This design comes from an exercise in tuning for small area, a short achievable clock period and few clock cycles on the open sky130 flow, not from production work. RTL that was checked went through simulation tests only; none was proved equivalent to the original. Some runs may be left out. An edit can pass the tests and still lose a function that they never use. For run 3, only the layout was checked, not whether the RTL still works.

Figure 1. Wires at chosen ports, followed through buffers (run 1).
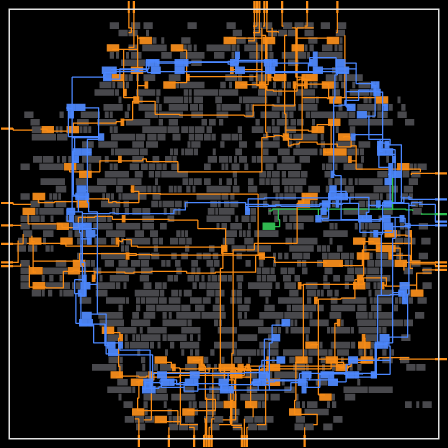
Figure 2. Logic cells by family (run 1).
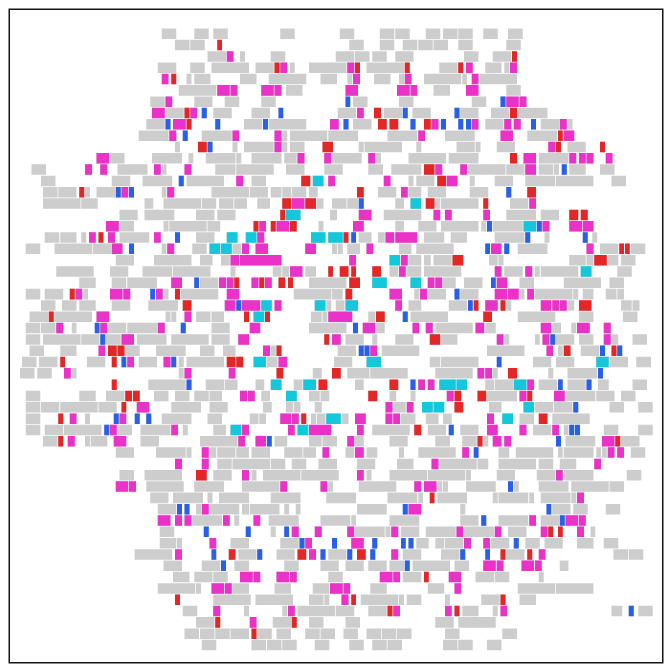
Figure 3. Routed metal per tile (run 1).
Bar = 50 um. The die is cut into 31 by 31 equal tiles; white is low, dark blue is high, scaled to the fullest tile. Values are wire area over tile area, all layers added.
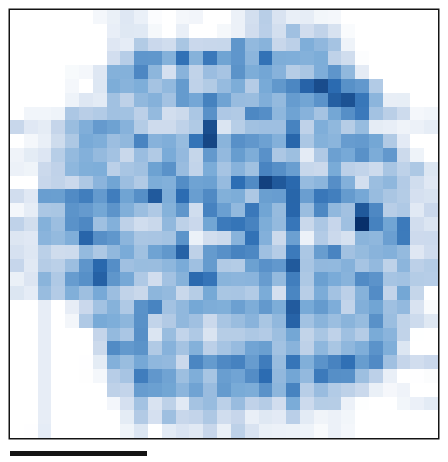
### flow/run.sh
#!/bin/bash
# synth_recipe.tcl (not shown) runs the flow's synth.tcl, then flattens the netlist and writes it again
# the make line also repeats each setting of config.mk as NAME=value (left out here)
make -C /OpenROAD-flow-scripts/flow DESIGN_CONFIG=/design/flow/config.mk WORK_HOME=/design/flow/orfs CLKGATE_MAP_FILE= SYNTH_SCRIPT=/design/flow/synth_recipe.tcl finish
### flow/config.mk
export PLATFORM = sky130hd
export DESIGN_NAME = alu
export DESIGN_NICKNAME = alu
export VERILOG_FILES = /design/flow/design.v
export SDC_FILE = /design/flow/constraint.sdc
export NUM_CORES = 4
export LEC_CHECK = 0
export CAP_MARGIN = 20
export CORE_MARGIN = 2
export CORE_UTILIZATION = 40
export SLEW_MARGIN = 20
### flow/constraint.sdc
create_clock -name core_clock -period 24.0 [get_ports {clk}]
set_input_delay 4.8000 -clock core_clock [delete_from_list [all_inputs] [get_ports {clk}]]
set_output_delay 4.8000 -clock core_clock [all_outputs]
set_load 0.01 [all_outputs]
### flow/design.v
module alu(
    input [31:0] A,          
    input [31:0] B,          
    input [2:0] ALUop,       
    input clk,               
    input reset,             
    output reg [31:0] Result,  
    output done              
);
wire [31:0] and_result, or_result, xor_result, nor_result, add_result, sub_result, less_than_result;
wire [31:0] mod_result;
wire mod_done;
wire mod_start = (ALUop == 3'b111);  
assign done = mod_done;
mod mod_instance (
    .clk(clk),          
    .reset(reset),      
    .start(mod_start),  
    .A(A),
    .B(B),
    .Result(mod_result),
    .done(mod_done)
);
and_module and_op(A, B, and_result);
or_module or_op(A, B, or_result);
xor_module xor_op(A, B, xor_result);
nor_module nor_op(A, B, nor_result);
cla_32bit add_op(A, B, 0, add_result);         
subtractor_32bit sub_op(A, B, sub_result);     
less_than_module lt_op(A, B, less_than_result);  
always @(*) begin
    Result = 32'b0;  
    case (ALUop)
        3'b000: Result = and_result;
        3'b001: Result = or_result;
        3'b010: Result = xor_result;
        3'b011: Result = nor_result;
        3'b101: Result = add_result;
        3'b110: Result = sub_result;
        3'b100: Result[0] = less_than_result;  
        3'b111: begin
                if (mod_done) begin
                    Result = mod_result;  
                end else begin
                    Result = 32'b0;  
                end
            end  
        default: Result = 32'b0;
    endcase
end
endmodule
module and_module(input [31:0] A, input [31:0] B, output [31:0] result);
    and and_gate0(result[0], A[0], B[0]);
    and and_gate1(result[1], A[1], B[1]);
	 and and_gate2(result[2], A[2], B[2]);
    and and_gate3(result[3], A[3], B[3]);
	 and and_gate4(result[4], A[4], B[4]);
	 and and_gate5(result[5], A[5], B[5]);
	 and and_gate6(result[6], A[6], B[6]);
	 and and_gate7(result[7], A[7], B[7]);
	 and and_gate8(result[8], A[8], B[8]);
	 and and_gate9(result[9], A[9], B[9]);
	 and and_gate10(result[10], A[10], B[10]);
	 and and_gate11(result[11], A[11], B[11]);
	 and and_gate12(result[12], A[12], B[12]);
	 and and_gate13(result[13], A[13], B[13]);
	 and and_gate14(result[14], A[14], B[14]);
	 and and_gate15(result[15], A[15], B[15]);
	 and and_gate16(result[16], A[16], B[16]);
	 and and_gate17(result[17], A[17], B[17]);
	 and and_gate18(result[18], A[18], B[18]);
	 and and_gate19(result[19], A[19], B[19]);
	 and and_gate20(result[20], A[20], B[20]);
	 and and_gate21(result[21], A[21], B[21]);
	 and and_gate22(result[22], A[22], B[22]);
	 and and_gate23(result[23], A[23], B[23]);
	 and and_gate24(result[24], A[24], B[24]);
	 and and_gate25(result[25], A[25], B[25]);
	 and and_gate26(result[26], A[26], B[26]);
	 and and_gate27(result[27], A[27], B[27]);
	 and and_gate28(result[28], A[28], B[28]);
	 and and_gate29(result[29], A[29], B[29]);
	 and and_gate30(result[30], A[30], B[30]);
	 and and_gate31(result[31], A[31], B[31]);
endmodule
module or_module(input [31:0] A, input [31:0] B, output [31:0] result);
    or or_gate0(result[0], A[0], B[0]);
    or or_gate1(result[1], A[1], B[1]);
	 or or_gate2(result[2], A[2], B[2]);
    or or_gate3(result[3], A[3], B[3]);
	 or or_gate4(result[4], A[4], B[4]);
	 or or_gate5(result[5], A[5], B[5]);
	 or or_gate6(result[6], A[6], B[6]);
	 or or_gate7(result[7], A[7], B[7]);
	 or or_gate8(result[8], A[8], B[8]);
	 or or_gate9(result[9], A[9], B[9]);
	 or or_gate10(result[10], A[10], B[10]);
	 or or_gate11(result[11], A[11], B[11]);
	 or or_gate12(result[12], A[12], B[12]);
	 or or_gate13(result[13], A[13], B[13]);
	 or or_gate14(result[14], A[14], B[14]);
	 or or_gate15(result[15], A[15], B[15]);
	 or or_gate16(result[16], A[16], B[16]);
	 or or_gate17(result[17], A[17], B[17]);
	 or or_gate18(result[18], A[18], B[18]);
	 or or_gate19(result[19], A[19], B[19]);
	 or or_gate20(result[20], A[20], B[20]);
	 or or_gate21(result[21], A[21], B[21]);
	 or or_gate22(result[22], A[22], B[22]);
	 or or_gate23(result[23], A[23], B[23]);
	 or or_gate24(result[24], A[24], B[24]);
	 or or_gate25(result[25], A[25], B[25]);
	 or or_gate26(result[26], A[26], B[26]);
	 or or_gate27(result[27], A[27], B[27]);
	 or or_gate28(result[28], A[28], B[28]);
	 or or_gate29(result[29], A[29], B[29]);
	 or or_gate30(result[30], A[30], B[30]);
	 or or_gate31(result[31], A[31], B[31]);
endmodule
module xor_module(input [31:0] A, input [31:0] B, output [31:0] result);
    xor xor_gate0(result[0], A[0], B[0]);
    xor xor_gate1(result[1], A[1], B[1]);
	 xor xor_gate2(result[2], A[2], B[2]);
    xor xor_gate3(result[3], A[3], B[3]);
	 xor xor_gate4(result[4], A[4], B[4]);
	 xor xor_gate5(result[5], A[5], B[5]);
	 xor xor_gate6(result[6], A[6], B[6]);
	 xor xor_gate7(result[7], A[7], B[7]);
	 xor xor_gate8(result[8], A[8], B[8]);
	 xor xor_gate9(result[9], A[9], B[9]);
	 xor xor_gate10(result[10], A[10], B[10]);
	 xor xor_gate11(result[11], A[11], B[11]);
	 xor xor_gate12(result[12], A[12], B[12]);
	 xor xor_gate13(result[13], A[13], B[13]);
	 xor xor_gate14(result[14], A[14], B[14]);
	 xor xor_gate15(result[15], A[15], B[15]);
	 xor xor_gate16(result[16], A[16], B[16]);
	 xor xor_gate17(result[17], A[17], B[17]);
	 xor xor_gate18(result[18], A[18], B[18]);
	 xor xor_gate19(result[19], A[19], B[19]);
	 xor xor_gate20(result[20], A[20], B[20]);
	 xor xor_gate21(result[21], A[21], B[21]);
	 xor xor_gate22(result[22], A[22], B[22]);
	 xor xor_gate23(result[23], A[23], B[23]);
	 xor xor_gate24(result[24], A[24], B[24]);
	 xor xor_gate25(result[25], A[25], B[25]);
	 xor xor_gate26(result[26], A[26], B[26]);
	 xor xor_gate27(result[27], A[27], B[27]);
	 xor xor_gate28(result[28], A[28], B[28]);
	 xor xor_gate29(result[29], A[29], B[29]);
	 xor xor_gate30(result[30], A[30], B[30]);
	 xor xor_gate31(result[31], A[31], B[31]);
endmodule
module nor_module(input [31:0] A, input [31:0] B, output [31:0] result);
    nor nor_gate0(result[0], A[0], B[0]);
    nor nor_gate1(result[1], A[1], B[1]);
	 nor nor_gate2(result[2], A[2], B[2]);
    nor nor_gate3(result[3], A[3], B[3]);
	 nor nor_gate4(result[4], A[4], B[4]);
	 nor nor_gate5(result[5], A[5], B[5]);
	 nor nor_gate6(result[6], A[6], B[6]);
	 nor nor_gate7(result[7], A[7], B[7]);
	 nor nor_gate8(result[8], A[8], B[8]);
	 nor nor_gate9(result[9], A[9], B[9]);
	 nor nor_gate10(result[10], A[10], B[10]);
	 nor nor_gate11(result[11], A[11], B[11]);
	 nor nor_gate12(result[12], A[12], B[12]);
	 nor nor_gate13(result[13], A[13], B[13]);
	 nor nor_gate14(result[14], A[14], B[14]);
	 nor nor_gate15(result[15], A[15], B[15]);
	 nor nor_gate16(result[16], A[16], B[16]);
	 nor nor_gate17(result[17], A[17], B[17]);
	 nor nor_gate18(result[18], A[18], B[18]);
	 nor nor_gate19(result[19], A[19], B[19]);
	 nor nor_gate20(result[20], A[20], B[20]);
	 nor nor_gate21(result[21], A[21], B[21]);
	 nor nor_gate22(result[22], A[22], B[22]);
	 nor nor_gate23(result[23], A[23], B[23]);
	 nor nor_gate24(result[24], A[24], B[24]);
	 nor nor_gate25(result[25], A[25], B[25]);
	 nor nor_gate26(result[26], A[26], B[26]);
	 nor nor_gate27(result[27], A[27], B[27]);
	 nor nor_gate28(result[28], A[28], B[28]);
	 nor nor_gate29(result[29], A[29], B[29]);
	 nor nor_gate30(result[30], A[30], B[30]);
	 nor nor_gate31(result[31], A[31], B[31]);
endmodule
module cla_4bit(
    input [3:0] a,          
    input [3:0] b,          
    input cin,              
    output [3:0] sum,       
    output cout             
);
    wire [3:0] g, p;         
    wire [4:0] c;            
    and and_g0(g[0], a[0], b[0]);  
    and and_g1(g[1], a[1], b[1]);  
    and and_g2(g[2], a[2], b[2]);  
    and and_g3(g[3], a[3], b[3]);  
    xor xor_p0(p[0], a[0], b[0]);  
    xor xor_p1(p[1], a[1], b[1]);  
    xor xor_p2(p[2], a[2], b[2]);  
    xor xor_p3(p[3], a[3], b[3]);  
    buf buf_c0(c[0], cin);  
    wire temp_and0, temp_and1, temp_and2, temp_and3;
    and and_temp0(temp_and0, p[0], c[0]);  
    and and_temp1(temp_and1, p[1], c[1]);  
    and and_temp2(temp_and2, p[2], c[2]);  
    and and_temp3(temp_and3, p[3], c[3]);  
    or or_c1(c[1], g[0], temp_and0);      
    or or_c2(c[2], g[1], temp_and1);      
    or or_c3(c[3], g[2], temp_and2);      
    or or_c4(c[4], g[3], temp_and3);      
    xor xor_sum0(sum[0], p[0], c[0]);  
    xor xor_sum1(sum[1], p[1], c[1]);  
    xor xor_sum2(sum[2], p[2], c[2]);  
    xor xor_sum3(sum[3], p[3], c[3]);  
    buf buf_cout(cout, c[4]);  
endmodule
module cla_32bit(
    input [31:0] a,          
    input [31:0] b,          
    input cin,               
    output [31:0] sum,       
    output cout              
);
    wire [7:0] carry;         
    cla_4bit cla0(a[3:0], b[3:0], cin, sum[3:0], carry[0]);     
    cla_4bit cla1(a[7:4], b[7:4], carry[0], sum[7:4], carry[1]);  
    cla_4bit cla2(a[11:8], b[11:8], carry[1], sum[11:8], carry[2]);  
    cla_4bit cla3(a[15:12], b[15:12], carry[2], sum[15:12], carry[3]);  
    cla_4bit cla4(a[19:16], b[19:16], carry[3], sum[19:16], carry[4]);  
    cla_4bit cla5(a[23:20], b[23:20], carry[4], sum[23:20], carry[5]);  
    cla_4bit cla6(a[27:24], b[27:24], carry[5], sum[27:24], carry[6]);  
    cla_4bit cla7(a[31:28], b[31:28], carry[6], sum[31:28], carry[7]);  
    buf buf_cout(cout, carry[7]);
endmodule
module subtractor_32bit(
    input [31:0] A,           
    input [31:0] B,           
    output [31:0] Result,     
    output CarryOut           
);
    wire [31:0] B_complement;  
    wire CarryIn = 1'b1;       
	 not (B_complement[0], B[0]);
    not (B_complement[1], B[1]);
	 not (B_complement[2], B[2]);
    not (B_complement[3], B[3]);
	 not (B_complement[4], B[4]);
	 not (B_complement[5], B[5]);
	 not (B_complement[6], B[6]);
	 not (B_complement[7], B[7]);
	 not (B_complement[8], B[8]);
	 not (B_complement[9], B[9]);
	 not (B_complement[10], B[10]);
	 not (B_complement[11], B[11]);
	 not (B_complement[12], B[12]);
	 not (B_complement[13], B[13]);
	 not (B_complement[14], B[14]);
	 not (B_complement[15], B[15]);
	 not (B_complement[16], B[16]);
	 not (B_complement[17], B[17]);
	 not (B_complement[18], B[18]);
	 not (B_complement[19], B[19]);
	 not (B_complement[20], B[20]);
	 not (B_complement[21], B[21]);
	 not (B_complement[22], B[22]);
	 not (B_complement[23], B[23]);
	 not (B_complement[24], B[24]);
	 not (B_complement[25], B[25]);
	 not (B_complement[26], B[26]);
	 not (B_complement[27], B[27]);
	 not (B_complement[28], B[28]);
	 not (B_complement[29], B[29]);
	 not (B_complement[30], B[30]);
	 not (B_complement[31], B[31]);
    cla_32bit adder(
        .a(A),
        .b(B_complement),
        .cin(CarryIn),
        .sum(Result),
        .cout(CarryOut)
    );
endmodule
module less_than_module(
    input [31:0] A,        
    input [31:0] B,        
    output LessThan        
);
    wire [31:0] notA, sum;  
    wire carryOut;         
	 not not_gate0(notA[0], A[0]);
    not not_gate1(notA[1], A[1]);
	 not not_gate2(notA[2], A[2]);
    not not_gate3(notA[3], A[3]);
	 not not_gate4(notA[4], A[4]);
	 not not_gate5(notA[5], A[5]);
	 not not_gate6(notA[6], A[6]);
	 not not_gate7(notA[7], A[7]);
	 not not_gate8(notA[8], A[8]);
	 not not_gate9(notA[9], A[9]);
	 not not_gate10(notA[10], A[10]);
	 not not_gate11(notA[11], A[11]);
	 not not_gate12(notA[12], A[12]);
	 not not_gate13(notA[13], A[13]);
	 not not_gate14(notA[14], A[14]);
	 not not_gate15(notA[15], A[15]);
	 not not_gate16(notA[16], A[16]);
	 not not_gate17(notA[17], A[17]);
	 not not_gate18(notA[18], A[18]);
	 not not_gate19(notA[19], A[19]);
	 not not_gate20(notA[20], A[20]);
	 not not_gate21(notA[21], A[21]);
	 not not_gate22(notA[22], A[22]);
	 not not_gate23(notA[23], A[23]);
	 not not_gate24(notA[24], A[24]);
	 not not_gate25(notA[25], A[25]);
	 not not_gate26(notA[26], A[26]);
	 not not_gate27(notA[27], A[27]);
	 not not_gate28(notA[28], A[28]);
	 not not_gate29(notA[29], A[29]);
	 not not_gate30(notA[30], A[30]);
	 not not_gate31(notA[31], A[31]);
    cla_32bit adder(
        .a(notA),
        .b(B),
        .cin(1'b1),        
        .sum(sum),
        .cout(carryOut)
    );
    not buf_LessThan(LessThan, carryOut);
endmodule
module mod_cu(
    input clk,                 
    input reset,               
    input start,               
    input [31:0] A,            
    input [31:0] B,            
    input subtract_ack,        
    output reg subtract,       
    output reg load,           
    output reg done            
);
    parameter IDLE = 0, LOAD = 1, CALCULATE = 2, DONE_STATE = 3;
    reg [1:0] state;             
    reg [1:0] next_state;        
    always @(posedge clk or posedge reset) begin
        if (reset) begin
            state <= IDLE;       
        end else begin
            state <= next_state;  
        end
    end
    always @(*) begin
        load = 0;                
        subtract = 0;            
        done = 0;                
        next_state = state;      
        case (state)
            IDLE: begin
                if (start) next_state = LOAD;  
            end
            LOAD: begin
                load = 1;             
                next_state = CALCULATE;
            end
            CALCULATE: begin
                subtract = 1;         
                if (subtract_ack) next_state = DONE_STATE;  
            end
            DONE_STATE: begin
                done = 1;             
                if (!start) next_state = IDLE;  
            end
        endcase
    end
endmodule
module mod_dp(
    input clk,                 
    input reset,               
    input [31:0] A,            
    input [31:0] B,            
    input load,                
    input subtract,            
    output reg [31:0] Result,  
    output reg subtract_ack    
);
    reg [31:0] temp_A;          
    reg processing;             
    wire [31:0] subtractor_output;          
    wire subtractor_carry_out;              
    subtractor_32bit subtractor(
        .A(temp_A),
        .B(B),
        .Result(subtractor_output),
        .CarryOut(subtractor_carry_out)
    );
    always @(posedge clk or posedge reset) begin
        if (reset) begin
            temp_A <= 0;             
            Result <= 0;             
            processing <= 0;         
            subtract_ack <= 0;       
        end else begin
            if (load) begin
                temp_A <= A;         
                processing <= 1;     
                subtract_ack <= 0;   
            end else if (subtract && processing) begin
                if (temp_A >= B && B != 0) begin
                    temp_A <= temp_A - B;  
                end else begin
                    processing <= 0;     
                    subtract_ack <= 1;   
                end
            end
            if (!processing) begin
                Result <= temp_A;     
            end
        end
    end
endmodule
module mod(
    input clk,                   
    input reset,                 
    input start,                 
    input [31:0] A,              
    input [31:0] B,              
    output [31:0] Result,        
    output done                   
);
    wire subtract, load, subtract_ack;    
    wire [31:0] mod_result;              
    mod_cu control_unit(
        .clk(clk),
        .reset(reset),
        .start(start),
        .A(A),
        .B(B),
        .subtract_ack(subtract_ack),     
        .subtract(subtract),
        .load(load),
        .done(done)
    );
    mod_dp datapath(
        .clk(clk),
        .reset(reset),
        .A(A),
        .B(B),
        .load(load),
        .subtract(subtract),
        .Result(mod_result),
        .subtract_ack(subtract_ack)      
    );
    assign Result = mod_result;
endmodule
==> reports/summary.txt, run 1 <==
Synth Area in Adders: 0.311
met3 routed WL: 1.12 mm
antenna cells: 0
met2 wire length: 12.4 mm
Final Util: 0.478
synth unique cells: 68
post-route cell area: 10900 sq um
RSZ-0062 raised after global routing: false
Tcrit/Tclk final: 0.981
hold wc startpoint: mod_instance.datapath.Result[0]
Critical Path End Type: output pin
Post-CTS Setup Bufs: 0
hold slack: 0.494 ns
final setup TNS: 0 ns
drt drc: 0
Crit path largest cell delay: 0.61 ns
starting density of the core: 0.409
max_cap viols: 0
Crit-path slowest cell: clkdlybuf4s50_1
Syn Inst Count: 1069
Post-DP Area: 10600 sq um
Worst path depth: 37
status: no timing/DRC/antenna violations
Critical Path Start Type: input port
XOR/XNOR Fraction of Synth Area: 0.0216
crit path max fanout: 5
vias per cell: 5.51
fraction of layout cells with a size suffix above 1: 0.0611
Layout area overhead: 16.7%
initial antenna violation count: 0
setup ws final: 0.445 ns
final weighted congestion in routability-driven placement: 0.862
CTS Buf Count: 9
Period minus WS final: 23.56 ns
Die W: 157 um
Synth Flop Type: dfrtp_1
# rows: 55
worst hold path cell count: 2
Synthesis Warnings: 5
Buffers on Ports: 101
Worst-Margin Slew: 0.893 ns
largest delay contributor family on the critical path: adder cells
clk_skew: 0.0113 ns
Post-synth EDFFs: 0
compound-cell area share of the yosys netlist: 0.201
Detailed Route Iter0 Violations: 440
final setup violating endpoints: 0
Post-synth ARST share: 1.00
slack of the worst reg-to-reg path: 19.89 ns
I/O pin total: 102
clk latency of the worst-skew pair: 0.35 ns
Root Buffer: clkbuf_16
max-slew violation count: 0
Worst slew margin: 0.405
Netlist Area Pre-Place: 9320 sq um
vias in the first global route: 7975
Top Layer Used: met4
Setup CP Type: in2out
Reg-to-Reg End: mod_instance.datapath.temp_A[30]
FF+latch count, synth: 68
Setup WS pre-CTS: 0.435 ns
simple-gate share of the synthesized area: 0.131
post_cts resized: 0
Hold WC Path Type: reg2reg
core box area: 22800 sq um
hold_buf cts: 0
largest family of logic cells by synthesized area: adder cells
critical path arrival: 18.76 ns
Syn Area/Cell: 8.72 sq um
gr ovfl total: 0
Fmax: 42.5 MHz
clock-pin slew of the registers on the worst-case setup and hold paths: 0.06 ns
Nets: 1406
mux cell area share after synthesis: 0.0910
Hold Vio Cnt, Final: 0
Final ANT Viol Nets: 0
H-tree Lvls: 3
die height: 157 um
met1 WL: 13.1 mm
first-pass GRT wire length: 43.3 mm
worst hold endpoint: mod_instance.datapath.Result[0]
TritonRoute pass-1 iters: 5
FF-to-FF Start: mod_instance.datapath.temp_A[0]
FF-to-FF path depth: 12
Seq/Total Area, Yosys: 0.183
largest net degree at the start of global routing: 69
CTS tree: yes
DP Wirelength: 20.2 mm
full die area: 24500 sq um
Buf+Inv Stages, Crit Path: 3
clk buf depth: 2
routed length per instance: 18.5 um
placed insts: 1443
CP required: 19.20 ns
Top cell by count, worst path: fa_1
TritonCTS Sinks: 68
post-synth net total: 1333
Testbench counts for the RTL of run 1, summed over its fixed seeds: cycles 1,205,805.
About Figure 1:
- B: orange (bits 32; direction input; end cells 108; wire 2640 um)
- ALUop: blue (bits 3; direction input; end cells 114; wire 2080 um)
- done: green (bits 1; direction output; end cells 1; wire 85.6 um)

About Figure 2:
- aoi and oai cells: magenta (cells 260; where all over the die)
- non-inverting ao/oa cells: cyan (cells 34; where center)
- nor cells: red (cells 113; where all over the die)
- inv cells: blue (cells 93; where all over the die)
multi-input combinational area share: 0.648
most common cell after layout, fill and taps aside: ha_1
fin cells: 1459

About Figure 3:
- nearly empty tiles: 17%
- fullest tile: 0.53
- tiles over half the peak: 22%
- densest ninth of the die: center
final wirelength: 27.0 mm
GRT Total Usage: 0.227
vias: 8039

-- run 1: kinds of logic (layout without fill, tap and decap cells) --
logic type               after synthesis  in the layout
multiplexers                          81             81
AND/OR/NAND/NOR                      262            262
AO/OA/AOI/OAI                        294            294
buffers and inverters                146            223
XOR/XNOR                              23             23
flip-flops                            68             68
adder cells (fa/ha/maj)              195            195
-- run 1: sequential cells by signal (all words and copies together) (netlist names) --
register and count:
mod_instance.datapath.temp_A 32, mod_instance.datapath.Result 32, mod_instance.datapath.subtract_ack 1, mod_instance.control_unit.state 2, mod_instance.datapath.processing 1
-- run 1: worst reg2reg max path, delay by kind of cell, from the launching register on --
family / cells / cell delay (ns)
adders and majority gates: 2 / 0.64
AOI/OAI and AO/OA: 5 / 1.80
buffers and inverters: 2 / 0.53
and+or+nand+nor: 3 / 0.74
DFF: 1 / 0.34
-- run 1: synth_stat cells (3+ instances only) --
cell type / n / area share
ha_1: 134 / 0.18
nand2_1: 99 / 0.040
a21oi_1: 97 / 0.052
inv_1: 93 / 0.037
o21ai_0: 69 / 0.037
dfrtp_1: 68 / 0.18
fa_1: 61 / 0.13
nor2_1: 61 / 0.025
mux2i_1: 51 / 0.055
clkbuf_1: 37 / 0.015
a221oi_1: 32 / 0.030
mux2_2: 30 / 0.036
nor3_1: 18 / 0.0097
nor2b_1: 16 / 0.011
o21ai_1: 16 / 0.0086
nand3_1: 14 / 0.0075
xnor2_1: 14 / 0.013
a21o_1: 11 / 0.0089
nor4_1: 11 / 0.0074
buf_1: 10 / 0.0040
o21a_1: 10 / 0.0081
xor2_1: 9 / 0.0085
a211oi_1: 8 / 0.0064
nand2b_1: 7 / 0.0047
nand4_1: 7 / 0.0047
nor3b_1: 7 / 0.0056
or3_1: 7 / 0.0047
a31oi_1: 6 / 0.0040
o31ai_1: 5 / 0.0040
o21bai_1: 4 / 0.0032
a2111oi_0: 3 / 0.0028
and2_1: 3 / 0.0020
and3_1: 3 / 0.0020
o2111ai_1: 3 / 0.0028
-- run 1: routing by layer --
| layer | track usage | vias up |
|---|---|---|
| li1 | - | 3926 |
| met1 | 0.322 | 3908 |
| met2 | 0.368 | 184 |
| met3 | 0.0280 | 21 |
| met4 | 0.0533 | 0 |
| met5 | 0 | - |
-- run 1: worst max-delay path by stage --
stage / from / end / slack (ns)
final: B[0] / Result[30] / 0.44
after global routing: B[0] / Result[31] / 0.02
after CTS: B[0] / Result[30] / 0.41
after detailed placement: B[0] / Result[30] / 0.44
after global placement: B[0] / Result[31] / 0.52
after floorplan: A[0] / Result[31] / 2.26
-- run 1: cell type report --
cell class                      instances  area (sq um)
Multi-Input combinational cell        855          7050
Tap cell                              313           392
Clock buffer                           13           260
Inverter                               93           349
Sequential cell                        68          1700
Fill cell                            2239         11900
Timing Repair Buffer                  115          1110
Clock inverter                          2          10.0
-- run 1: cells in the final DEF (no fill, tap or decap), drive strengths merged, types with 3 or more instances in the layout --
cell / n
o21bai: 4
inv: 93
xor2: 9
nor3: 18
nand2b: 7
a21o: 11
nor4: 11
ha: 134
o2111ai: 3
clkdlybuf4s50: 98
o31ai: 5
a211oi: 8
xnor2: 14
mux2: 30
o21a: 10
buf: 17
clkbuf: 13
nor3b: 7
o21ai: 85
a31oi: 7
nor2: 61
fa: 61
or3: 7
mux2i: 51
a2111oi: 4
a221oi: 34
and3: 3
nand2: 99
nand3: 14
a21oi: 98
and2: 3
nor2b: 16
dfrtp: 68
nand4: 7
Figure 4. Critical path on the layout (run 1).
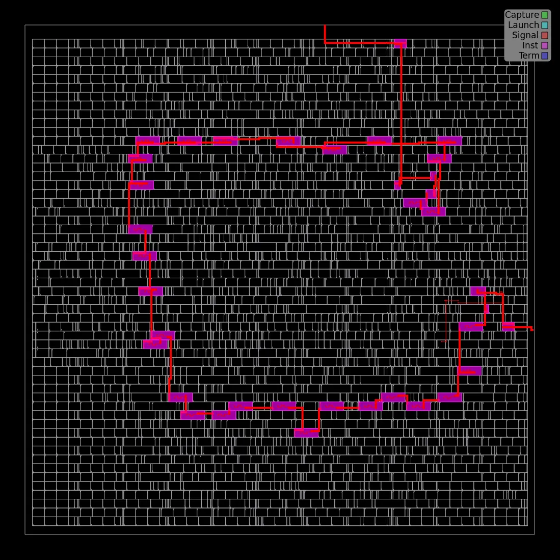

==> run 2: a larger rewrite; changed files in full <==
==> flow/design.v <==
module alu(
    input [31:0] A,
    input [31:0] B,
    input [2:0] ALUop,
    input clk,
    input reset,
    output reg [31:0] Result,
    output done
);
wire [31:0] mod_result;
wire mod_sel = (ALUop == 3'b111);
mod mod_instance (
    .clk(clk),
    .reset(reset),
    .start(mod_sel),
    .A(A),
    .B(B),
    .Result(mod_result),
    .done(done)
);
always @(*) begin
    case (ALUop)
        3'b000: Result = A & B;
        3'b001: Result = A | B;
        3'b010: Result = A ^ B;
        3'b011: Result = ~(A | B);
        3'b100: Result = {31'b0, A > B};
        3'b101: Result = A + B;
        3'b110: Result = A - B;
        default: Result = mod_result;
    endcase
end
endmodule
module mod_cu #(parameter CW = 5) (
    input clk,
    input reset,
    input start,               
    input [CW-1:0] cnt,        
    output first,              
    output load,               
    output last,               
    output done
);
    reg active;                
    always @(posedge clk or posedge reset) begin
        if (reset) active <= 1'b0;
        else       active <= start;
    end
    assign load  = start & ~active;
    assign last  = (cnt == 0);
    assign done  = active & last;
    assign first = load;
endmodule
module mod_dp #(parameter R_STEPS = 4, parameter CW = 5) (
    input clk,
    input [31:0] A,
    input [31:0] B,
    input load,
    input last,
    input done,
    output [31:0] Result,
    output reg [CW-1:0] cnt
);
    localparam DW = 32 + R_STEPS - 1;
    localparam NG = (32 + R_STEPS - 1) / R_STEPS;    
    reg [31:0] R;
    reg [DW-1:0] D;
    function [5:0] clz;
        input [31:0] x;
        integer i;
        begin
            clz = 6'd32;
            for (i = 0; i < 32; i = i + 1)
                if (x[i]) clz = 31 - i;
        end
    endfunction
    wire [5:0] ca = clz(A);
    wire [5:0] cb = clz(B);
    wire [6:0] dd = {1'b0, cb} - {1'b0, ca};
    wire [5:0] d = dd[6] ? 6'd0 : dd[5:0];
    wire [CW-1:0] g = d / R_STEPS;                      
    wire [DW-1:0] d0 = ({{(R_STEPS-1){1'b0}}, B} << (R_STEPS - 1)) << (g * R_STEPS);
    reg [31:0] r;
    reg [DW:0] diff;
    integer j;
    always @(*) begin
        r = R;
        for (j = 0; j < R_STEPS; j = j + 1) begin
            diff = {{(DW+1-32){1'b0}}, r} - {1'b0, D >> j};
            if (!diff[DW]) r = diff[31:0];
        end
    end
    always @(posedge clk) begin
        if (load) begin
            R   <= A;
            D   <= d0;
            cnt <= g;
        end else begin
            R   <= r;
            D   <= last ? {DW{1'b0}} : (D >> R_STEPS);
            cnt <= last ? cnt : cnt - 1'b1;
        end
    end
    assign Result = done ? r : 32'd0;
endmodule
module mod #(parameter R_STEPS = 4) (
    input clk,
    input reset,
    input start,               
    input [31:0] A,
    input [31:0] B,
    output [31:0] Result,      
    output done
);
    localparam CW = 5;
    wire [CW-1:0] cnt;
    wire last, first, load;
    mod_cu #(.CW(CW)) control_unit(
        .clk(clk), .reset(reset), .start(start),
        .cnt(cnt), .first(first), .load(load), .last(last), .done(done)
    );
    mod_dp #(.R_STEPS(R_STEPS), .CW(CW)) datapath(
        .clk(clk), .A(A), .B(B), .load(load), .last(last),
        .done(done), .Result(Result), .cnt(cnt)
    );
endmodule
Figure 5. Critical path on the layout (run 2).
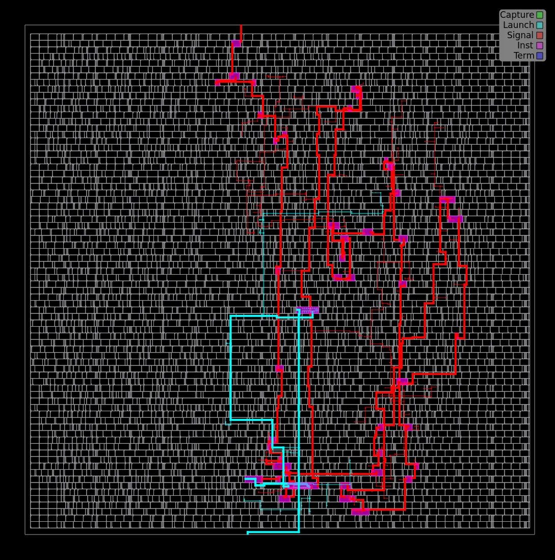
setup ws final: 5.40 ns
Final Util: 0.446

Figure 6. Logic cells by family (run 2).
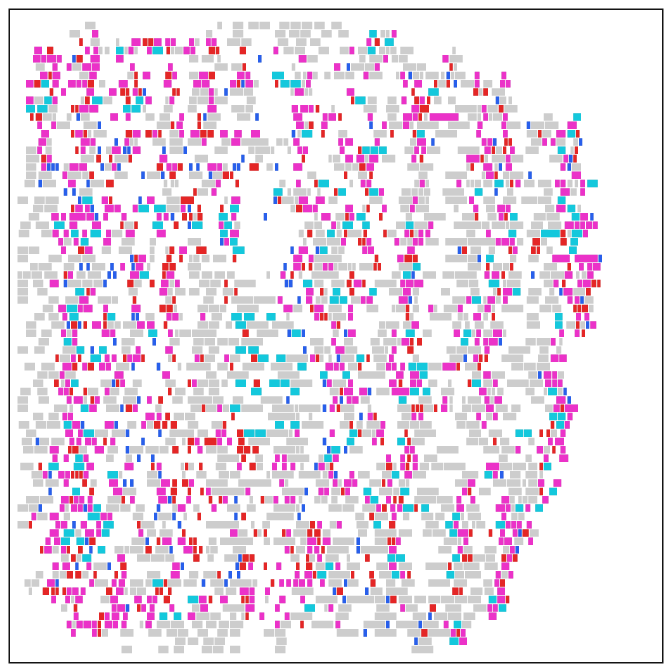
- inv cells: blue (cells 174; where all over the die)
- aoi and oai cells: magenta (cells 690; where all over the die)
- non-inverting ao/oa cells: cyan (cells 180; where all over the die)
- nor cells: red (cells 380; where all over the die)
most common cell after layout, fill and taps aside: nor2_1
multi-input combinational area share: 0.777
fin cells: 3060

==> run 2 against run 1 <==
  * Critical path type is now reg2out
  * Wire length up 150%
  * Non-clock buffer count up 4
  * Synthesized area up 88%
  * Sequential cell count up 5
  * Largest cell class unchanged
  * Still clean
  * Setup slack better by 5.0 ns
==> reports/summary.txt, run 2 <==
simple-gate share of the synthesized area: 0.189 (+0.0577)
Multi-input gate area: 14900 sq um (+110%)
Setup WS pre-CTS: 5.67 ns (+5.24 ns)
Synthesis Warnings: 3 (-2)
Worst path depth: 46 (+24%)
Buf+Inv Stages, Crit Path: 7 (+4)
RSZ-0062 raised after global routing: false
FF-to-FF path depth: 46 (+34)
Post-CTS Setup Bufs: 0 (unchanged)
Top Usage Layer GRT: met2
DP Wirelength: 54.4 mm (+170%)
CTS Buf Count: 9 (unchanged)
Post-synth ARST share: 0.0137 (-0.986)
XOR/XNOR Fraction of Synth Area: 0.0696 (+0.0480)
FF/Latch Area: 1510 sq um (-11%)
Setup crit start: mod_instance.datapath.D[4]
Fmax: 53.8 MHz (+27%)
GRT Total Usage: 0.289 (+0.0621)
TritonCTS Sinks: 73 (+7.4%)
met2 usage: 0.476 (+0.108)
M1 GR Usage: 0.399 (+0.0767)
Nets: 2775 (+97%)
FF+latch count, synth: 73 (+7.4%)
gr ovfl total: 0 (unchanged)
Buffers on Ports: 101 (unchanged)
Crit path largest cell delay: 0.88 ns (+0.27 ns)
Post-synth EDFFs: 4 (+4)
vias: 19200 (+140%)
most frequent cells in the layout: nor2_1 (246), a21oi_1 (243), ha_1 (231)
Period minus WS final: 18.60 ns (-4.96 ns)
clk buf depth: 2 (unchanged)
max_cap viols: 0 (unchanged)
Fill cells: 4483 (+100%)
routed length per instance: 21.8 um (+18%)
routing usage on met3: 0.0176 (-0.0103)
Detailed Route Iter0 Violations: 1763 (+300%)
initial antenna violation count: 3 (+3)
Tcrit/Tclk final: 0.775 (-0.206)
largest family of logic cells by synthesized area: compound AO/OA/AOI/OAI gates
Reg-to-Reg End: mod_instance.datapath.R[10]
clk latency of the worst-skew pair: 0.36 ns (about the same)
first-pass GRT wire length: 103 mm (+140%)
Critical Path End Type: output pin
Netlist Area Pre-Place: 17500 sq um (+88%)
compound-cell area share of the yosys netlist: 0.331 (+0.130)
crit path max fanout: 32 (+27)
end point of the critical path: Result[30]
post-route cell area: 19200 sq um (+77%)
Seq/Total Area, Yosys: 0.0861 (-0.0964)
die height: 213 um (+36%)
drt drc: 0 (unchanged)
final wirelength: 66.8 mm (+150%)
slack of the worst reg-to-reg path: 11.02 ns (-8.87 ns)
most common cell in the netlist: nor2_1
FF-to-FF Start: mod_instance.datapath.D[4]
Synth Area in Adders: 0.172 (-0.139)
Worst-Margin Slew: 1.01 ns (+0.116 ns)
clk_skew: 0.0128 ns (+0.00146 ns)
largest net degree at the start of global routing: 55 (-20%)
H-tree Lvls: 3 (unchanged)
CP required: 19.20 ns (about the same)
Post-DP Area: 19000 sq um (+79%)
vias in the first global route: 18200 (+130%)
Synth Flop Type: dfxtp_1
clock-pin slew of the registers on the worst-case setup and hold paths: 0.07 ns (about the same)
Die W: 213 um (+36%)
Largest Register: mod_instance.datapath.D
Hold WC Path Type: reg2reg
final setup violating endpoints: 0 (unchanged)
top-area cell type share of the netlist area: 0.165 (-0.0173)
post-synth top area cell: ha_1
Synth top cells by count: nor2_1 (247), a21oi_1 (243), ha_1 (231), inv_1 (173), o21ai_0 (157)
post_cts resized: 0 (unchanged)
synth unique cells: 90 (+32%)
Crit-path slowest cell: nor3_1
number of flip-flops in the largest register: 35
Final ANT Viol Nets: 0 (unchanged)
largest delay contributor family on the critical path: compound AO/OA/AOI/OAI gates
final weighted congestion in routability-driven placement: 0.955 (+11%)
final setup TNS: 0 ns (unchanged)
critical path arrival: 13.80 ns (-4.96 ns)
hold_buf cts: 0 (unchanged)
Layout area overhead: 9.98%
Worst slew margin: 0.322 (-0.0827)
Hold Vio Cnt, Final: 0 (unchanged)
# rows: 76 (+38%)
Syn Inst Count: 2441 (+130%)
starting density of the core: 0.405 (-0.00405)
vias per cell: 6.29 (+14%)
Syn Area/Cell: 7.17 sq um (-18%)
status: no timing/DRC/antenna violations
Critical Path Start Type: flop
I/O pin total: 102 (unchanged)
core box area: 43200 sq um (+90%)
full die area: 45400 sq um (+85%)
post-synth net total: 2747 (+110%)
Setup CP Type: reg2out
Root Buffer: clkbuf_16
max-slew violation count: 0 (unchanged)
Regs by FF count: mod_instance.datapath.D (35), mod_instance.datapath.R (32), mod_instance.datapath.cnt (5)
Area contributors post-synth: ha_1 (17%), dfxtp_1 (7.8%), a21oi_1 (7.0%)
CTS tree: yes
fraction of layout cells with a size suffix above 1: 0.0509 (-0.0102)
TritonRoute pass-1 iters: 5 (unchanged)
mux cell area share after synthesis: 0.0904 (-0.000593)
Testbench counts for the RTL of run 2, summed over its fixed seeds: cycles 2,131.
Figure 7. Sequential cells grouped by signal name (run 2).
Other sequential cells in the stronger gray, the rest of the logic in the fainter gray.
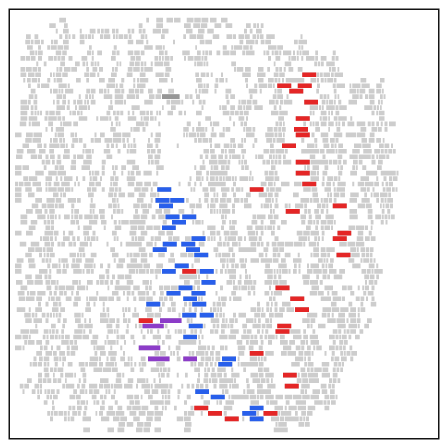
- mod_instance.datapath.R: red (sequential cells 32)
- mod_instance.datapath.D: blue (sequential cells 35)
- mod_instance.datapath.cnt: purple (sequential cells 5)

run 2: routing by layer:
metal  vias up  routed length, um
met1      9169              29900
met5         -                  0
met2       853              30100
li1       9119                  -
met3       108               4420
met4         0               2340
run 2: kinds of logic (layout without fill, tap and decap cells):
| kind of cell | count (synthesis) | after routing |
|---|---|---|
| other | 0 | 1 |
| AND/OR/NAND/NOR | 703 | 703 |
| adder cells (fa/ha/maj) | 237 | 237 |
| multiplexers | 143 | 143 |
| flip-flops | 73 | 73 |
| XOR/XNOR | 139 | 139 |
| buffers and inverters | 276 | 309 |
| AO/OA/AOI/OAI | 870 | 870 |
run 2: how the worst min path moves through the flow:
stage | cells after the start | startpoint | endpoint
finish | 2 | mod_instance.datapath.D[14] | mod_instance.datapath.D[10]
CTS | 2 | mod_instance.datapath.D[14] | mod_instance.datapath.D[10]
global route | 1 | mod_instance.datapath.cnt[4] | mod_instance.datapath.cnt[4]
floorplan | 2 | mod_instance.datapath.D[14] | mod_instance.datapath.D[10]
detailed placement | 2 | mod_instance.datapath.D[14] | mod_instance.datapath.D[10]
global placement | 1 | mod_instance.datapath.cnt[4] | mod_instance.datapath.cnt[4]
run 2: layout make-up:
type,instances,area share
Sequential cell,73,0.0783
Clock buffer,11,0.0121
Clock inverter,5,0.00208
Timing Repair Buffer,119,0.0589
Antenna cell,1,0.000130
Inverter,174,0.0339
Multi-Input combinational cell,2092,0.777
Tap cell,585,0.0380
run 2: per-stage QoR:
stage / instances / hold slack (ns)
2_1_floorplan: 2441 / 0.425
3_3_place_gp: 3043 / 0.467
3_5_place_dp: 3043 / 0.471
4_1_cts: 3059 / 0.477
5_1_grt: 3059 / 0.502
6_report: 3060 / 0.483
run 2: tightest hold or removal path: stages, from the launching register on:
cell     delay [ns]
dfxtp_1        0.33
nand2_1        0.07
o21ai_0        0.06
Figure 8. Routed metal per tile (run 2).
Bar = 50 um. The die is cut into 21 by 21 equal tiles; white is low, dark blue is high, scaled to the fullest tile. Values are wire area over tile area, all layers added.
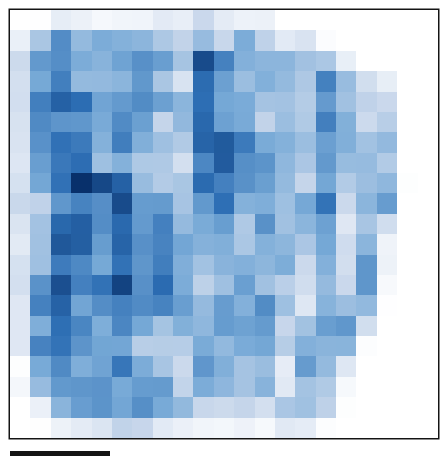

==> run 3: a larger rewrite; changed files in full <==
==> flow/design.v <==
module alu(
    input [31:0] A,
    input [31:0] B,
    input [2:0] ALUop,
    input clk,
    input reset,
    output reg [31:0] Result,
    output done
);
wire mod_sel = (ALUop == 3'b111);
wire [31:0] mod_result;
wire [31:0] diff;              
wire no_borrow;                
mod #(.R_STEPS(2)) mod_instance (
    .clk(clk),
    .reset(reset),
    .start(mod_sel),
    .ALUop(ALUop),
    .A(A),
    .B(B),
    .Result(mod_result),
    .diff(diff),
    .no_borrow(no_borrow),
    .done(done)
);
always @(*) begin
    case (ALUop)
        3'b000: Result = A & B;
        3'b001: Result = A | B;
        3'b010: Result = A ^ B;
        3'b011: Result = ~(A | B);
        3'b100: Result = {31'b0, no_borrow};
        3'b101: Result = diff;
        3'b110: Result = diff;
        default: Result = mod_result;
    endcase
end
endmodule
module mod_cu(
    input clk,
    input reset,
    input start,               
    input [4:0] g,             
    output load,               
    output last,               
    output done
);
    reg active;                
    reg [4:0] cnt;
    always @(posedge clk or posedge reset) begin
        if (reset) begin
            active <= 1'b0;
            cnt    <= 5'd0;
        end else begin
            active <= start;
            if (load)       cnt <= g;
            else if (!last) cnt <= cnt - 5'd1;
        end
    end
    assign load = start & ~active;
    assign last = (cnt == 5'd0);
    assign done = active & last;
endmodule
module mod_dp #(parameter R_STEPS = 2) (
    input clk,
    input [2:0] ALUop,
    input [31:0] A,
    input [31:0] B,
    input load,
    input last,
    input done,
    output [4:0] g,
    output [31:0] Result,
    output [31:0] diff,
    output no_borrow
);
    localparam DW = 32 + R_STEPS - 1;
    reg [31:0] R;
    reg [DW-1:0] D;
    function [2:0] lz4;
        input [3:0] x;
        begin
            lz4[2] = ~|x;
            lz4[1] = ~|x[3:2];
            lz4[0] = ~x[3] & (x[2] | ~x[1]);
        end
    endfunction
    function [5:0] lz32;
        input [31:0] x;
        reg [2:0] n [0:7];
        reg [3:0] m [0:3];
        reg [4:0] k [0:1];
        integer i;
        begin
            for (i = 0; i < 8; i = i + 1) n[i] = lz4(x[31-4*i -: 4]);
            for (i = 0; i < 4; i = i + 1)
                m[i] = n[2*i][2] ? {n[2*i+1][2], 1'b1, n[2*i+1][1:0]} : {2'b00, n[2*i][1:0]};
            for (i = 0; i < 2; i = i + 1)
                k[i] = m[2*i][3] ? {m[2*i+1][3], 1'b1, m[2*i+1][2:0]} : {2'b00, m[2*i][2:0]};
            lz32 = k[0][4] ? {k[1][4], 1'b1, k[1][3:0]} : {2'b00, k[0][3:0]};
        end
    endfunction
    wire [5:0] ca = lz32(A);
    wire [5:0] cb = lz32(B);
    wire [6:0] dd = {1'b0, cb} - {1'b0, ca};
    wire [4:0] d = dd[6] ? 5'd0 : dd[4:0];
    assign g = d / R_STEPS;
    wire [DW-1:0] dn = {B, {(R_STEPS-1){1'b0}}} << (g * R_STEPS);
    wire alu_mode = ~(ALUop == 3'b111);
    wire add = (ALUop == 3'b101);
    wire bin = alu_mode & ~ALUop[1];
    wire [31:0] rc [0:R_STEPS];
    assign rc[0] = R;
    genvar j;
    generate for (j = 0; j < R_STEPS - 1; j = j + 1) begin : chain
        wire b;
        wire [31:0] df;
        mod_step #(.DW(DW - j)) st(.r(rc[j]), .d(D[DW-1:j]), .bin(1'b0), .q(rc[j+1]), .diff(df), .bout(b));
    end endgenerate
    wire [31:0] r_last = alu_mode ? A : rc[R_STEPS-1];
    wire [31:0] d_last = alu_mode ? (B ^ {32{add}}) : D[31 + R_STEPS - 1:R_STEPS - 1];
    wire bout_last;
    mod_step #(.DW(32)) st_last(.r(r_last), .d(d_last), .bin(bin), .q(rc[R_STEPS]), .diff(diff), .bout(bout_last));
    assign no_borrow = ~bout_last;
    always @(posedge clk) begin
        if (load) begin
            R <= A;
            D <= dn;
        end else begin
            R <= rc[R_STEPS];
            D <= last ? {DW{1'b0}} : (D >> R_STEPS);
        end
    end
    assign Result = done ? rc[R_STEPS] : 32'd0;
endmodule
module mod_step #(parameter DW = 33) (
    input [31:0] r,
    input [DW-1:0] d,
    input bin,
    output [31:0] q,
    output [31:0] diff,
    output bout
);
    wire [32:0] b;
    pfx32 borrow(.g(~r & d[31:0]), .p(~(r ^ d[31:0])), .cin(bin), .c(b));
    generate
        if (DW > 32) assign bout = b[32] | (|d[DW-1:32]);
        else         assign bout = b[32];
    endgenerate
    assign diff = r ^ d[31:0] ^ b[31:0];
    assign q = bout ? r : diff;
endmodule
module pfx32(input [31:0] g, input [31:0] p, input cin, output [32:0] c);
  wire G0c = g[0] | (p[0] & cin);
  wire G2 = g[1] | (p[1] & G0c);
  wire G3 = g[3] | (p[3] & g[2]);
  wire P3 = p[3] & p[2];
  wire G4 = g[5] | (p[5] & g[4]);
  wire P4 = p[5] & p[4];
  wire G5 = g[7] | (p[7] & g[6]);
  wire P5 = p[7] & p[6];
  wire G6 = g[9] | (p[9] & g[8]);
  wire P6 = p[9] & p[8];
  wire G7 = g[11] | (p[11] & g[10]);
  wire P7 = p[11] & p[10];
  wire G8 = g[13] | (p[13] & g[12]);
  wire P8 = p[13] & p[12];
  wire G9 = g[15] | (p[15] & g[14]);
  wire P9 = p[15] & p[14];
  wire G10 = g[17] | (p[17] & g[16]);
  wire P10 = p[17] & p[16];
  wire G11 = g[19] | (p[19] & g[18]);
  wire P11 = p[19] & p[18];
  wire G12 = g[21] | (p[21] & g[20]);
  wire P12 = p[21] & p[20];
  wire G13 = g[23] | (p[23] & g[22]);
  wire P13 = p[23] & p[22];
  wire G14 = g[25] | (p[25] & g[24]);
  wire P14 = p[25] & p[24];
  wire G15 = g[27] | (p[27] & g[26]);
  wire P15 = p[27] & p[26];
  wire G16 = g[29] | (p[29] & g[28]);
  wire P16 = p[29] & p[28];
  wire G17 = g[31] | (p[31] & g[30]);
  wire P17 = p[31] & p[30];
  wire G18 = G3 | (P3 & G2);
  wire G19 = G5 | (P5 & G4);
  wire P19 = P5 & P4;
  wire G20 = G7 | (P7 & G6);
  wire P20 = P7 & P6;
  wire G21 = G9 | (P9 & G8);
  wire P21 = P9 & P8;
  wire G22 = G11 | (P11 & G10);
  wire P22 = P11 & P10;
  wire G23 = G13 | (P13 & G12);
  wire P23 = P13 & P12;
  wire G24 = G15 | (P15 & G14);
  wire P24 = P15 & P14;
  wire G25 = G17 | (P17 & G16);
  wire P25 = P17 & P16;
  wire G26 = G19 | (P19 & G18);
  wire G27 = G21 | (P21 & G20);
  wire P27 = P21 & P20;
  wire G28 = G23 | (P23 & G22);
  wire P28 = P23 & P22;
  wire G29 = G25 | (P25 & G24);
  wire P29 = P25 & P24;
  wire G30 = G27 | (P27 & G26);
  wire G31 = G29 | (P29 & G28);
  wire P31 = P29 & P28;
  wire G32 = G31 | (P31 & G30);
  wire G33 = G28 | (P28 & G30);
  wire G34 = G20 | (P20 & G26);
  wire G35 = G22 | (P22 & G30);
  wire G36 = G24 | (P24 & G33);
  wire G37 = G4 | (P4 & G18);
  wire G38 = G6 | (P6 & G26);
  wire G39 = G8 | (P8 & G34);
  wire G40 = G10 | (P10 & G30);
  wire G41 = G12 | (P12 & G35);
  wire G42 = G14 | (P14 & G33);
  wire G43 = G16 | (P16 & G36);
  wire G44 = g[2] | (p[2] & G2);
  wire G45 = g[4] | (p[4] & G18);
  wire G46 = g[6] | (p[6] & G37);
  wire G47 = g[8] | (p[8] & G26);
  wire G48 = g[10] | (p[10] & G38);
  wire G49 = g[12] | (p[12] & G34);
  wire G50 = g[14] | (p[14] & G39);
  wire G51 = g[16] | (p[16] & G30);
  wire G52 = g[18] | (p[18] & G40);
  wire G53 = g[20] | (p[20] & G35);
  wire G54 = g[22] | (p[22] & G41);
  wire G55 = g[24] | (p[24] & G33);
  wire G56 = g[26] | (p[26] & G42);
  wire G57 = g[28] | (p[28] & G36);
  wire G58 = g[30] | (p[30] & G43);
  assign c[0] = cin;
  assign c[1] = G0c;
  assign c[2] = G2;
  assign c[3] = G44;
  assign c[4] = G18;
  assign c[5] = G45;
  assign c[6] = G37;
  assign c[7] = G46;
  assign c[8] = G26;
  assign c[9] = G47;
  assign c[10] = G38;
  assign c[11] = G48;
  assign c[12] = G34;
  assign c[13] = G49;
  assign c[14] = G39;
  assign c[15] = G50;
  assign c[16] = G30;
  assign c[17] = G51;
  assign c[18] = G40;
  assign c[19] = G52;
  assign c[20] = G35;
  assign c[21] = G53;
  assign c[22] = G41;
  assign c[23] = G54;
  assign c[24] = G33;
  assign c[25] = G55;
  assign c[26] = G42;
  assign c[27] = G56;
  assign c[28] = G36;
  assign c[29] = G57;
  assign c[30] = G43;
  assign c[31] = G58;
  assign c[32] = G32;
endmodule
module mod #(parameter R_STEPS = 2) (
    input clk,
    input reset,
    input start,               
    input [2:0] ALUop,
    input [31:0] A,
    input [31:0] B,
    output [31:0] Result,      
    output [31:0] diff,
    output no_borrow,
    output done
);
    wire load, last;
    wire [4:0] g;
    mod_cu control_unit(
        .clk(clk), .reset(reset), .start(start), .g(g),
        .load(load), .last(last), .done(done)
    );
    mod_dp #(.R_STEPS(R_STEPS)) datapath(
        .clk(clk), .ALUop(ALUop), .A(A), .B(B), .load(load), .last(last),
        .done(done), .g(g), .Result(Result), .diff(diff), .no_borrow(no_borrow)
    );
endmodule
Figure 9. Routed metal per tile (run 3).
Bar = 50 um. The die is cut into 34 by 34 equal tiles; white is low, dark blue is high, scaled to the fullest tile. Values are wire area over tile area, all layers added.
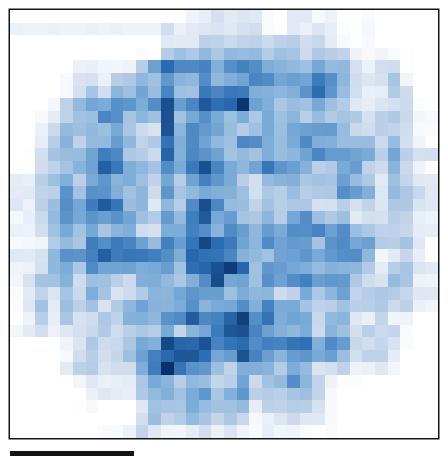
- fullest tile: 0.78
- densest ninth of the die: center
- nearly empty tiles: 18%
- tiles over half the peak: 23%
vias: 11600
final wirelength: 43.8 mm
routed length per instance: 22.8 um

Figure 10. Logic cells by family (run 3).
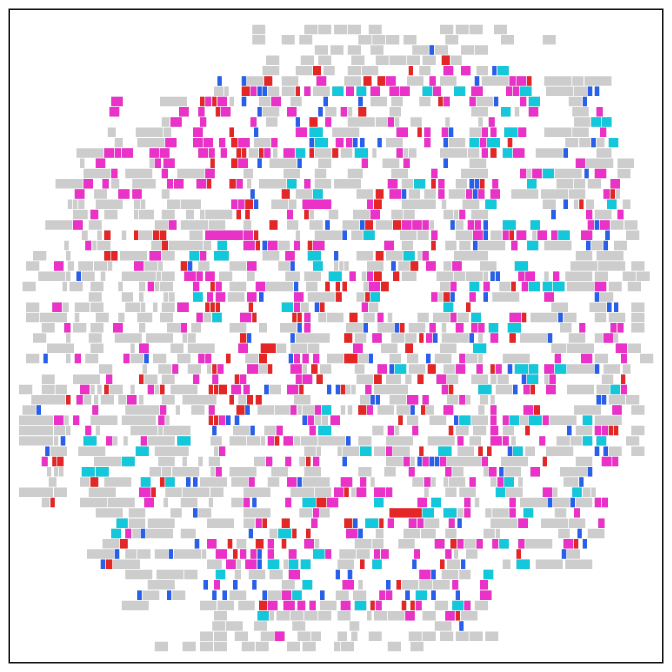
- non-inverting ao/oa cells: cyan (cells 106)
- nor cells: red (cells 163)
- inv cells: blue (cells 154; where all over the die)
- aoi and oai cells: magenta (cells 374; where all over the die)
most common cell after layout, fill and taps aside: inv_1
fin cells: 1925
multi-input combinational area share: 0.697

Figure 11. Sequential cells grouped by signal name (run 3).
Other sequential cells in the stronger gray, the rest of the logic in the fainter gray.
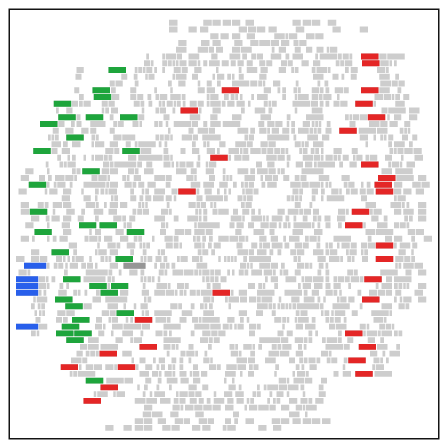
- mod_instance.control_unit.cnt: blue (sequential cells 5)
- mod_instance.datapath.D: green (sequential cells 33)
- mod_instance.datapath.R: red (sequential cells 32; where all over the die)
- not colored: 1
register share of the cell area: 0.112
Final Util: 0.466
FF/Latch Area: 1450 sq um

==> run 3 against run 2 <==
  * Fmax is 9.5% higher
  * Worst hold slack gained 0.038 ns
  * Die area shrank 35%
  * Sequential cell count fell by 2
  * Critical endpoint is now Result[15]
  * Largest cell class unchanged
==> reports/summary.txt, run 3 <==
vias per cell: 6.05 (-3.9%)
CP required: 19.20 ns (about the same)
Syn Inst Count: 1500 (-39%)
Post-synth ARST share: 0.0845 (+0.0708)
clk latency of the worst-skew pair: 0.37 ns (about the same)
RSZ-0062 raised after global routing: false
status: no timing/DRC/antenna violations
Hold Vio Cnt, Final: 0 (unchanged)
Post-synth EDFFs: 0 (-4)
largest net degree at the start of global routing: 81 (+47%)
top-area cell type share of the netlist area: 0.144 (-0.0208)
most frequent cells in the layout: inv_1 (153), ha_1 (131), nand2_1 (123)
Worst-Margin Slew: 1.07 ns (+0.0587 ns)
first-pass GRT wire length: 65.8 mm (-36%)
Regs by FF count: mod_instance.datapath.D (33), mod_instance.datapath.R (32), mod_instance.control_unit.cnt (5)
die height: 172 um (-19%)
Syn Area/Cell: 7.57 sq um (+5.5%)
FF-to-FF path depth: 25 (-46%)
CTS tree: yes
post-synth top area cell: ha_1
worst hold path cell count: 2 (unchanged)
Post-CTS Setup Bufs: 0 (unchanged)
# rows: 61 (-20%)
Fmax: 58.9 MHz (+9.5%)
final setup violating endpoints: 0 (unchanged)
crit path max fanout: 80 (+150%)
final setup TNS: 0 ns (unchanged)
synth unique cells: 68 (-24%)
Largest Register: mod_instance.datapath.D
core box area: 27900 sq um (-35%)
Layout area overhead: 14.4%
Crit path largest cell delay: 0.77 ns (-0.11 ns)
Setup CP Type: in2out
most common cell in the netlist: inv_1
vias in the first global route: 10900 (-40%)
Synth top cells by count: inv_1 (153), ha_1 (131), nand2_1 (124), a21oi_1 (114)
Critical Path Start Type: input port
Synth Flop Type: dfxtp_1
placed insts: 1908 (-37%)
gr ovfl total: 0 (unchanged)
initial antenna violation count: 0 (-3)
Detailed Route Iter0 Violations: 1059 (-40%)
CTS Buf Count: 9 (unchanged)
Period minus WS final: 16.99 ns (-1.61 ns)
Hold WC Path Type: reg2reg
TritonCTS Sinks: 71 (-2.7%)
max_cap viols: 0 (unchanged)
Seq/Total Area, Yosys: 0.128 (+0.0418)
setup ws final: 7.01 ns (+1.61 ns)
H-tree Lvls: 3 (unchanged)
Tcrit/Tclk final: 0.708 (-0.0671)
hold_buf cts: 0 (unchanged)
antenna cells: 0 (-1)
Die W: 172 um (-19%)
Root Buffer: clkbuf_16
Setup WS pre-CTS: 7.17 ns (+1.49 ns)
post-synth net total: 1734 (-37%)
critical path arrival: 12.19 ns (-1.61 ns)
clk buf depth: 2 (unchanged)
DP Wirelength: 33.8 mm (-38%)
number of flip-flops in the largest register: 33 (-5.7%)
worst path cell trace: buf_2, buf_4, nand3_4, inv_2, buf_4, nor2_1, a21oi_1, fa_1, inv_1, fa_1, a21oi_1, nor2_1, o311a_1, nor2_1, o21ai_0, o21a_1, buf_4, nor3_1, a21oi_1, o221ai_1, clkdlybuf4s50_1
TritonRoute pass-1 iters: 9 (+4)
max-slew violation count: 0 (unchanged)
fraction of layout cells with a size suffix above 1: 0.0452 (-0.00568)
clk_skew: 0.0165 ns (+0.00377 ns)
Buffers on Ports: 101 (unchanged)
full die area: 29700 sq um (-35%)
Nets: 1776 (-36%)
clock-pin slew of the registers on the worst-case setup and hold paths: 0.07 ns (about the same)
Critical Path End Type: output pin
Crit-path slowest cell: nor3_1
final weighted congestion in routability-driven placement: 0.971 (+1.7%)
Worst slew margin: 0.282 (-0.0405)
I/O pin total: 102 (unchanged)
Area contributors post-synth: ha_1 (14%), dfxtp_1 (11%), mux2i_1 (7.5%)
post_cts resized: 0 (unchanged)
Synthesis Warnings: 15 (+12)
Final ANT Viol Nets: 0 (unchanged)
FF+latch count, synth: 71 (-2.7%)
starting density of the core: 0.407 (+0.00208)
drt drc: 0 (unchanged)
Netlist Area Pre-Place: 11300 sq um (-35%)
GRT Total Usage: 0.297 (+0.00828)
-- run 3: changes by cell type after synthesis, moves of 28 or more --
cell      change
o21ai_0      -56
nand2b_1     -28
mux2_2       -30
a21oi_1     -129
ha_1        -100
nor3_1       -33
xnor2_1      -45
nor2_1      -146
fa_1         +28
nand2_1      -32
-- run 3: cell type report --
| type | instances | area (sq um) |
|---|---|---|
| Sequential cell | 71 | 1450 |
| Timing Repair Buffer | 117 | 1130 |
| Tap cell | 378 | 473 |
| Inverter | 154 | 578 |
| Clock inverter | 6 | 56.3 |
| Fill cell | 2834 | 14900 |
| Multi-Input combinational cell | 1189 | 9040 |
| Clock buffer | 10 | 250 |
-- run 3: layer usage --
metal / GRT usage / wire [um] / vias to the layer above
met5: 0 / 0 / -
met4: 0.0939 / 1310 / 0
met3: 0.0613 / 4160 / 81
met2: 0.456 / 18900 / 542
met1: 0.416 / 19500 / 5574
li1: - / - / 5442
-- run 3: worst max-delay path: cells and delay by family --
kind / cells / cell delay [ns]
buffers and inverters: 7 / 2.65
AOI/OAI and AO/OA: 7 / 2.25
and+or+nand+nor: 5 / 1.84
adders and majority gates: 2 / 0.59
-- run 3: logic make-up (layout without fill, tap and decap cells) --
| group | Yosys count | count (layout) | synth area share |
|---|---|---|---|
| muxes | 100 | 100 | 0.0899 |
| xor gates and xnor gates | 89 | 89 | 0.0687 |
| buffers and inverters | 240 | 287 | 0.0807 |
| AOI/OAI and AO/OA | 480 | 480 | 0.284 |
| adders and majority gates | 165 | 165 | 0.204 |
| DFF | 71 | 71 | 0.128 |
| and+or+nand+nor | 355 | 355 | 0.145 |
-- run 3: path summary, 6_finish.rpt --
| path | start | end | slack, ns |
|---|---|---|---|
| max in group asynchronous | reset | mod_instance.control_unit.cnt[2] | 19.13 |
| worst min-delay path | mod_instance.datapath.D[2] | mod_instance.datapath.D[0] | 0.52 |
| worst max-delay path | ALUop[0] | Result[15] | 7.01 |
| worst min register to register | mod_instance.datapath.D[2] | mod_instance.datapath.D[0] | 0.52 |
| worst max register to register | mod_instance.datapath.R[0] | mod_instance.datapath.R[7] | 16.41 |
| min in group asynchronous | reset | mod_instance.control_unit.active | 4.65 |
-- run 3: metrics by stage --
| stage | hold slack, ns | area [sq um] |
|---|---|---|
| 2_1_floorplan | 0.451 | 11300 |
| 3_3_place_gp | 0.514 | 12700 |
| 3_5_place_dp | 0.515 | 12700 |
| 4_1_cts | 0.527 | 13000 |
| 5_1_grt | 0.559 | 13000 |
| 6_report | 0.522 | 13000 |
Figure 12. Critical path on the layout (run 3).
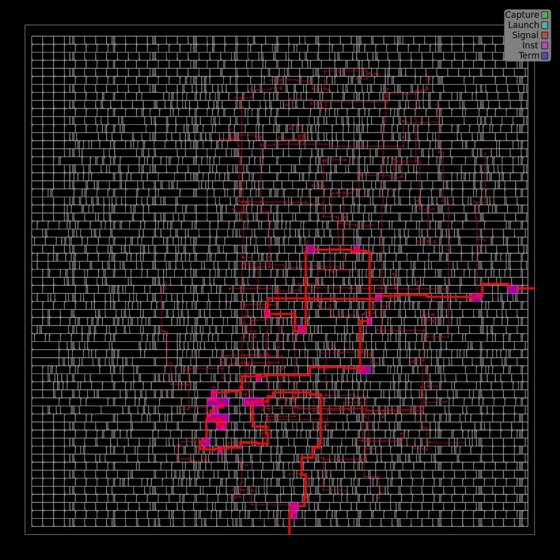

## Run 4: what changed since run 3
--- a/flow/design.v
+++ b/flow/design.v
@@ -25,13 +25,19 @@
 );
+wire t11 = ~ALUop[1];
+wire t10 = ALUop[1] ^ ALUop[0];
+wire t00 = ALUop[1] & ALUop[0];
+wire [31:0] both = A & B;
+wire [31:0] any = A | B;
+reg [31:0] logic_res;
+integer i;
+always @(*)
+    for (i = 0; i < 32; i = i + 1)
+        logic_res[i] = both[i] ? t11 : (any[i] ? t10 : t00);
+wire is_logic = ~ALUop[2];
+wire is_arith = ALUop[2] & (ALUop[1] ^ ALUop[0]);
+wire is_gt = ALUop[2] & ~ALUop[1] & ~ALUop[0];
+wire mod_done = mod_sel & done;
 always @(*) begin
-    case (ALUop)
-        3'b000: Result = A & B;
-        3'b001: Result = A | B;
-        3'b010: Result = A ^ B;
-        3'b011: Result = ~(A | B);
-        3'b100: Result = {31'b0, no_borrow};
-        3'b101: Result = diff;
-        3'b110: Result = diff;
-        default: Result = mod_result;
-    endcase
+    Result = (logic_res & {32{is_logic}}) | (diff & {32{is_arith}}) | (mod_result & {32{mod_done}});
+    Result[0] = Result[0] | (is_gt & no_borrow);
 end
@@ -119,3 +125,3 @@
     end endgenerate
-    wire [31:0] r_last = alu_mode ? A : rc[R_STEPS-1];
+    wire [31:0] r_last = (alu_mode | load) ? A : rc[R_STEPS-1];
     wire [31:0] d_last = alu_mode ? (B ^ {32{add}}) : D[31 + R_STEPS - 1:R_STEPS - 1];
@@ -125,11 +131,7 @@
     always @(posedge clk) begin
-        if (load) begin
-            R <= A;
-            D <= dn;
-        end else begin
-            R <= rc[R_STEPS];
-            D <= last ? {DW{1'b0}} : (D >> R_STEPS);
-        end
+        R <= rc[R_STEPS];
+        if (load) D <= dn;
+        else      D <= last ? {DW{1'b0}} : (D >> R_STEPS);
     end
-    assign Result = done ? rc[R_STEPS] : 32'd0;
+    assign Result = rc[R_STEPS];
 endmodule
Figure 13. Critical path on the layout (run 4).
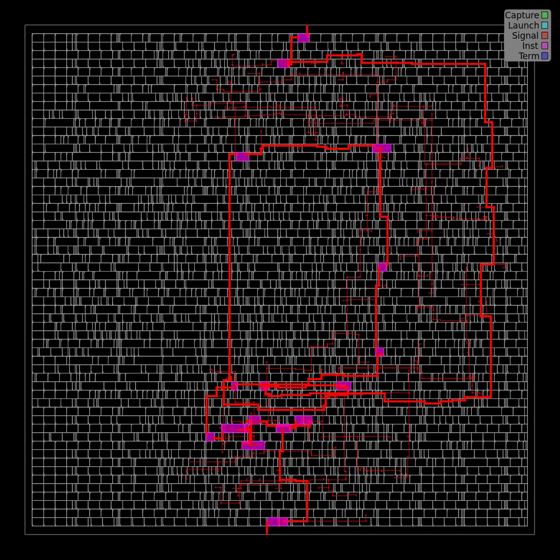
final setup TNS: 0 ns
Period minus WS final: 16.82 ns
Final Util: 0.463

Figure 14. Routed metal per tile (run 4).
Bar = 50 um. The die is cut into 33 by 33 equal tiles; white is low, dark blue is high, scaled to the fullest tile. Values are wire area over tile area, all layers added.
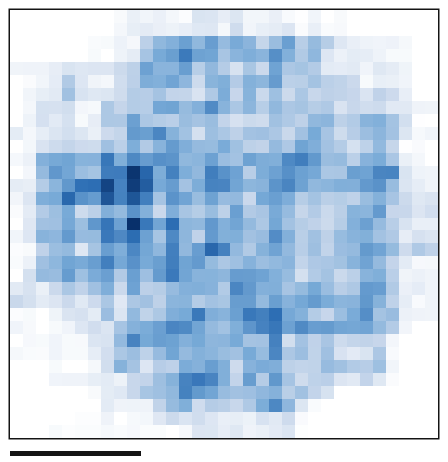
- mean over tiles: 0.24
- fullest tile: 0.82
- emptiest ninth of the die: lower left
- tiles over half the peak: 17%
vias: 10500
GRT Total Usage: 0.282
routed length per instance: 21.5 um
final wirelength: 37.9 mm

Figure 15. Logic cells by family (run 4).
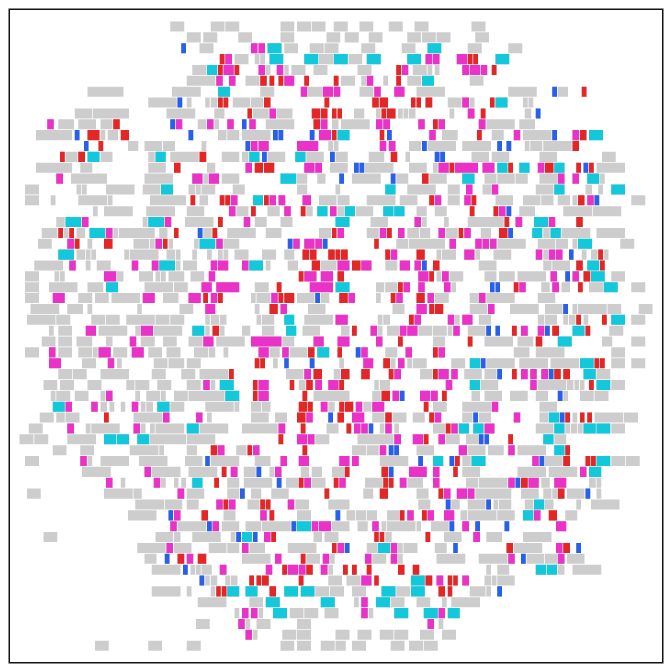
- inv cells: blue (cells 88)
- nor cells: red (cells 229)
- aoi and oai cells: magenta (cells 286)
- non-inverting ao/oa cells: cyan (cells 104; where all over the die)

==> run 4 against run 3 <==
  * Synthesized cell count shrank 6.4%
  * Utilization shrank 0.29 points
  * Via count shrank 9.6%
  * Clock skew is essentially flat
  * Register-to-register slack gained 0.64 ns
  * Worst hold slack lost 0.011 ns
==> reports/summary.txt, run 4 <==
Die W: 163 um (-5.3%)
met2 wire length: 16.5 mm (-12%)
FF+latch count, synth: 71 (unchanged)
clk latency of the worst-skew pair: 0.37 ns (about the same)
synth unique cells: 70 (+2.9%)
Buffers on Ports: 101 (unchanged)
most common cell after layout, fill and taps aside: nor2_1
Syn Inst Count: 1404 (-6.4%)
Top Layer Used: met4
largest net degree at the start of global routing: 78 (-3.7%)
DP Wirelength: 28.9 mm (-14%)
Setup CP Type: in2out
vias in the first global route: 9816 (-9.7%)
Netlist Area Pre-Place: 10100 sq um (-11%)
initial antenna violation count: 0 (unchanged)
CTS tree: yes
RSZ-0062 raised after global routing: false
clk_skew: 0.0166 ns (+0.0000607 ns)
Fmax: 59.5 MHz (+1.0%)
Post-CTS Setup Bufs: 0 (unchanged)
starting density of the core: 0.405 (-0.00217)
Multi-input gate area: 7950 sq um (-12%)
Largest Register: mod_instance.datapath.D
Setup crit start: ALUop[1]
fraction of layout cells with a size suffix above 1: 0.0490 (+0.00374)
max_cap viols: 0 (unchanged)
drt drc: 0 (unchanged)
CP required: 19.20 ns (about the same)
post-route cell area: 11600 sq um (-11%)
Nets: 1597 (-10%)
crit path max fanout: 77 (-3.8%)
antenna cells: 0 (unchanged)
Synth top cells by count: nor2_1 (153), nand2_1 (152), a21oi_1 (130), clkbuf_1 (94), inv_1 (88)
met3 routed WL: 3.80 mm (-8.6%)
Final ANT Viol Nets: 0 (unchanged)
Synth Flop Type: dfxtp_1
Hold Vio Cnt, Final: 0 (unchanged)
Detailed Route Iter0 Violations: 1003 (-5.3%)
Hold WC Path Type: reg2reg
CTS Buf Count: 9 (unchanged)
max-slew violation count: 0 (unchanged)
Syn Area/Cell: 7.23 sq um (-4.5%)
Area contributors post-synth: dfxtp_1 (13%), ha_1 (8.6%), mux2i_1 (8.3%)
most common cell in the netlist: nor2_1
post_cts resized: 0 (unchanged)
Buf+Inv Stages, Crit Path: 6 (-1)
Tcrit/Tclk final: 0.701 (-0.00722)
die height: 163 um (-5.3%)
Critical Path Start Type: input port
Layout area overhead: 14.3% (about the same)
Crit-path slowest cell: a2111o_1
Worst-Margin Slew: 1.14 ns (+0.0708 ns)
vias per cell: 5.98 (-1.1%)
Critical Path End Type: output pin
clock-pin slew of the registers on the worst-case setup and hold paths: 0.06 ns (about the same)
final weighted congestion in routability-driven placement: 0.946 (-2.5%)
Crit path largest cell delay: 0.96 ns (+0.19 ns)
I/O pin total: 102 (unchanged)
Post-synth ARST share: 0.0845 (unchanged)
final setup violating endpoints: 0 (unchanged)
status: no timing/DRC/antenna violations
core box area: 25000 sq um (-10%)
Root Buffer: clkbuf_16
worst path cell trace: clkdlybuf4s50_1, buf_4, ha_1, and3_2, buf_4, mux2i_1, fa_1, inv_1, fa_1, o21a_1, o21ai_1, a21o_1, o211ai_1, o41ai_2, a2111o_1, o22ai_2, buf_4, a221o_1, clkdlybuf4s50_1
number of flip-flops in the largest register: 33 (unchanged)
Synthesis Warnings: 15 (unchanged)
FF/Latch Area: 1450 sq um (unchanged)
critical path arrival: 12.02 ns (-0.17 ns)
Post-DP Area: 11300 sq um (-11%)
gr ovfl total: 0 (unchanged)
# rows: 58 (-4.9%)
H-tree Lvls: 3 (unchanged)
Fill cells: 2574 (-9.2%)
Testbench counts for the RTL of run 4, summed over its fixed seeds: cycles 2,985.
[run 4: cell count changes in the layout (fill, tap and decap cells not counted), moves of 18 or more]
cell / change
a21oi_1: +18
nor2_1: +52
o211ai_1: -28
xnor2_1: -33
nand2_1: +27
o21ai_1: +23
nor3_1: +24
inv_1: -65
o21ai_0: -38
ha_1: -62
[run 4: worst reg2reg max path: cells and delay by family (launching register included)]
family / cells / cell delay, ns
compound gates: 12 / 2.97
mux: 1 / 0.31
flops: 1 / 0.56
fa+ha+maj: 4 / 1.59
simple gates: 7 / 1.35
buf+inv: 1 / 0.08
[run 4: stage by stage]
step | hold slack [ns] | setup slack [ns] | std cells | util
global placement | 0.491 | 7.39 | 1743 | 0.452
detailed placement | 0.494 | 7.26 | 1743 | 0.452
CTS | 0.503 | 7.23 | 1759 | 0.463
floorplan | 0.445 | 9.71 | 1404 | -
finish | 0.510 | 7.18 | 1759 | 0.463
global route | 0.524 | 6.92 | 1759 | 0.463
[run 4: layer usage]
metal / up-vias / global-route usage
li1: 5014 / -
met1: 4985 / 0.390
met2: 461 / 0.441
met3: 60 / 0.0627
met4: 0 / 0.0809
met5: - / 0
[run 4: final cells by class]
class / instances / share of cell area
Multi-Input combinational cell: 1132 / 0.686
Sequential cell: 71 / 0.125
Timing Repair Buffer: 122 / 0.101
Tap cell: 330 / 0.0356
Inverter: 88 / 0.0285
Clock buffer: 10 / 0.0198
Clock inverter: 6 / 0.00389
[run 4: worst paths after layout]
check	to	slack (ns)	depth (start not counted)
max	Result[27]	7.18	19
min	mod_instance.datapath.D[1]	0.51	2
max reg2reg	mod_instance.datapath.R[30]	17.05	25
min reg2reg	mod_instance.datapath.D[1]	0.51	2
max in group asynchronous	mod_instance.control_unit.cnt[3]	18.98	2
min in group asynchronous	mod_instance.control_unit.active	4.73	2
[run 4: cells by family (layout without fill, tap and decap cells)]
logic type | count (synthesis) | after routing | synth area share
multiplexers | 111 | 111 | 0.113
XOR/XNOR | 68 | 68 | 0.0587
AND/OR/NAND/NOR | 459 | 459 | 0.200
adder cells (fa/ha/maj) | 104 | 104 | 0.153
buffers and inverters | 201 | 226 | 0.0762
AO/OA/AOI/OAI | 390 | 390 | 0.256
flip-flops | 71 | 71 | 0.143
Figure 16. Wires at chosen ports, followed through buffers (run 4).
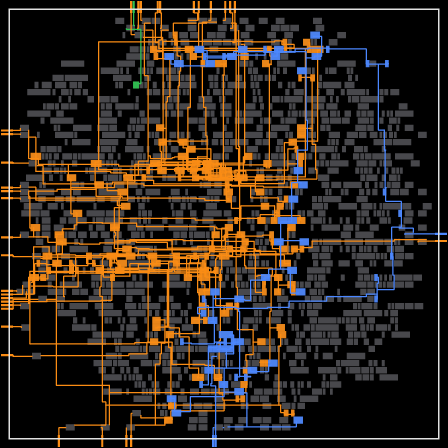

## Run 5: what changed since run 4
==> flow/flow/run.sh (new file) <==
#!/bin/bash
# The standard layout (standard.sh: standard synthesis, floorplan, place,
# CTS, route, finish) with two changes to how it is made:
#  - setup repair aims at 10 ns of slack instead of 0, so the resizer sizes up
#    the gates on the longest paths;
#  - the port buffers are sky130_fd_sc_hd__buf_2 instead of the default pick.
# The constraints (constraint.sdc) are the standard flow's, unchanged.
set -euo pipefail
bash standard.sh SETUP_SLACK_MARGIN=10 \
    "BUFFER_PORTS_ARGS=-buffer_cell sky130_fd_sc_hd__buf_2" \
    finish > flow_make.log 2>&1
==> flow/standard.sh (new file) <==
#!/bin/bash
# synth_recipe.tcl (not shown) runs the flow's synth.tcl, then flattens the netlist and writes it again
# the make line also repeats each setting of config.mk as NAME=value (left out here)
make -C /OpenROAD-flow-scripts/flow DESIGN_CONFIG=/design/flow/config.mk WORK_HOME=/design/flow/orfs CLKGATE_MAP_FILE= SYNTH_SCRIPT=/design/flow/synth_recipe.tcl "${@:-finish}"
removed: flow/run.sh
Figure 17. Wires at chosen ports, followed through buffers (run 5).
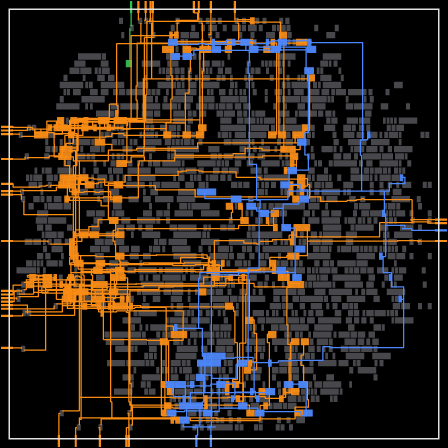
- done: green (bits 1; direction output; end cells 1; wire 19.1 um)
- ALUop: blue (bits 3; direction input; end cells 57; wire 1230 um)
- B: orange (bits 32; direction input; end cells 176; wire 5370 um)

Figure 18. Sequential cells grouped by signal name (run 5).
Other sequential cells in the stronger gray, the rest of the logic in the fainter gray.
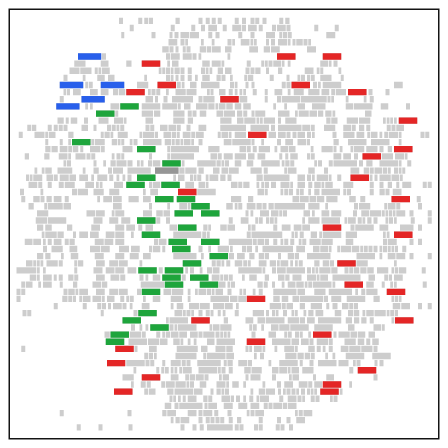
- mod_instance.datapath.D: green (sequential cells 33)
- mod_instance.datapath.R: red (sequential cells 32; where all over the die)
- mod_instance.control_unit.cnt: blue (sequential cells 5; where upper left)
- not colored: 1
register share of the cell area: 0.123
Final Util: 0.473

Figure 19. Routed metal per tile (run 5).
Bar = 50 um. The die is cut into 33 by 33 equal tiles; white is low, dark blue is high, scaled to the fullest tile. Values are wire area over tile area, all layers added.
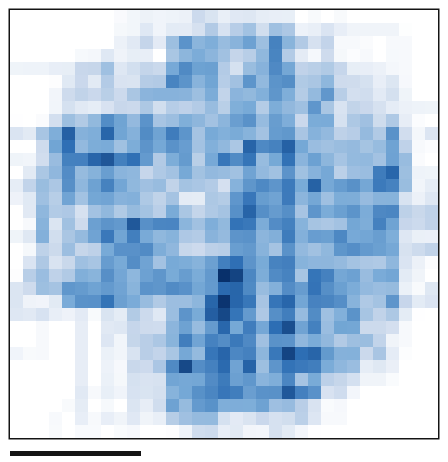
- tiles over half the peak: 26%
- mean over tiles: 0.26
- fullest tile: 0.81
- nearly empty tiles: 16%
- emptiest ninth of the die: lower left
final wirelength: 40.7 mm
GRT Total Usage: 0.294
vias: 10900
routed length per instance: 22.7 um

==> run 5 against run 4 <==
  * Still clean on timing, DRC and antenna
  * Synthesized area is the same
  * First-iteration DRC count grew 26%
  * Clock skew shrank 0.0057 ns
  * Critical endpoint is now Result[18]
  * Die area is the same
  * Worst hold slack lost 0.0040 ns
  * Global-route usage grew 1.1 points
==> reports/summary.txt, run 5 <==
H-tree Lvls: 3 (unchanged)
Critical Path Start Type: input port
FF-to-FF Start: mod_instance.datapath.D[10]
slack of the worst reg-to-reg path: 17.27 ns (+0.22 ns)
Syn Inst Count: 1404 (unchanged)
TritonCTS Sinks: 71
fin cells: 1789 (+1.7%)
Synth top cells by count: nor2_1 (153), nand2_1 (152), a21oi_1 (130), clkbuf_1 (94), inv_1 (88)
Die W: 163 um (unchanged)
Worst-Margin Slew: 1.11 ns (-0.0264 ns)
most frequent cells in the layout: nand2_1 (150), nor2_1 (149), a21oi_1 (121)
Setup WS pre-CTS: 7.79 ns (+0.531 ns)
Largest Register: mod_instance.datapath.D
placed insts: 1742 (-0.057%)
Seq/Total Area, Yosys: 0.143
CP required: 19.20 ns (about the same)
RSZ-0062 raised after global routing: true
# rows: 58 (unchanged)
die height: 163 um (unchanged)
Area contributors post-synth: dfxtp_1 (13%), ha_1 (8.6%), mux2i_1 (8.3%)
max_cap viols: 0 (unchanged)
core box area: 25000 sq um (unchanged)
post-synth top area cell: dfxtp_1
initial antenna violation count: 0 (unchanged)
Synth Flop Type: dfxtp_1
Hold WC Path Type: reg2reg
Netlist Area Pre-Place: 10100 sq um (unchanged)
Critical Path End Type: output pin
most common cell in the netlist: nor2_1
full die area: 26700 sq um
synth unique cells: 70 (unchanged)
Post-synth ARST share: 0.0845 (unchanged)
top-area cell type share of the netlist area: 0.128
final weighted congestion in routability-driven placement: 0.933 (-1.4%)
end point of the critical path: Result[18]
Period minus WS final: 13.89 ns (-2.93 ns)
Nets: 1627 (+1.9%)
clk latency of the worst-skew pair: 0.36 ns (about the same)
clk_skew: 0.0109 ns (-0.00569 ns)
Layout area overhead: 16.7%
fraction of layout cells with a size suffix above 1: 0.152 (+0.103)
Hold Vio Cnt, Final: 0 (unchanged)
Setup CP Type: in2out
critical path arrival: 9.09 ns (-2.93 ns)
max-slew violation count: 0 (unchanged)
hold slack: 0.506 ns (-0.00404 ns)
status: no timing/DRC/antenna violations
Synthesis Warnings: 15 (unchanged)
worst hold path cell count: 2 (unchanged)
crit path max fanout: 19 (-75%)
I/O pin total: 102 (unchanged)
TritonRoute pass-1 iters: 6
number of flip-flops in the largest register: 33 (unchanged)
CTS tree: yes
setup ws final: 10.11 ns (+2.93 ns)
Syn Area/Cell: 7.23 sq um (unchanged)
first-pass GRT wire length: 58.9 mm
vias in the first global route: 9932 (+1.2%)
Final ANT Viol Nets: 0 (unchanged)
Detailed Route Iter0 Violations: 1265 (+26%)
gr ovfl total: 0 (unchanged)
DP Wirelength: 29.2 mm (+0.96%)
FF-to-FF path depth: 25 (unchanged)
final setup TNS: 0 ns (unchanged)
final setup violating endpoints: 0 (unchanged)
post-route cell area: 11800 sq um (+2.1%)
drt drc: 0 (unchanged)
largest net degree at the start of global routing: 68 (-13%)
CTS Buf Count: 9 (unchanged)
Post-DP Area: 10800 sq um (-4.5%)
Setup crit start: ALUop[1]
Regs by FF count: mod_instance.datapath.D (33), mod_instance.datapath.R (32), mod_instance.control_unit.cnt (5)
Reg-to-Reg End: mod_instance.datapath.R[30]
FF+latch count, synth: 71 (unchanged)
Buffers on Ports: 101 (unchanged)
Fmax: 72.0 MHz (+21%)
antenna cells: 0 (unchanged)
Tcrit/Tclk final: 0.579 (-0.122)
clock-pin slew of the registers on the worst-case setup and hold paths: 0.06 ns (about the same)
vias per cell: 6.11 (+2.1%)
most common cell after layout, fill and taps aside: nand2_1
Root Buffer: clkbuf_16
starting density of the core: 0.405 (unchanged)
[run 5: cell counts after synthesis]
Identical to the previous run, type by type.
[run 5: how the worst min path moves through the flow]
stage                                  to                  startpoint  slack [ns]
3_5_place_dp   mod_instance.datapath.D[1]  mod_instance.datapath.D[3]        0.50
3_3_place_gp   mod_instance.datapath.D[1]  mod_instance.datapath.D[3]        0.50
2_1_floorplan  mod_instance.datapath.D[1]  mod_instance.datapath.D[3]        0.45
4_1_cts        mod_instance.datapath.D[1]  mod_instance.datapath.D[3]        0.51
5_1_grt        mod_instance.datapath.D[0]  mod_instance.datapath.D[2]        0.54
6_report       mod_instance.datapath.D[1]  mod_instance.datapath.D[3]        0.51
[run 5: layer usage]
| layer | track usage | routed length [um] | vias to the layer above |
|---|---|---|---|
| li1 | - | - | 5079 |
| met1 | 0.407 | 17400 | 5153 |
| met2 | 0.463 | 17800 | 603 |
| met3 | 0.0429 | 3830 | 92 |
| met4 | 0.105 | 1650 | 0 |
| met5 | 0 | 0 | - |
[run 5: worst max-delay path: stages]
cell	delay [ns]
buf_16	0.15
ha_4	0.18
and3_4	0.34
buf_12	0.17
nor2_1	0.05
a21oi_2	0.18
inv_1	0.07
ha_1	0.32
a21oi_1	0.15
a21boi_1	0.11
o311a_1	0.35
a21o_1	0.19
o211ai_1	0.17
buf_4	0.16
o41ai_4	0.10
buf_4	0.17
a2111o_2	0.56
o22ai_4	0.15
buf_12	0.18
buf_6	0.21
a221o_1	0.19
buf_2	0.12
[run 5: kinds of logic (layout without fill, tap and decap cells)]
group	count (synthesis)	in the layout	share of synthesized area
AND/OR/NAND/NOR	459	460	0.200
AO/OA/AOI/OAI	390	390	0.256
buffers and inverters	201	255	0.0762
multiplexers	111	111	0.113
adder cells (fa/ha/maj)	104	104	0.153
flip-flops	71	71	0.143
XOR/XNOR	68	68	0.0587
[run 5: layout make-up]
cell class              count  area, sq um
clock buffers              10          229
clock inverters             6          116
fillers                  2537        13200
inverters                  88          330
multi-input cells        1133         8140
flip-flops and latches     71         1450
well taps                 330          413
repair buffers            151         1160
[run 5: repair_timing]
item / CTS / global route
pin swaps: 6 / 8
gates resized for setup: 33 / 24
gates cloned: 5 / 5
endpoints found under the setup margin: 32 / 32
buffers inserted: 8 / 13
hold buffers: 0 / 0
Figure 20. Logic cells by family (run 5).
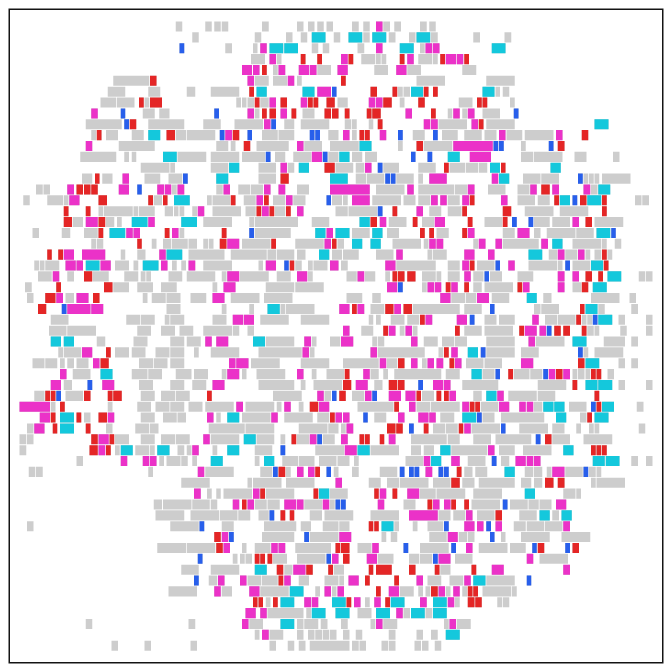

## Run 6: what changed since run 5
--- a/flow/design.v
+++ b/flow/design.v
@@ -13,3 +13,3 @@
 wire no_borrow;                
-mod #(.R_STEPS(2)) mod_instance (
+mod #(.R_STEPS(3)) mod_instance (
     .clk(clk),
@@ -48,3 +48,3 @@
     input start,               
-    input [4:0] g,             
+    input [3:0] g,             
     output load,               
@@ -54,3 +54,3 @@
     reg active;                
-    reg [4:0] cnt;
+    reg [3:0] cnt;
     always @(posedge clk or posedge reset) begin
@@ -58,3 +58,3 @@
             active <= 1'b0;
-            cnt    <= 5'd0;
+            cnt    <= 4'd0;
         end else begin
@@ -62,3 +62,3 @@
             if (load)       cnt <= g;
-            else if (!last) cnt <= cnt - 5'd1;
+            else if (!last) cnt <= cnt - 4'd1;
         end
@@ -66,3 +66,3 @@
     assign load = start & ~active;
-    assign last = (cnt == 5'd0);
+    assign last = (cnt == 4'd0);
     assign done = active & last;
@@ -77,3 +77,3 @@
     input done,
-    output [4:0] g,
+    output [3:0] g,
     output [31:0] Result,
@@ -112,4 +112,11 @@
     wire [4:0] d = dd[6] ? 5'd0 : dd[4:0];
-    assign g = d / R_STEPS;
-    wire [DW-1:0] dn = {B, {(R_STEPS-1){1'b0}}} << (g * R_STEPS);
+    wire [4:0] gq = d / R_STEPS;
+    assign g = gq[3:0];
+    reg [DW-1:0] dn;
+    integer k;
+    always @(*) begin
+        dn = {B, {(R_STEPS-1){1'b0}}};
+        for (k = 0; k < 4; k = k + 1)
+            if (g[k]) dn = dn << (R_STEPS << k);
+    end
     wire alu_mode = ~(ALUop == 3'b111);
@@ -128,3 +135,3 @@
     wire bout_last;
-    mod_step #(.DW(32)) st_last(.r(r_last), .d(d_last), .bin(bin), .q(rc[R_STEPS]), .diff(diff), .bout(bout_last));
+    mod_step #(.DW(32), .FAST(1)) st_last(.r(r_last), .d(d_last), .bin(bin), .q(rc[R_STEPS]), .diff(diff), .bout(bout_last));
     assign no_borrow = ~bout_last;
@@ -137,3 +144,3 @@
 endmodule
-module mod_step #(parameter DW = 33) (
+module mod_step #(parameter DW = 33, parameter FAST = 0) (
     input [31:0] r,
@@ -146,3 +153,6 @@
     wire [32:0] b;
-    pfx32 borrow(.g(~r & d[31:0]), .p(~(r ^ d[31:0])), .cin(bin), .c(b));
+    generate
+        if (FAST) pfx32f borrow(.g(~r & d[31:0]), .p(~(r ^ d[31:0])), .cin(bin), .c(b));
+        else      pfx32 borrow(.g(~r & d[31:0]), .p(~(r ^ d[31:0])), .cin(bin), .c(b));
+    endgenerate
     generate
@@ -273,2 +283,265 @@
 endmodule
+module pfx32f(input [31:0] g, input [31:0] p, input cin, output [32:0] c);
+  wire G0c = g[0] | (p[0] & cin);
+  wire G2 = g[1] | (p[1] & G0c);
+  wire G3 = g[2] | (p[2] & g[1]);
+  wire P3 = p[2] & p[1];
+  wire G4 = g[3] | (p[3] & g[2]);
+  wire P4 = p[3] & p[2];
+  wire G5 = g[4] | (p[4] & g[3]);
+  wire P5 = p[4] & p[3];
+  wire G6 = g[5] | (p[5] & g[4]);
+  wire P6 = p[5] & p[4];
+  wire G7 = g[6] | (p[6] & g[5]);
+  wire P7 = p[6] & p[5];
+  wire G8 = g[7] | (p[7] & g[6]);
+  wire P8 = p[7] & p[6];
+  wire G9 = g[8] | (p[8] & g[7]);
+  wire P9 = p[8] & p[7];
+  wire G10 = g[9] | (p[9] & g[8]);
+  wire P10 = p[9] & p[8];
+  wire G11 = g[10] | (p[10] & g[9]);
+  wire P11 = p[10] & p[9];
+  wire G12 = g[11] | (p[11] & g[10]);
+  wire P12 = p[11] & p[10];
+  wire G13 = g[12] | (p[12] & g[11]);
+  wire P13 = p[12] & p[11];
+  wire G14 = g[13] | (p[13] & g[12]);
+  wire P14 = p[13] & p[12];
+  wire G15 = g[14] | (p[14] & g[13]);
+  wire P15 = p[14] & p[13];
+  wire G16 = g[15] | (p[15] & g[14]);
+  wire P16 = p[15] & p[14];
+  wire G17 = g[16] | (p[16] & g[15]);
+  wire P17 = p[16] & p[15];
+  wire G18 = g[17] | (p[17] & g[16]);
+  wire P18 = p[17] & p[16];
+  wire G19 = g[18] | (p[18] & g[17]);
+  wire P19 = p[18] & p[17];
+  wire G20 = g[19] | (p[19] & g[18]);
+  wire P20 = p[19] & p[18];
+  wire G21 = g[20] | (p[20] & g[19]);
+  wire P21 = p[20] & p[19];
+  wire G22 = g[21] | (p[21] & g[20]);
+  wire P22 = p[21] & p[20];
+  wire G23 = g[22] | (p[22] & g[21]);
+  wire P23 = p[22] & p[21];
+  wire G24 = g[23] | (p[23] & g[22]);
+  wire P24 = p[23] & p[22];
+  wire G25 = g[24] | (p[24] & g[23]);
+  wire P25 = p[24] & p[23];
+  wire G26 = g[25] | (p[25] & g[24]);
+  wire P26 = p[25] & p[24];
+  wire G27 = g[26] | (p[26] & g[25]);
+  wire P27 = p[26] & p[25];
+  wire G28 = g[27] | (p[27] & g[26]);
+  wire P28 = p[27] & p[26];
+  wire G29 = g[28] | (p[28] & g[27]);
+  wire P29 = p[28] & p[27];
+  wire G30 = g[29] | (p[29] & g[28]);
+  wire P30 = p[29] & p[28];
+  wire G31 = g[30] | (p[30] & g[29]);
+  wire P31 = p[30] & p[29];
+  wire G32 = g[31] | (p[31] & g[30]);
+  wire P32 = p[31] & p[30];
+  wire G33 = G3 | (P3 & G0c);
+  wire G34 = G4 | (P4 & G2);
+  wire G35 = G5 | (P5 & G3);
+  wire P35 = P5 & P3;
+  wire G36 = G6 | (P6 & G4);
+  wire P36 = P6 & P4;
+  wire G37 = G7 | (P7 & G5);
+  wire P37 = P7 & P5;
+  wire G38 = G8 | (P8 & G6);
+  wire P38 = P8 & P6;
+  wire G39 = G9 | (P9 & G7);
+  wire P39 = P9 & P7;
+  wire G40 = G10 | (P10 & G8);
+  wire P40 = P10 & P8;
+  wire G41 = G11 | (P11 & G9);
+  wire P41 = P11 & P9;
+  wire G42 = G12 | (P12 & G10);
+  wire P42 = P12 & P10;
+  wire G43 = G13 | (P13 & G11);
+  wire P43 = P13 & P11;
+  wire G44 = G14 | (P14 & G12);
+  wire P44 = P14 & P12;
+  wire G45 = G15 | (P15 & G13);
+  wire P45 = P15 & P13;
+  wire G46 = G16 | (P16 & G14);
+  wire P46 = P16 & P14;
+  wire G47 = G17 | (P17 & G15);
+  wire P47 = P17 & P15;
+  wire G48 = G18 | (P18 & G16);
+  wire P48 = P18 & P16;
+  wire G49 = G19 | (P19 & G17);
+  wire P49 = P19 & P17;
+  wire G50 = G20 | (P20 & G18);
+  wire P50 = P20 & P18;
+  wire G51 = G21 | (P21 & G19);
+  wire P51 = P21 & P19;
+  wire G52 = G22 | (P22 & G20);
+  wire P52 = P22 & P20;
+  wire G53 = G23 | (P23 & G21);
+  wire P53 = P23 & P21;
+  wire G54 = G24 | (P24 & G22);
+  wire P54 = P24 & P22;
+  wire G55 = G25 | (P25 & G23);
+  wire P55 = P25 & P23;
+  wire G56 = G26 | (P26 & G24);
+  wire P56 = P26 & P24;
+  wire G57 = G27 | (P27 & G25);
+  wire P57 = P27 & P25;
+  wire G58 = G28 | (P28 & G26);
+  wire P58 = P28 & P26;
+  wire G59 = G29 | (P29 & G27);
+  wire P59 = P29 & P27;
+  wire G60 = G30 | (P30 & G28);
+  wire P60 = P30 & P28;
+  wire G61 = G31 | (P31 & G29);
+  wire P61 = P31 & P29;
+  wire G62 = G32 | (P32 & G30);
+  wire P62 = P32 & P30;
+  wire G63 = G35 | (P35 & G0c);
+  wire G64 = G36 | (P36 & G2);
+  wire G65 = G37 | (P37 & G33);
+  wire G66 = G38 | (P38 & G34);
+  wire G67 = G39 | (P39 & G35);
+  wire P67 = P39 & P35;
+  wire G68 = G40 | (P40 & G36);
+  wire P68 = P40 & P36;
+  wire G69 = G41 | (P41 & G37);
+  wire P69 = P41 & P37;
+  wire G70 = G42 | (P42 & G38);
+  wire P70 = P42 & P38;
+  wire G71 = G43 | (P43 & G39);
+  wire P71 = P43 & P39;
+  wire G72 = G44 | (P44 & G40);
+  wire P72 = P44 & P40;
+  wire G73 = G45 | (P45 & G41);
+  wire P73 = P45 & P41;
+  wire G74 = G46 | (P46 & G42);
+  wire P74 = P46 & P42;
+  wire G75 = G47 | (P47 & G43);
+  wire P75 = P47 & P43;
+  wire G76 = G48 | (P48 & G44);
+  wire P76 = P48 & P44;
+  wire G77 = G49 | (P49 & G45);
+  wire P77 = P49 & P45;
+  wire G78 = G50 | (P50 & G46);
+  wire P78 = P50 & P46;
+  wire G79 = G51 | (P51 & G47);
+  wire P79 = P51 & P47;
+  wire G80 = G52 | (P52 & G48);
+  wire P80 = P52 & P48;
+  wire G81 = G53 | (P53 & G49);
+  wire P81 = P53 & P49;
+  wire G82 = G54 | (P54 & G50);
+  wire P82 = P54 & P50;
+  wire G83 = G55 | (P55 & G51);
+  wire P83 = P55 & P51;
+  wire G84 = G56 | (P56 & G52);
+  wire P84 = P56 & P52;
+  wire G85 = G57 | (P57 & G53);
+  wire P85 = P57 & P53;
+  wire G86 = G58 | (P58 & G54);
+  wire P86 = P58 & P54;
+  wire G87 = G59 | (P59 & G55);
+  wire P87 = P59 & P55;
+  wire G88 = G60 | (P60 & G56);
+  wire P88 = P60 & P56;
+  wire G89 = G61 | (P61 & G57);
+  wire P89 = P61 & P57;
+  wire G90 = G62 | (P62 & G58);
+  wire P90 = P62 & P58;
+  wire G91 = G67 | (P67 & G0c);
+  wire G92 = G68 | (P68 & G2);
+  wire G93 = G69 | (P69 & G33);
+  wire G94 = G70 | (P70 & G34);
+  wire G95 = G71 | (P71 & G63);
+  wire G96 = G72 | (P72 & G64);
+  wire G97 = G73 | (P73 & G65);
+  wire G98 = G74 | (P74 & G66);
+  wire G99 = G75 | (P75 & G67);
+  wire P99 = P75 & P67;
+  wire G100 = G76 | (P76 & G68);
+  wire P100 = P76 & P68;
+  wire G101 = G77 | (P77 & G69);
+  wire P101 = P77 & P69;
+  wire G102 = G78 | (P78 & G70);
+  wire P102 = P78 & P70;
+  wire G103 = G79 | (P79 & G71);
+  wire P103 = P79 & P71;
+  wire G104 = G80 | (P80 & G72);
+  wire P104 = P80 & P72;
+  wire G105 = G81 | (P81 & G73);
+  wire P105 = P81 & P73;
+  wire G106 = G82 | (P82 & G74);
+  wire P106 = P82 & P74;
+  wire G107 = G83 | (P83 & G75);
+  wire P107 = P83 & P75;
+  wire G108 = G84 | (P84 & G76);
+  wire P108 = P84 & P76;
+  wire G109 = G85 | (P85 & G77);
+  wire P109 = P85 & P77;
+  wire G110 = G86 | (P86 & G78);
+  wire P110 = P86 & P78;
+  wire G111 = G87 | (P87 & G79);
+  wire P111 = P87 & P79;
+  wire G112 = G88 | (P88 & G80);
+  wire P112 = P88 & P80;
+  wire G113 = G89 | (P89 & G81);
+  wire P113 = P89 & P81;
+  wire G114 = G90 | (P90 & G82);
+  wire P114 = P90 & P82;
+  wire G115 = G99 | (P99 & G0c);
+  wire G116 = G100 | (P100 & G2);
+  wire G117 = G101 | (P101 & G33);
+  wire G118 = G102 | (P102 & G34);
+  wire G119 = G103 | (P103 & G63);
+  wire G120 = G104 | (P104 & G64);
+  wire G121 = G105 | (P105 & G65);
+  wire G122 = G106 | (P106 & G66);
+  wire G123 = G107 | (P107 & G91);
+  wire G124 = G108 | (P108 & G92);
+  wire G125 = G109 | (P109 & G93);
+  wire G126 = G110 | (P110 & G94);
+  wire G127 = G111 | (P111 & G95);
+  wire G128 = G112 | (P112 & G96);
+  wire G129 = G113 | (P113 & G97);
+  wire G130 = G114 | (P114 & G98);
+  assign c[0] = cin;
+  assign c[1] = G0c;
+  assign c[2] = G2;
+  assign c[3] = G33;
+  assign c[4] = G34;
+  assign c[5] = G63;
+  assign c[6] = G64;
+  assign c[7] = G65;
+  assign c[8] = G66;
+  assign c[9] = G91;
+  assign c[10] = G92;
+  assign c[11] = G93;
+  assign c[12] = G94;
+  assign c[13] = G95;
+  assign c[14] = G96;
+  assign c[15] = G97;
+  assign c[16] = G98;
+  assign c[17] = G115;
+  assign c[18] = G116;
+  assign c[19] = G117;
+  assign c[20] = G118;
+  assign c[21] = G119;
+  assign c[22] = G120;
+  assign c[23] = G121;
+  assign c[24] = G122;
+  assign c[25] = G123;
+  assign c[26] = G124;
+  assign c[27] = G125;
+  assign c[28] = G126;
+  assign c[29] = G127;
+  assign c[30] = G128;
+  assign c[31] = G129;
+  assign c[32] = G130;
+endmodule
 module mod #(parameter R_STEPS = 2) (
@@ -286,3 +559,3 @@
     wire load, last;
-    wire [4:0] g;
+    wire [3:0] g;
     mod_cu control_unit(
Figure 21. Logic cells by family (run 6).
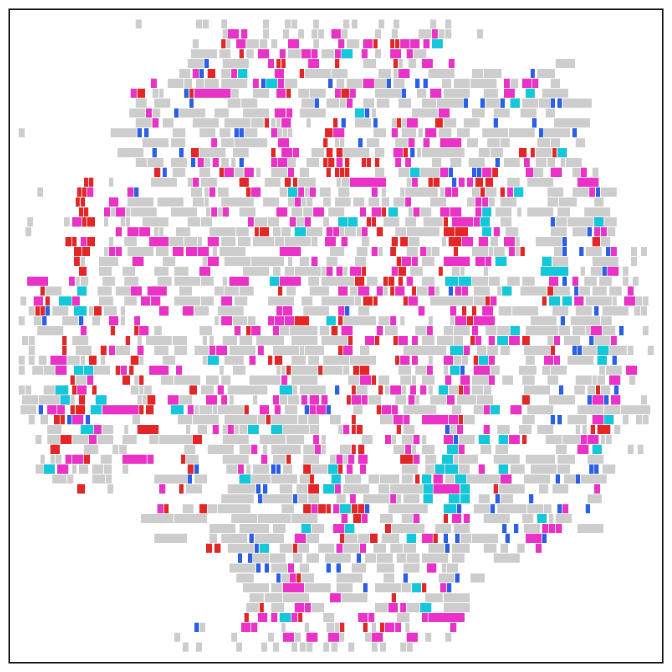
- nor cells: red (cells 215)
- inv cells: blue (cells 120; where all over the die)
- aoi and oai cells: magenta (cells 372)
- non-inverting ao/oa cells: cyan (cells 84)
multi-input combinational area share: 0.716
most common cell after layout, fill and taps aside: nor2_1
fin cells: 2095

Figure 22. Critical path on the layout (run 6).
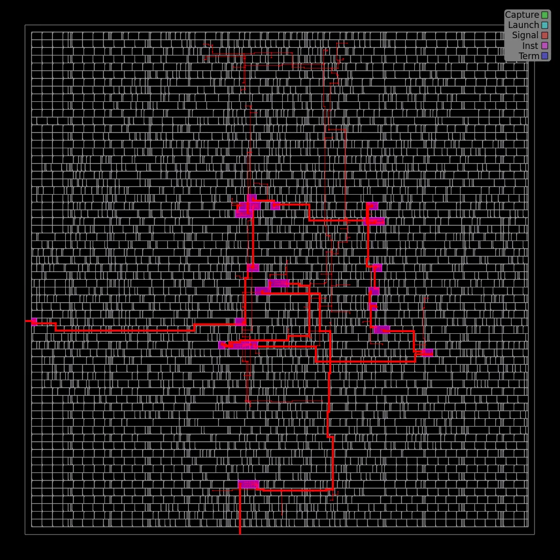
setup ws final: 10.03 ns
Period minus WS final: 13.97 ns
Final Util: 0.478

Figure 23. Wires at chosen ports, followed through buffers (run 6).
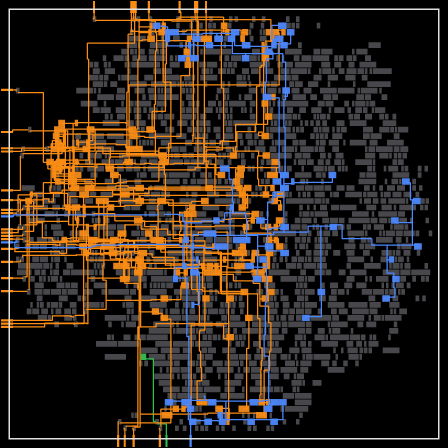
- B: orange (bits 32; direction input; end cells 196; wire 6030 um)
- done: green (bits 1; direction output; end cells 1; wire 39.6 um)
- ALUop: blue (bits 3; direction input; end cells 72; wire 1260 um)

==> run 6 against run 5 <==
  * Setup slack worse by 0.080 ns
  * Worst hold slack better by 0.057 ns
  * Via count is 18% higher
  * Clock skew is 0.0030 ns lower
  * Cell count is 17% higher
  * Fmax is 0.57% lower
  * Synthesized cell count is 16% higher
  * First-iteration DRC count is 6.2% lower
  * Non-clock buffer count is 22 higher
==> reports/summary.txt, run 6 <==
status: no timing/DRC/antenna violations
vias in the first global route: 11900 (+20%)
first-pass GRT wire length: 69.5 mm (+18%)
hold wc startpoint: mod_instance.datapath.D[3]
Synthesis Warnings: 15 (unchanged)
# rows: 64 (+10%)
synth unique cells: 84 (+20%)
Syn Area/Cell: 7.55 sq um (+4.5%)
CP required: 19.20 ns (about the same)
vias: 12800 (+18%)
TritonCTS Sinks: 71 (unchanged)
Final ANT Viol Nets: 0 (unchanged)
final setup violating endpoints: 0 (unchanged)
most frequent cells in the layout: nor2_1 (135), nand2_1 (134), inv_1 (118)
placed insts: 2017 (+16%)
Reg-to-Reg End: mod_instance.datapath.R[26]
Area contributors post-synth: mux2i_1 (11%), ha_1 (11%), dfxtp_1 (11%)
end point of the critical path: Result[0]
CTS tree: yes
clk_skew: 0.00795 ns (-0.00296 ns)
met1 WL: 20.4 mm (+17%)
fraction of layout cells with a size suffix above 1: 0.197 (+0.0448)
DP Wirelength: 34.3 mm (+17%)
Layout area overhead: 18.5%
FF+latch count, synth: 71 (unchanged)
largest net degree at the start of global routing: 68 (unchanged)
full die area: 32100 sq um (+21%)
max_cap viols: 0 (unchanged)
Die W: 179 um (+9.8%)
met3 routed WL: 4.17 mm (+9.0%)
GRT Total Usage: 0.286 (-0.00788)
FF-to-FF Start: mod_instance.datapath.R[0]
gr ovfl total: 0 (unchanged)
crit path max fanout: 33 (+14)
TritonRoute pass-1 iters: 6 (unchanged)
Synth top cells by count: nor2_1 (141), nand2_1 (137), mux2i_1 (134), a21oi_1 (120), inv_1 (120)
final wirelength: 47.6 mm (+17%)
Nets: 1901 (+17%)
final weighted congestion in routability-driven placement: 0.960 (+2.9%)
Critical Path Start Type: input port
vias per cell: 6.13 (+0.41%)
Critical Path End Type: output pin
Fill cells: 3026 (+19%)
most common cell in the netlist: nor2_1
die height: 179 um (+9.8%)
Hold WC Path Type: reg2reg
Setup CP Type: in2out
initial antenna violation count: 3 (+3)
Netlist Area Pre-Place: 12300 sq um (+21%)
Setup crit start: ALUop[1]
Buffers on Ports: 101 (unchanged)
Top Layer Used: met4
Detailed Route Iter0 Violations: 1186 (-6.2%)
clk latency of the worst-skew pair: 0.36 ns (about the same)
final setup TNS: 0 ns (unchanged)
critical path arrival: 9.17 ns (+0.08 ns)
top-area cell type share of the netlist area: 0.109 (-0.0191)
Root Buffer: clkbuf_16
drt drc: 0 (unchanged)
slack of the worst reg-to-reg path: 15.25 ns (-2.02 ns)
met2 wire length: 21.4 mm (+20%)
clock-pin slew of the registers on the worst-case setup and hold paths: 0.06 ns (about the same)
Fmax: 71.6 MHz (-0.57%)
routed length per instance: 22.7 um (-0.13%)
starting density of the core: 0.404 (-0.00129)
Regs by FF count: mod_instance.datapath.D (34), mod_instance.datapath.R (32), mod_instance.control_unit.cnt (4)
core box area: 30400 sq um (+22%)
RSZ-0062 raised after global routing: true
Largest Register: mod_instance.datapath.D
CTS Buf Count: 9 (unchanged)
hold_buf cts: 0 (unchanged)
Worst-Margin Slew: 1.17 ns (+0.0561 ns)
Post-synth ARST share: 0.0704 (-0.0141)
post-synth top area cell: mux2i_1
FF-to-FF path depth: 40 (+60%)
number of flip-flops in the largest register: 34 (+3.0%)
Hold Vio Cnt, Final: 0 (unchanged)
Tcrit/Tclk final: 0.582 (+0.00333)
Seq/Total Area, Yosys: 0.118 (-0.0254)
Testbench counts for the RTL of run 6, summed over its fixed seeds: cycles 2,414.
run 6: area by class of cell:
type	instances	area (sq um)	share of cell area
diodes	3	7.51	0.000516
clock buffers	10	229	0.0157
clock inverters	6	93.8	0.00645
inverters	120	450	0.0309
multi-input cells	1316	10400	0.716
flip-flops and latches	71	1450	0.0999
well taps	396	495	0.0340
repair buffers	173	1400	0.0963
run 6: worst min path at each step:
stage / cells after the start / slack, ns / end
after global routing: 2 / 0.59 / mod_instance.datapath.D[10]
final: 2 / 0.56 / mod_instance.datapath.D[0]
after CTS: 2 / 0.58 / mod_instance.datapath.D[0]
after detailed placement: 2 / 0.57 / mod_instance.datapath.D[0]
after global placement: 2 / 0.58 / mod_instance.datapath.D[0]
after floorplan: 2 / 0.47 / mod_instance.datapath.D[11]
run 6: layer usage:
| metal | track usage | up-vias |
|---|---|---|
| met2 | 0.454 | 627 |
| met1 | 0.403 | 6167 |
| met3 | 0.0276 | 104 |
| met4 | 0.0971 | 0 |
| li1 | - | 5951 |
| met5 | 0 | - |
run 6: what timing repair did:
item                                    4_1_cts  5_1_grt
pin swaps                                    29       46
endpoints found under the setup margin       32       32
resized for setup                            68       80
cloned                                        4        5
setup buffers                                30       20
run 6: cell families (layout without fill, tap and decap cells):
logic type | after synthesis | after routing | share of synthesized area
adder cells (fa/ha/maj) | 141 | 141 | 0.165
buffers and inverters | 241 | 309 | 0.0789
XOR/XNOR | 104 | 104 | 0.0747
flip-flops | 71 | 71 | 0.118
AO/OA/AOI/OAI | 456 | 456 | 0.251
AND/OR/NAND/NOR | 441 | 442 | 0.167
multiplexers | 173 | 173 | 0.145
other | 0 | 3 | 0
run 6: critical path, cell delays in order:
cell	delay [ns]
buf_12	0.18
ha_2	0.28
buf_12	0.17
and3_1	0.22
buf_12	0.12
buf_4	0.16
mux2i_1	0.30
ha_2	0.37
a21o_1	0.19
a221o_1	0.33
a21oi_2	0.19
nor3_2	0.09
a211oi_4	0.29
o21ai_2	0.10
o31a_1	0.33
a21oi_4	0.21
buf_12	0.13
nor2_4	0.08
a221o_1	0.44
buf_2	0.17
run 6: metrics by stage:
step                setup WS (ns)  instance area (sq um)  hold slack [ns]
finish                      10.03                  14600            0.563
floorplan                   10.18                  12300            0.471
global placement             8.19                  12900            0.575
global route                 9.90                  14600            0.589
detailed placement           8.12                  12900            0.567
CTS                         10.01                  14000            0.576
Figure 24. Sequential cells grouped by signal name (run 6).
Other sequential cells in the stronger gray, the rest of the logic in the fainter gray.
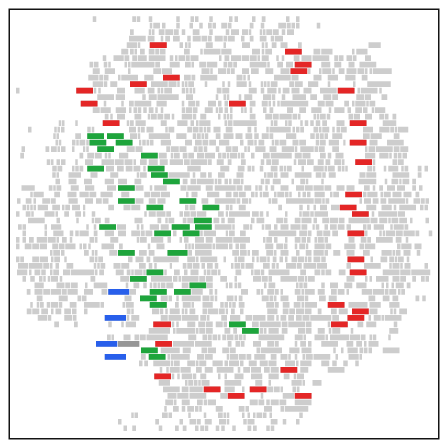

## Run 7: what changed since run 6
--- a/flow/design.v
+++ b/flow/design.v
@@ -11,5 +11,3 @@
 wire [31:0] mod_result;
-wire [31:0] diff;              
-wire no_borrow;                
-mod #(.R_STEPS(3)) mod_instance (
+mod #(.R_STEPS(2)) mod_instance (
     .clk(clk),
@@ -17,3 +15,2 @@
     .start(mod_sel),
-    .ALUop(ALUop),
     .A(A),
@@ -21,6 +18,8 @@
     .Result(mod_result),
-    .diff(diff),
-    .no_borrow(no_borrow),
     .done(done)
 );
+wire [31:0] y = B ^ {32{~ALUop[0]}};
+wire [32:0] c;
+pfx32f add_carry(.g(A & y), .p(A ^ y), .cin(ALUop[1]), .c(c));
+wire [31:0] sum = A ^ y ^ c[31:0];
 wire t11 = ~ALUop[1];
@@ -40,4 +39,4 @@
 always @(*) begin
-    Result = (logic_res & {32{is_logic}}) | (diff & {32{is_arith}}) | (mod_result & {32{mod_done}});
-    Result[0] = Result[0] | (is_gt & no_borrow);
+    Result = (logic_res & {32{is_logic}}) | (sum & {32{is_arith}}) | (mod_result & {32{mod_done}});
+    Result[0] = Result[0] | (is_gt & c[32]);
 end
@@ -71,3 +70,2 @@
     input clk,
-    input [2:0] ALUop,
     input [31:0] A,
@@ -76,7 +74,4 @@
     input last,
-    input done,
     output [3:0] g,
-    output [31:0] Result,
-    output [31:0] diff,
-    output no_borrow
+    output [31:0] Result
 );
@@ -121,5 +116,2 @@
     end
-    wire alu_mode = ~(ALUop == 3'b111);
-    wire add = (ALUop == 3'b101);
-    wire bin = alu_mode & ~ALUop[1];
     wire [31:0] rc [0:R_STEPS];
@@ -127,16 +119,15 @@
     genvar j;
-    generate for (j = 0; j < R_STEPS - 1; j = j + 1) begin : chain
-        wire b;
+    generate for (j = 0; j < R_STEPS; j = j + 1) begin : chain
         wire [31:0] df;
+        wire b;
         mod_step #(.DW(DW - j)) st(.r(rc[j]), .d(D[DW-1:j]), .bin(1'b0), .q(rc[j+1]), .diff(df), .bout(b));
     end endgenerate
-    wire [31:0] r_last = (alu_mode | load) ? A : rc[R_STEPS-1];
-    wire [31:0] d_last = alu_mode ? (B ^ {32{add}}) : D[31 + R_STEPS - 1:R_STEPS - 1];
-    wire bout_last;
-    mod_step #(.DW(32), .FAST(1)) st_last(.r(r_last), .d(d_last), .bin(bin), .q(rc[R_STEPS]), .diff(diff), .bout(bout_last));
-    assign no_borrow = ~bout_last;
     always @(posedge clk) begin
-        R <= rc[R_STEPS];
-        if (load) D <= dn;
-        else      D <= last ? {DW{1'b0}} : (D >> R_STEPS);
+        if (load) begin
+            R <= A;
+            D <= dn;
+        end else begin
+            R <= rc[R_STEPS];
+            D <= last ? {DW{1'b0}} : (D >> R_STEPS);
+        end
     end
@@ -550,3 +541,2 @@
     input start,               
-    input [2:0] ALUop,
     input [31:0] A,
@@ -554,4 +544,2 @@
     output [31:0] Result,      
-    output [31:0] diff,
-    output no_borrow,
     output done
@@ -565,4 +553,4 @@
     mod_dp #(.R_STEPS(R_STEPS)) datapath(
-        .clk(clk), .ALUop(ALUop), .A(A), .B(B), .load(load), .last(last),
-        .done(done), .g(g), .Result(Result), .diff(diff), .no_borrow(no_borrow)
+        .clk(clk), .A(A), .B(B), .load(load), .last(last),
+        .g(g), .Result(Result)
     );
--- a/flow/flow/run.sh
+++ b/flow/flow/run.sh
@@ -3,3 +3,3 @@
 # CTS, route, finish) with two changes to how it is made:
-#  - setup repair aims at 10 ns of slack instead of 0, so the resizer sizes up
+#  - setup repair aims at 12 ns of slack instead of 0, so the resizer sizes up
 #    the gates on the longest paths;
@@ -8,3 +8,3 @@
 set -euo pipefail
-bash standard.sh SETUP_SLACK_MARGIN=10 \
+bash standard.sh SETUP_SLACK_MARGIN=12 \
     "BUFFER_PORTS_ARGS=-buffer_cell sky130_fd_sc_hd__buf_2" \
Figure 25. Sequential cells grouped by signal name (run 7).
Other sequential cells in the stronger gray, the rest of the logic in the fainter gray.
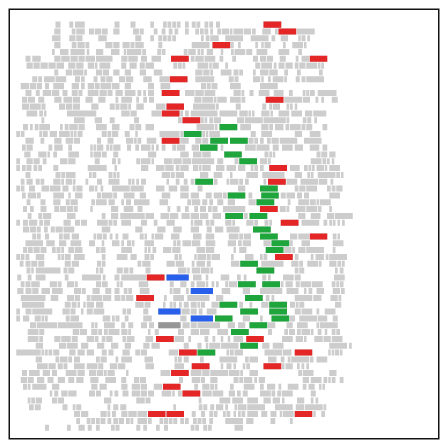
- mod_instance.datapath.D: green (sequential cells 33)
- mod_instance.control_unit.cnt: blue (sequential cells 4)
- mod_instance.datapath.R: red (sequential cells 32)
- not colored: 1
FF/Latch Area: 1430 sq um
register share of the cell area: 0.114
Final Util: 0.461

Figure 26. Logic cells by family (run 7).
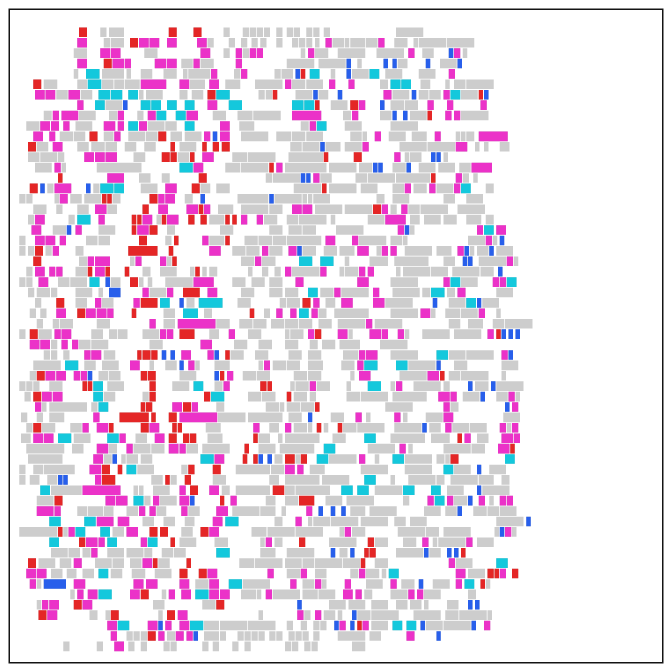
- nor cells: red (cells 156)
- non-inverting ao/oa cells: cyan (cells 90)
- aoi and oai cells: magenta (cells 341; where all over the die)
- inv cells: blue (cells 93)
multi-input combinational area share: 0.729
fin cells: 1819
most common cell after layout, fill and taps aside: mux2i_1

Figure 27. Wires at chosen ports, followed through buffers (run 7).
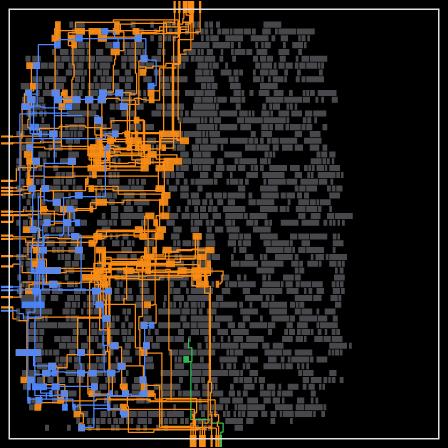
- ALUop: blue (bits 3; direction input; end cells 83; wire 1140 um)
- done: green (bits 1; direction output; end cells 1; wire 53.9 um)
- B: orange (bits 32; direction input; end cells 178; wire 4520 um)
Buffers on Ports: 101
I/O pin total: 102

==> run 7 against run 6 <==
  * Global-route usage shrank 3.6 points
  * Design area shrank 14%
  * Synthesized cell count shrank 14%
  * Fmax grew 11%
  * Die area shrank 9.7%
  * Clock skew grew 0.0021 ns
  * Utilization shrank 1.8 points
  * Critical path type unchanged
  * Critical endpoint is now Result[30]
  * Largest cell class unchanged
==> reports/summary.txt, run 7 <==
most frequent cells in the layout: mux2i_1 (117), ha_1 (99), buf_2 (98)
status: no timing/DRC/antenna violations
die height: 170 um (-5.0%)
# rows: 60 (-6.3%)
DP Wirelength: 28.1 mm (-18%)
Syn Area/Cell: 7.95 sq um (+5.3%)
Synth Flop Type: dfxtp_1
number of flip-flops in the largest register: 33 (-2.9%)
Largest Register: mod_instance.datapath.D
hold_buf cts: 0 (unchanged)
met2 usage: 0.413 (-0.0408)
Detailed Route Iter0 Violations: 802 (-32%)
M1 GR Usage: 0.350 (-0.0530)
clk_skew: 0.0100 ns (+0.00206 ns)
Regs by FF count: mod_instance.datapath.D (33), mod_instance.datapath.R (32), mod_instance.control_unit.cnt (4)
routing usage on met3: 0.0202 (-0.00733)
top-area cell type share of the netlist area: 0.118 (+0.00838)
initial antenna violation count: 1 (-2)
Period minus WS final: 12.62 ns (-1.35 ns)
GRT Total Usage: 0.250 (-0.0359)
drt drc: 0 (unchanged)
vias: 10700 (-17%)
Netlist Area Pre-Place: 11100 sq um (-9.9%)
Die W: 170 um (-5.0%)
FF+latch count, synth: 70 (-1.4%)
core box area: 27100 sq um (-11%)
TritonRoute pass-1 iters: 5 (-1)
Fmax: 79.3 MHz (+11%)
CTS tree: yes
max_cap viols: 0 (unchanged)
Final ANT Viol Nets: 0 (unchanged)
Setup CP Type: in2out
final wirelength: 36.6 mm (-23%)
largest net degree at the start of global routing: 70 (+2.9%)
Post-synth ARST share: 0.0714 (+0.00101)
synth unique cells: 82 (-2.4%)
Tcrit/Tclk final: 0.526 (-0.0563)
Seq/Total Area, Yosys: 0.129 (+0.0111)
RSZ-0062 raised after global routing: true
Top Usage Layer GRT: met2
Root Buffer: clkbuf_16
Worst-Margin Slew: 1.02 ns (-0.153 ns)
Critical Path Start Type: input port
vias per cell: 5.86 (-4.5%)
post-synth top area cell: dfxtp_1
gr ovfl total: 0 (unchanged)
first-pass GRT wire length: 56.6 mm (-19%)
Nets: 1644 (-14%)
starting density of the core: 0.409 (+0.00468)
CTS Buf Count: 9 (unchanged)
crit path max fanout: 2 (-94%)
clk latency of the worst-skew pair: 0.34 ns (-0.02 ns)
TritonCTS Sinks: 70 (-1.4%)
final setup violating endpoints: 0 (unchanged)
Layout area overhead: 12.8%
Synth top cells by count: mux2i_1 (118), a21oi_1 (104), ha_1 (100), nand2_1 (95), o21ai_0 (95)
Synthesis Warnings: 15 (unchanged)
post-route cell area: 12500 sq um (-14%)
Post-DP Area: 11800 sq um (-8.8%)
Testbench counts for the RTL of run 7, summed over its fixed seeds: cycles 2,985.
-- run 7: critical path, stage by stage --
cell and delay [ns]:
buf_16 0.11, xor2_4 0.17, fa_2 0.24, inv_2 0.04
fa_2 0.36, a211o_1 0.32, a2111oi_4 0.34, nor3_2 0.07
nor2_2 0.17, o21bai_2 0.12, o22ai_2 0.14, o31a_1 0.20
o21ai_2 0.08, xor2_1 0.15, a221o_1 0.36, buf_2 0.15
-- run 7: cell families (layout without fill, tap and decap cells) --
group,after synthesis,after routing,synth area share
AOI/OAI and AO/OA,431,431,0.264
and+or+nand+nor,324,324,0.147
other,0,1,0
xor gates and xnor gates,93,93,0.0736
buffers and inverters,187,241,0.0688
DFF,70,70,0.129
adders and majority gates,135,135,0.175
muxes,152,152,0.143
-- run 7: layout make-up --
| type | instances | area [sq um] |
|---|---|---|
| diodes | 1 | 2.50 |
| clock buffers | 12 | 246 |
| clock inverters | 4 | 55.1 |
| fillers | 2711 | 14600 |
| inverters | 92 | 358 |
| multi-input cells | 1135 | 9100 |
| flip-flops and latches | 70 | 1430 |
| well taps | 372 | 465 |
| repair buffers | 132 | 826 |
| repair inverters | 1 | 8.76 |
-- run 7: what timing repair did --
item | 4_1_cts | 5_1_grt
pin swaps | 26 | 22
buffers inserted | 11 | 10
gates cloned | 2 | 0
endpoints found under the setup margin | 32 | 32
resized for setup | 19 | 22
-- run 7: worst paths after layout --
check / startpoint / endpoint / slack [ns] / cells after the start
max in group asynchronous: reset / mod_instance.control_unit.cnt[3] / 19.41 / 2
setup / recovery: ALUop[0] / Result[30] / 11.38 / 16
hold reg to reg: mod_instance.datapath.D[13] / mod_instance.datapath.D[11] / 0.53 / 2
hold / removal: mod_instance.datapath.D[13] / mod_instance.datapath.D[11] / 0.53 / 2
min in group asynchronous: reset / mod_instance.control_unit.active / 4.41 / 2
setup reg to reg: mod_instance.datapath.R[0] / mod_instance.datapath.R[18] / 17.56 / 22
-- run 7: metrics by stage --
step                      hold WS, ns  std cells  setup WS, ns   util
final                           0.527       1819         11.38  0.461
after global placement          0.522       1779         10.29  0.435
after detailed placement        0.521       1779         10.26  0.435
after global routing            0.567       1819         11.27  0.461
after floorplan                 0.471       1392         11.53      -
after CTS                       0.529       1808         11.24  0.454
-- run 7: per-layer routing --
layer / vias up / share of wire
li1: 5161 / -
met1: 5134 / 0.46
met2: 313 / 0.46
met3: 48 / 0.051
met4: 0 / 0.022
met5: - / 0

==> afterwards: timing with drivers on the ports <==
How much do the figures lean on ideal ports? The routed layouts below were timed once more, with nothing changed but the port constraints. Step 1 assumes that a clkbuf_16 drives the clock port and a buf_2 every other input. Step 2 moves the port delays by t, midway between the first and last clock arrival at a register: inputs arrive t later, outputs are due t later. That takes back most of the time a late clock gives input paths. Slacks: ideal ports / drivers / drivers and shift; pairs: ideal ports / drivers.
run | t (ns) | slack for setup (ns) | worst slew at a driven data input, ns
run 1 | 0.393 | 0.445 / 0.415 / 0.415 | 0.04
run 2 | 0.394 | 5.400 / 5.359 / 5.753 | 0.04
run 3 | 0.410 | 7.012 / 6.989 / 6.989 | 0.05
run 4 | 0.408 | 7.185 / 7.163 / 7.163 | 0.05
run 5 | 0.401 | 10.113 / 9.933 / 9.933 | 0.18
run 6 | 0.403 | 10.033 / 9.963 / 9.963 | 0.09
run 7 | 0.378 | 11.385 / 11.284 / 11.284 | 0.15
After both steps setup and hold are still met in every run listed. The setup slack of run 5, which loses most, moves by -0.180 ns with the drivers and by -0.180 ns with both steps.
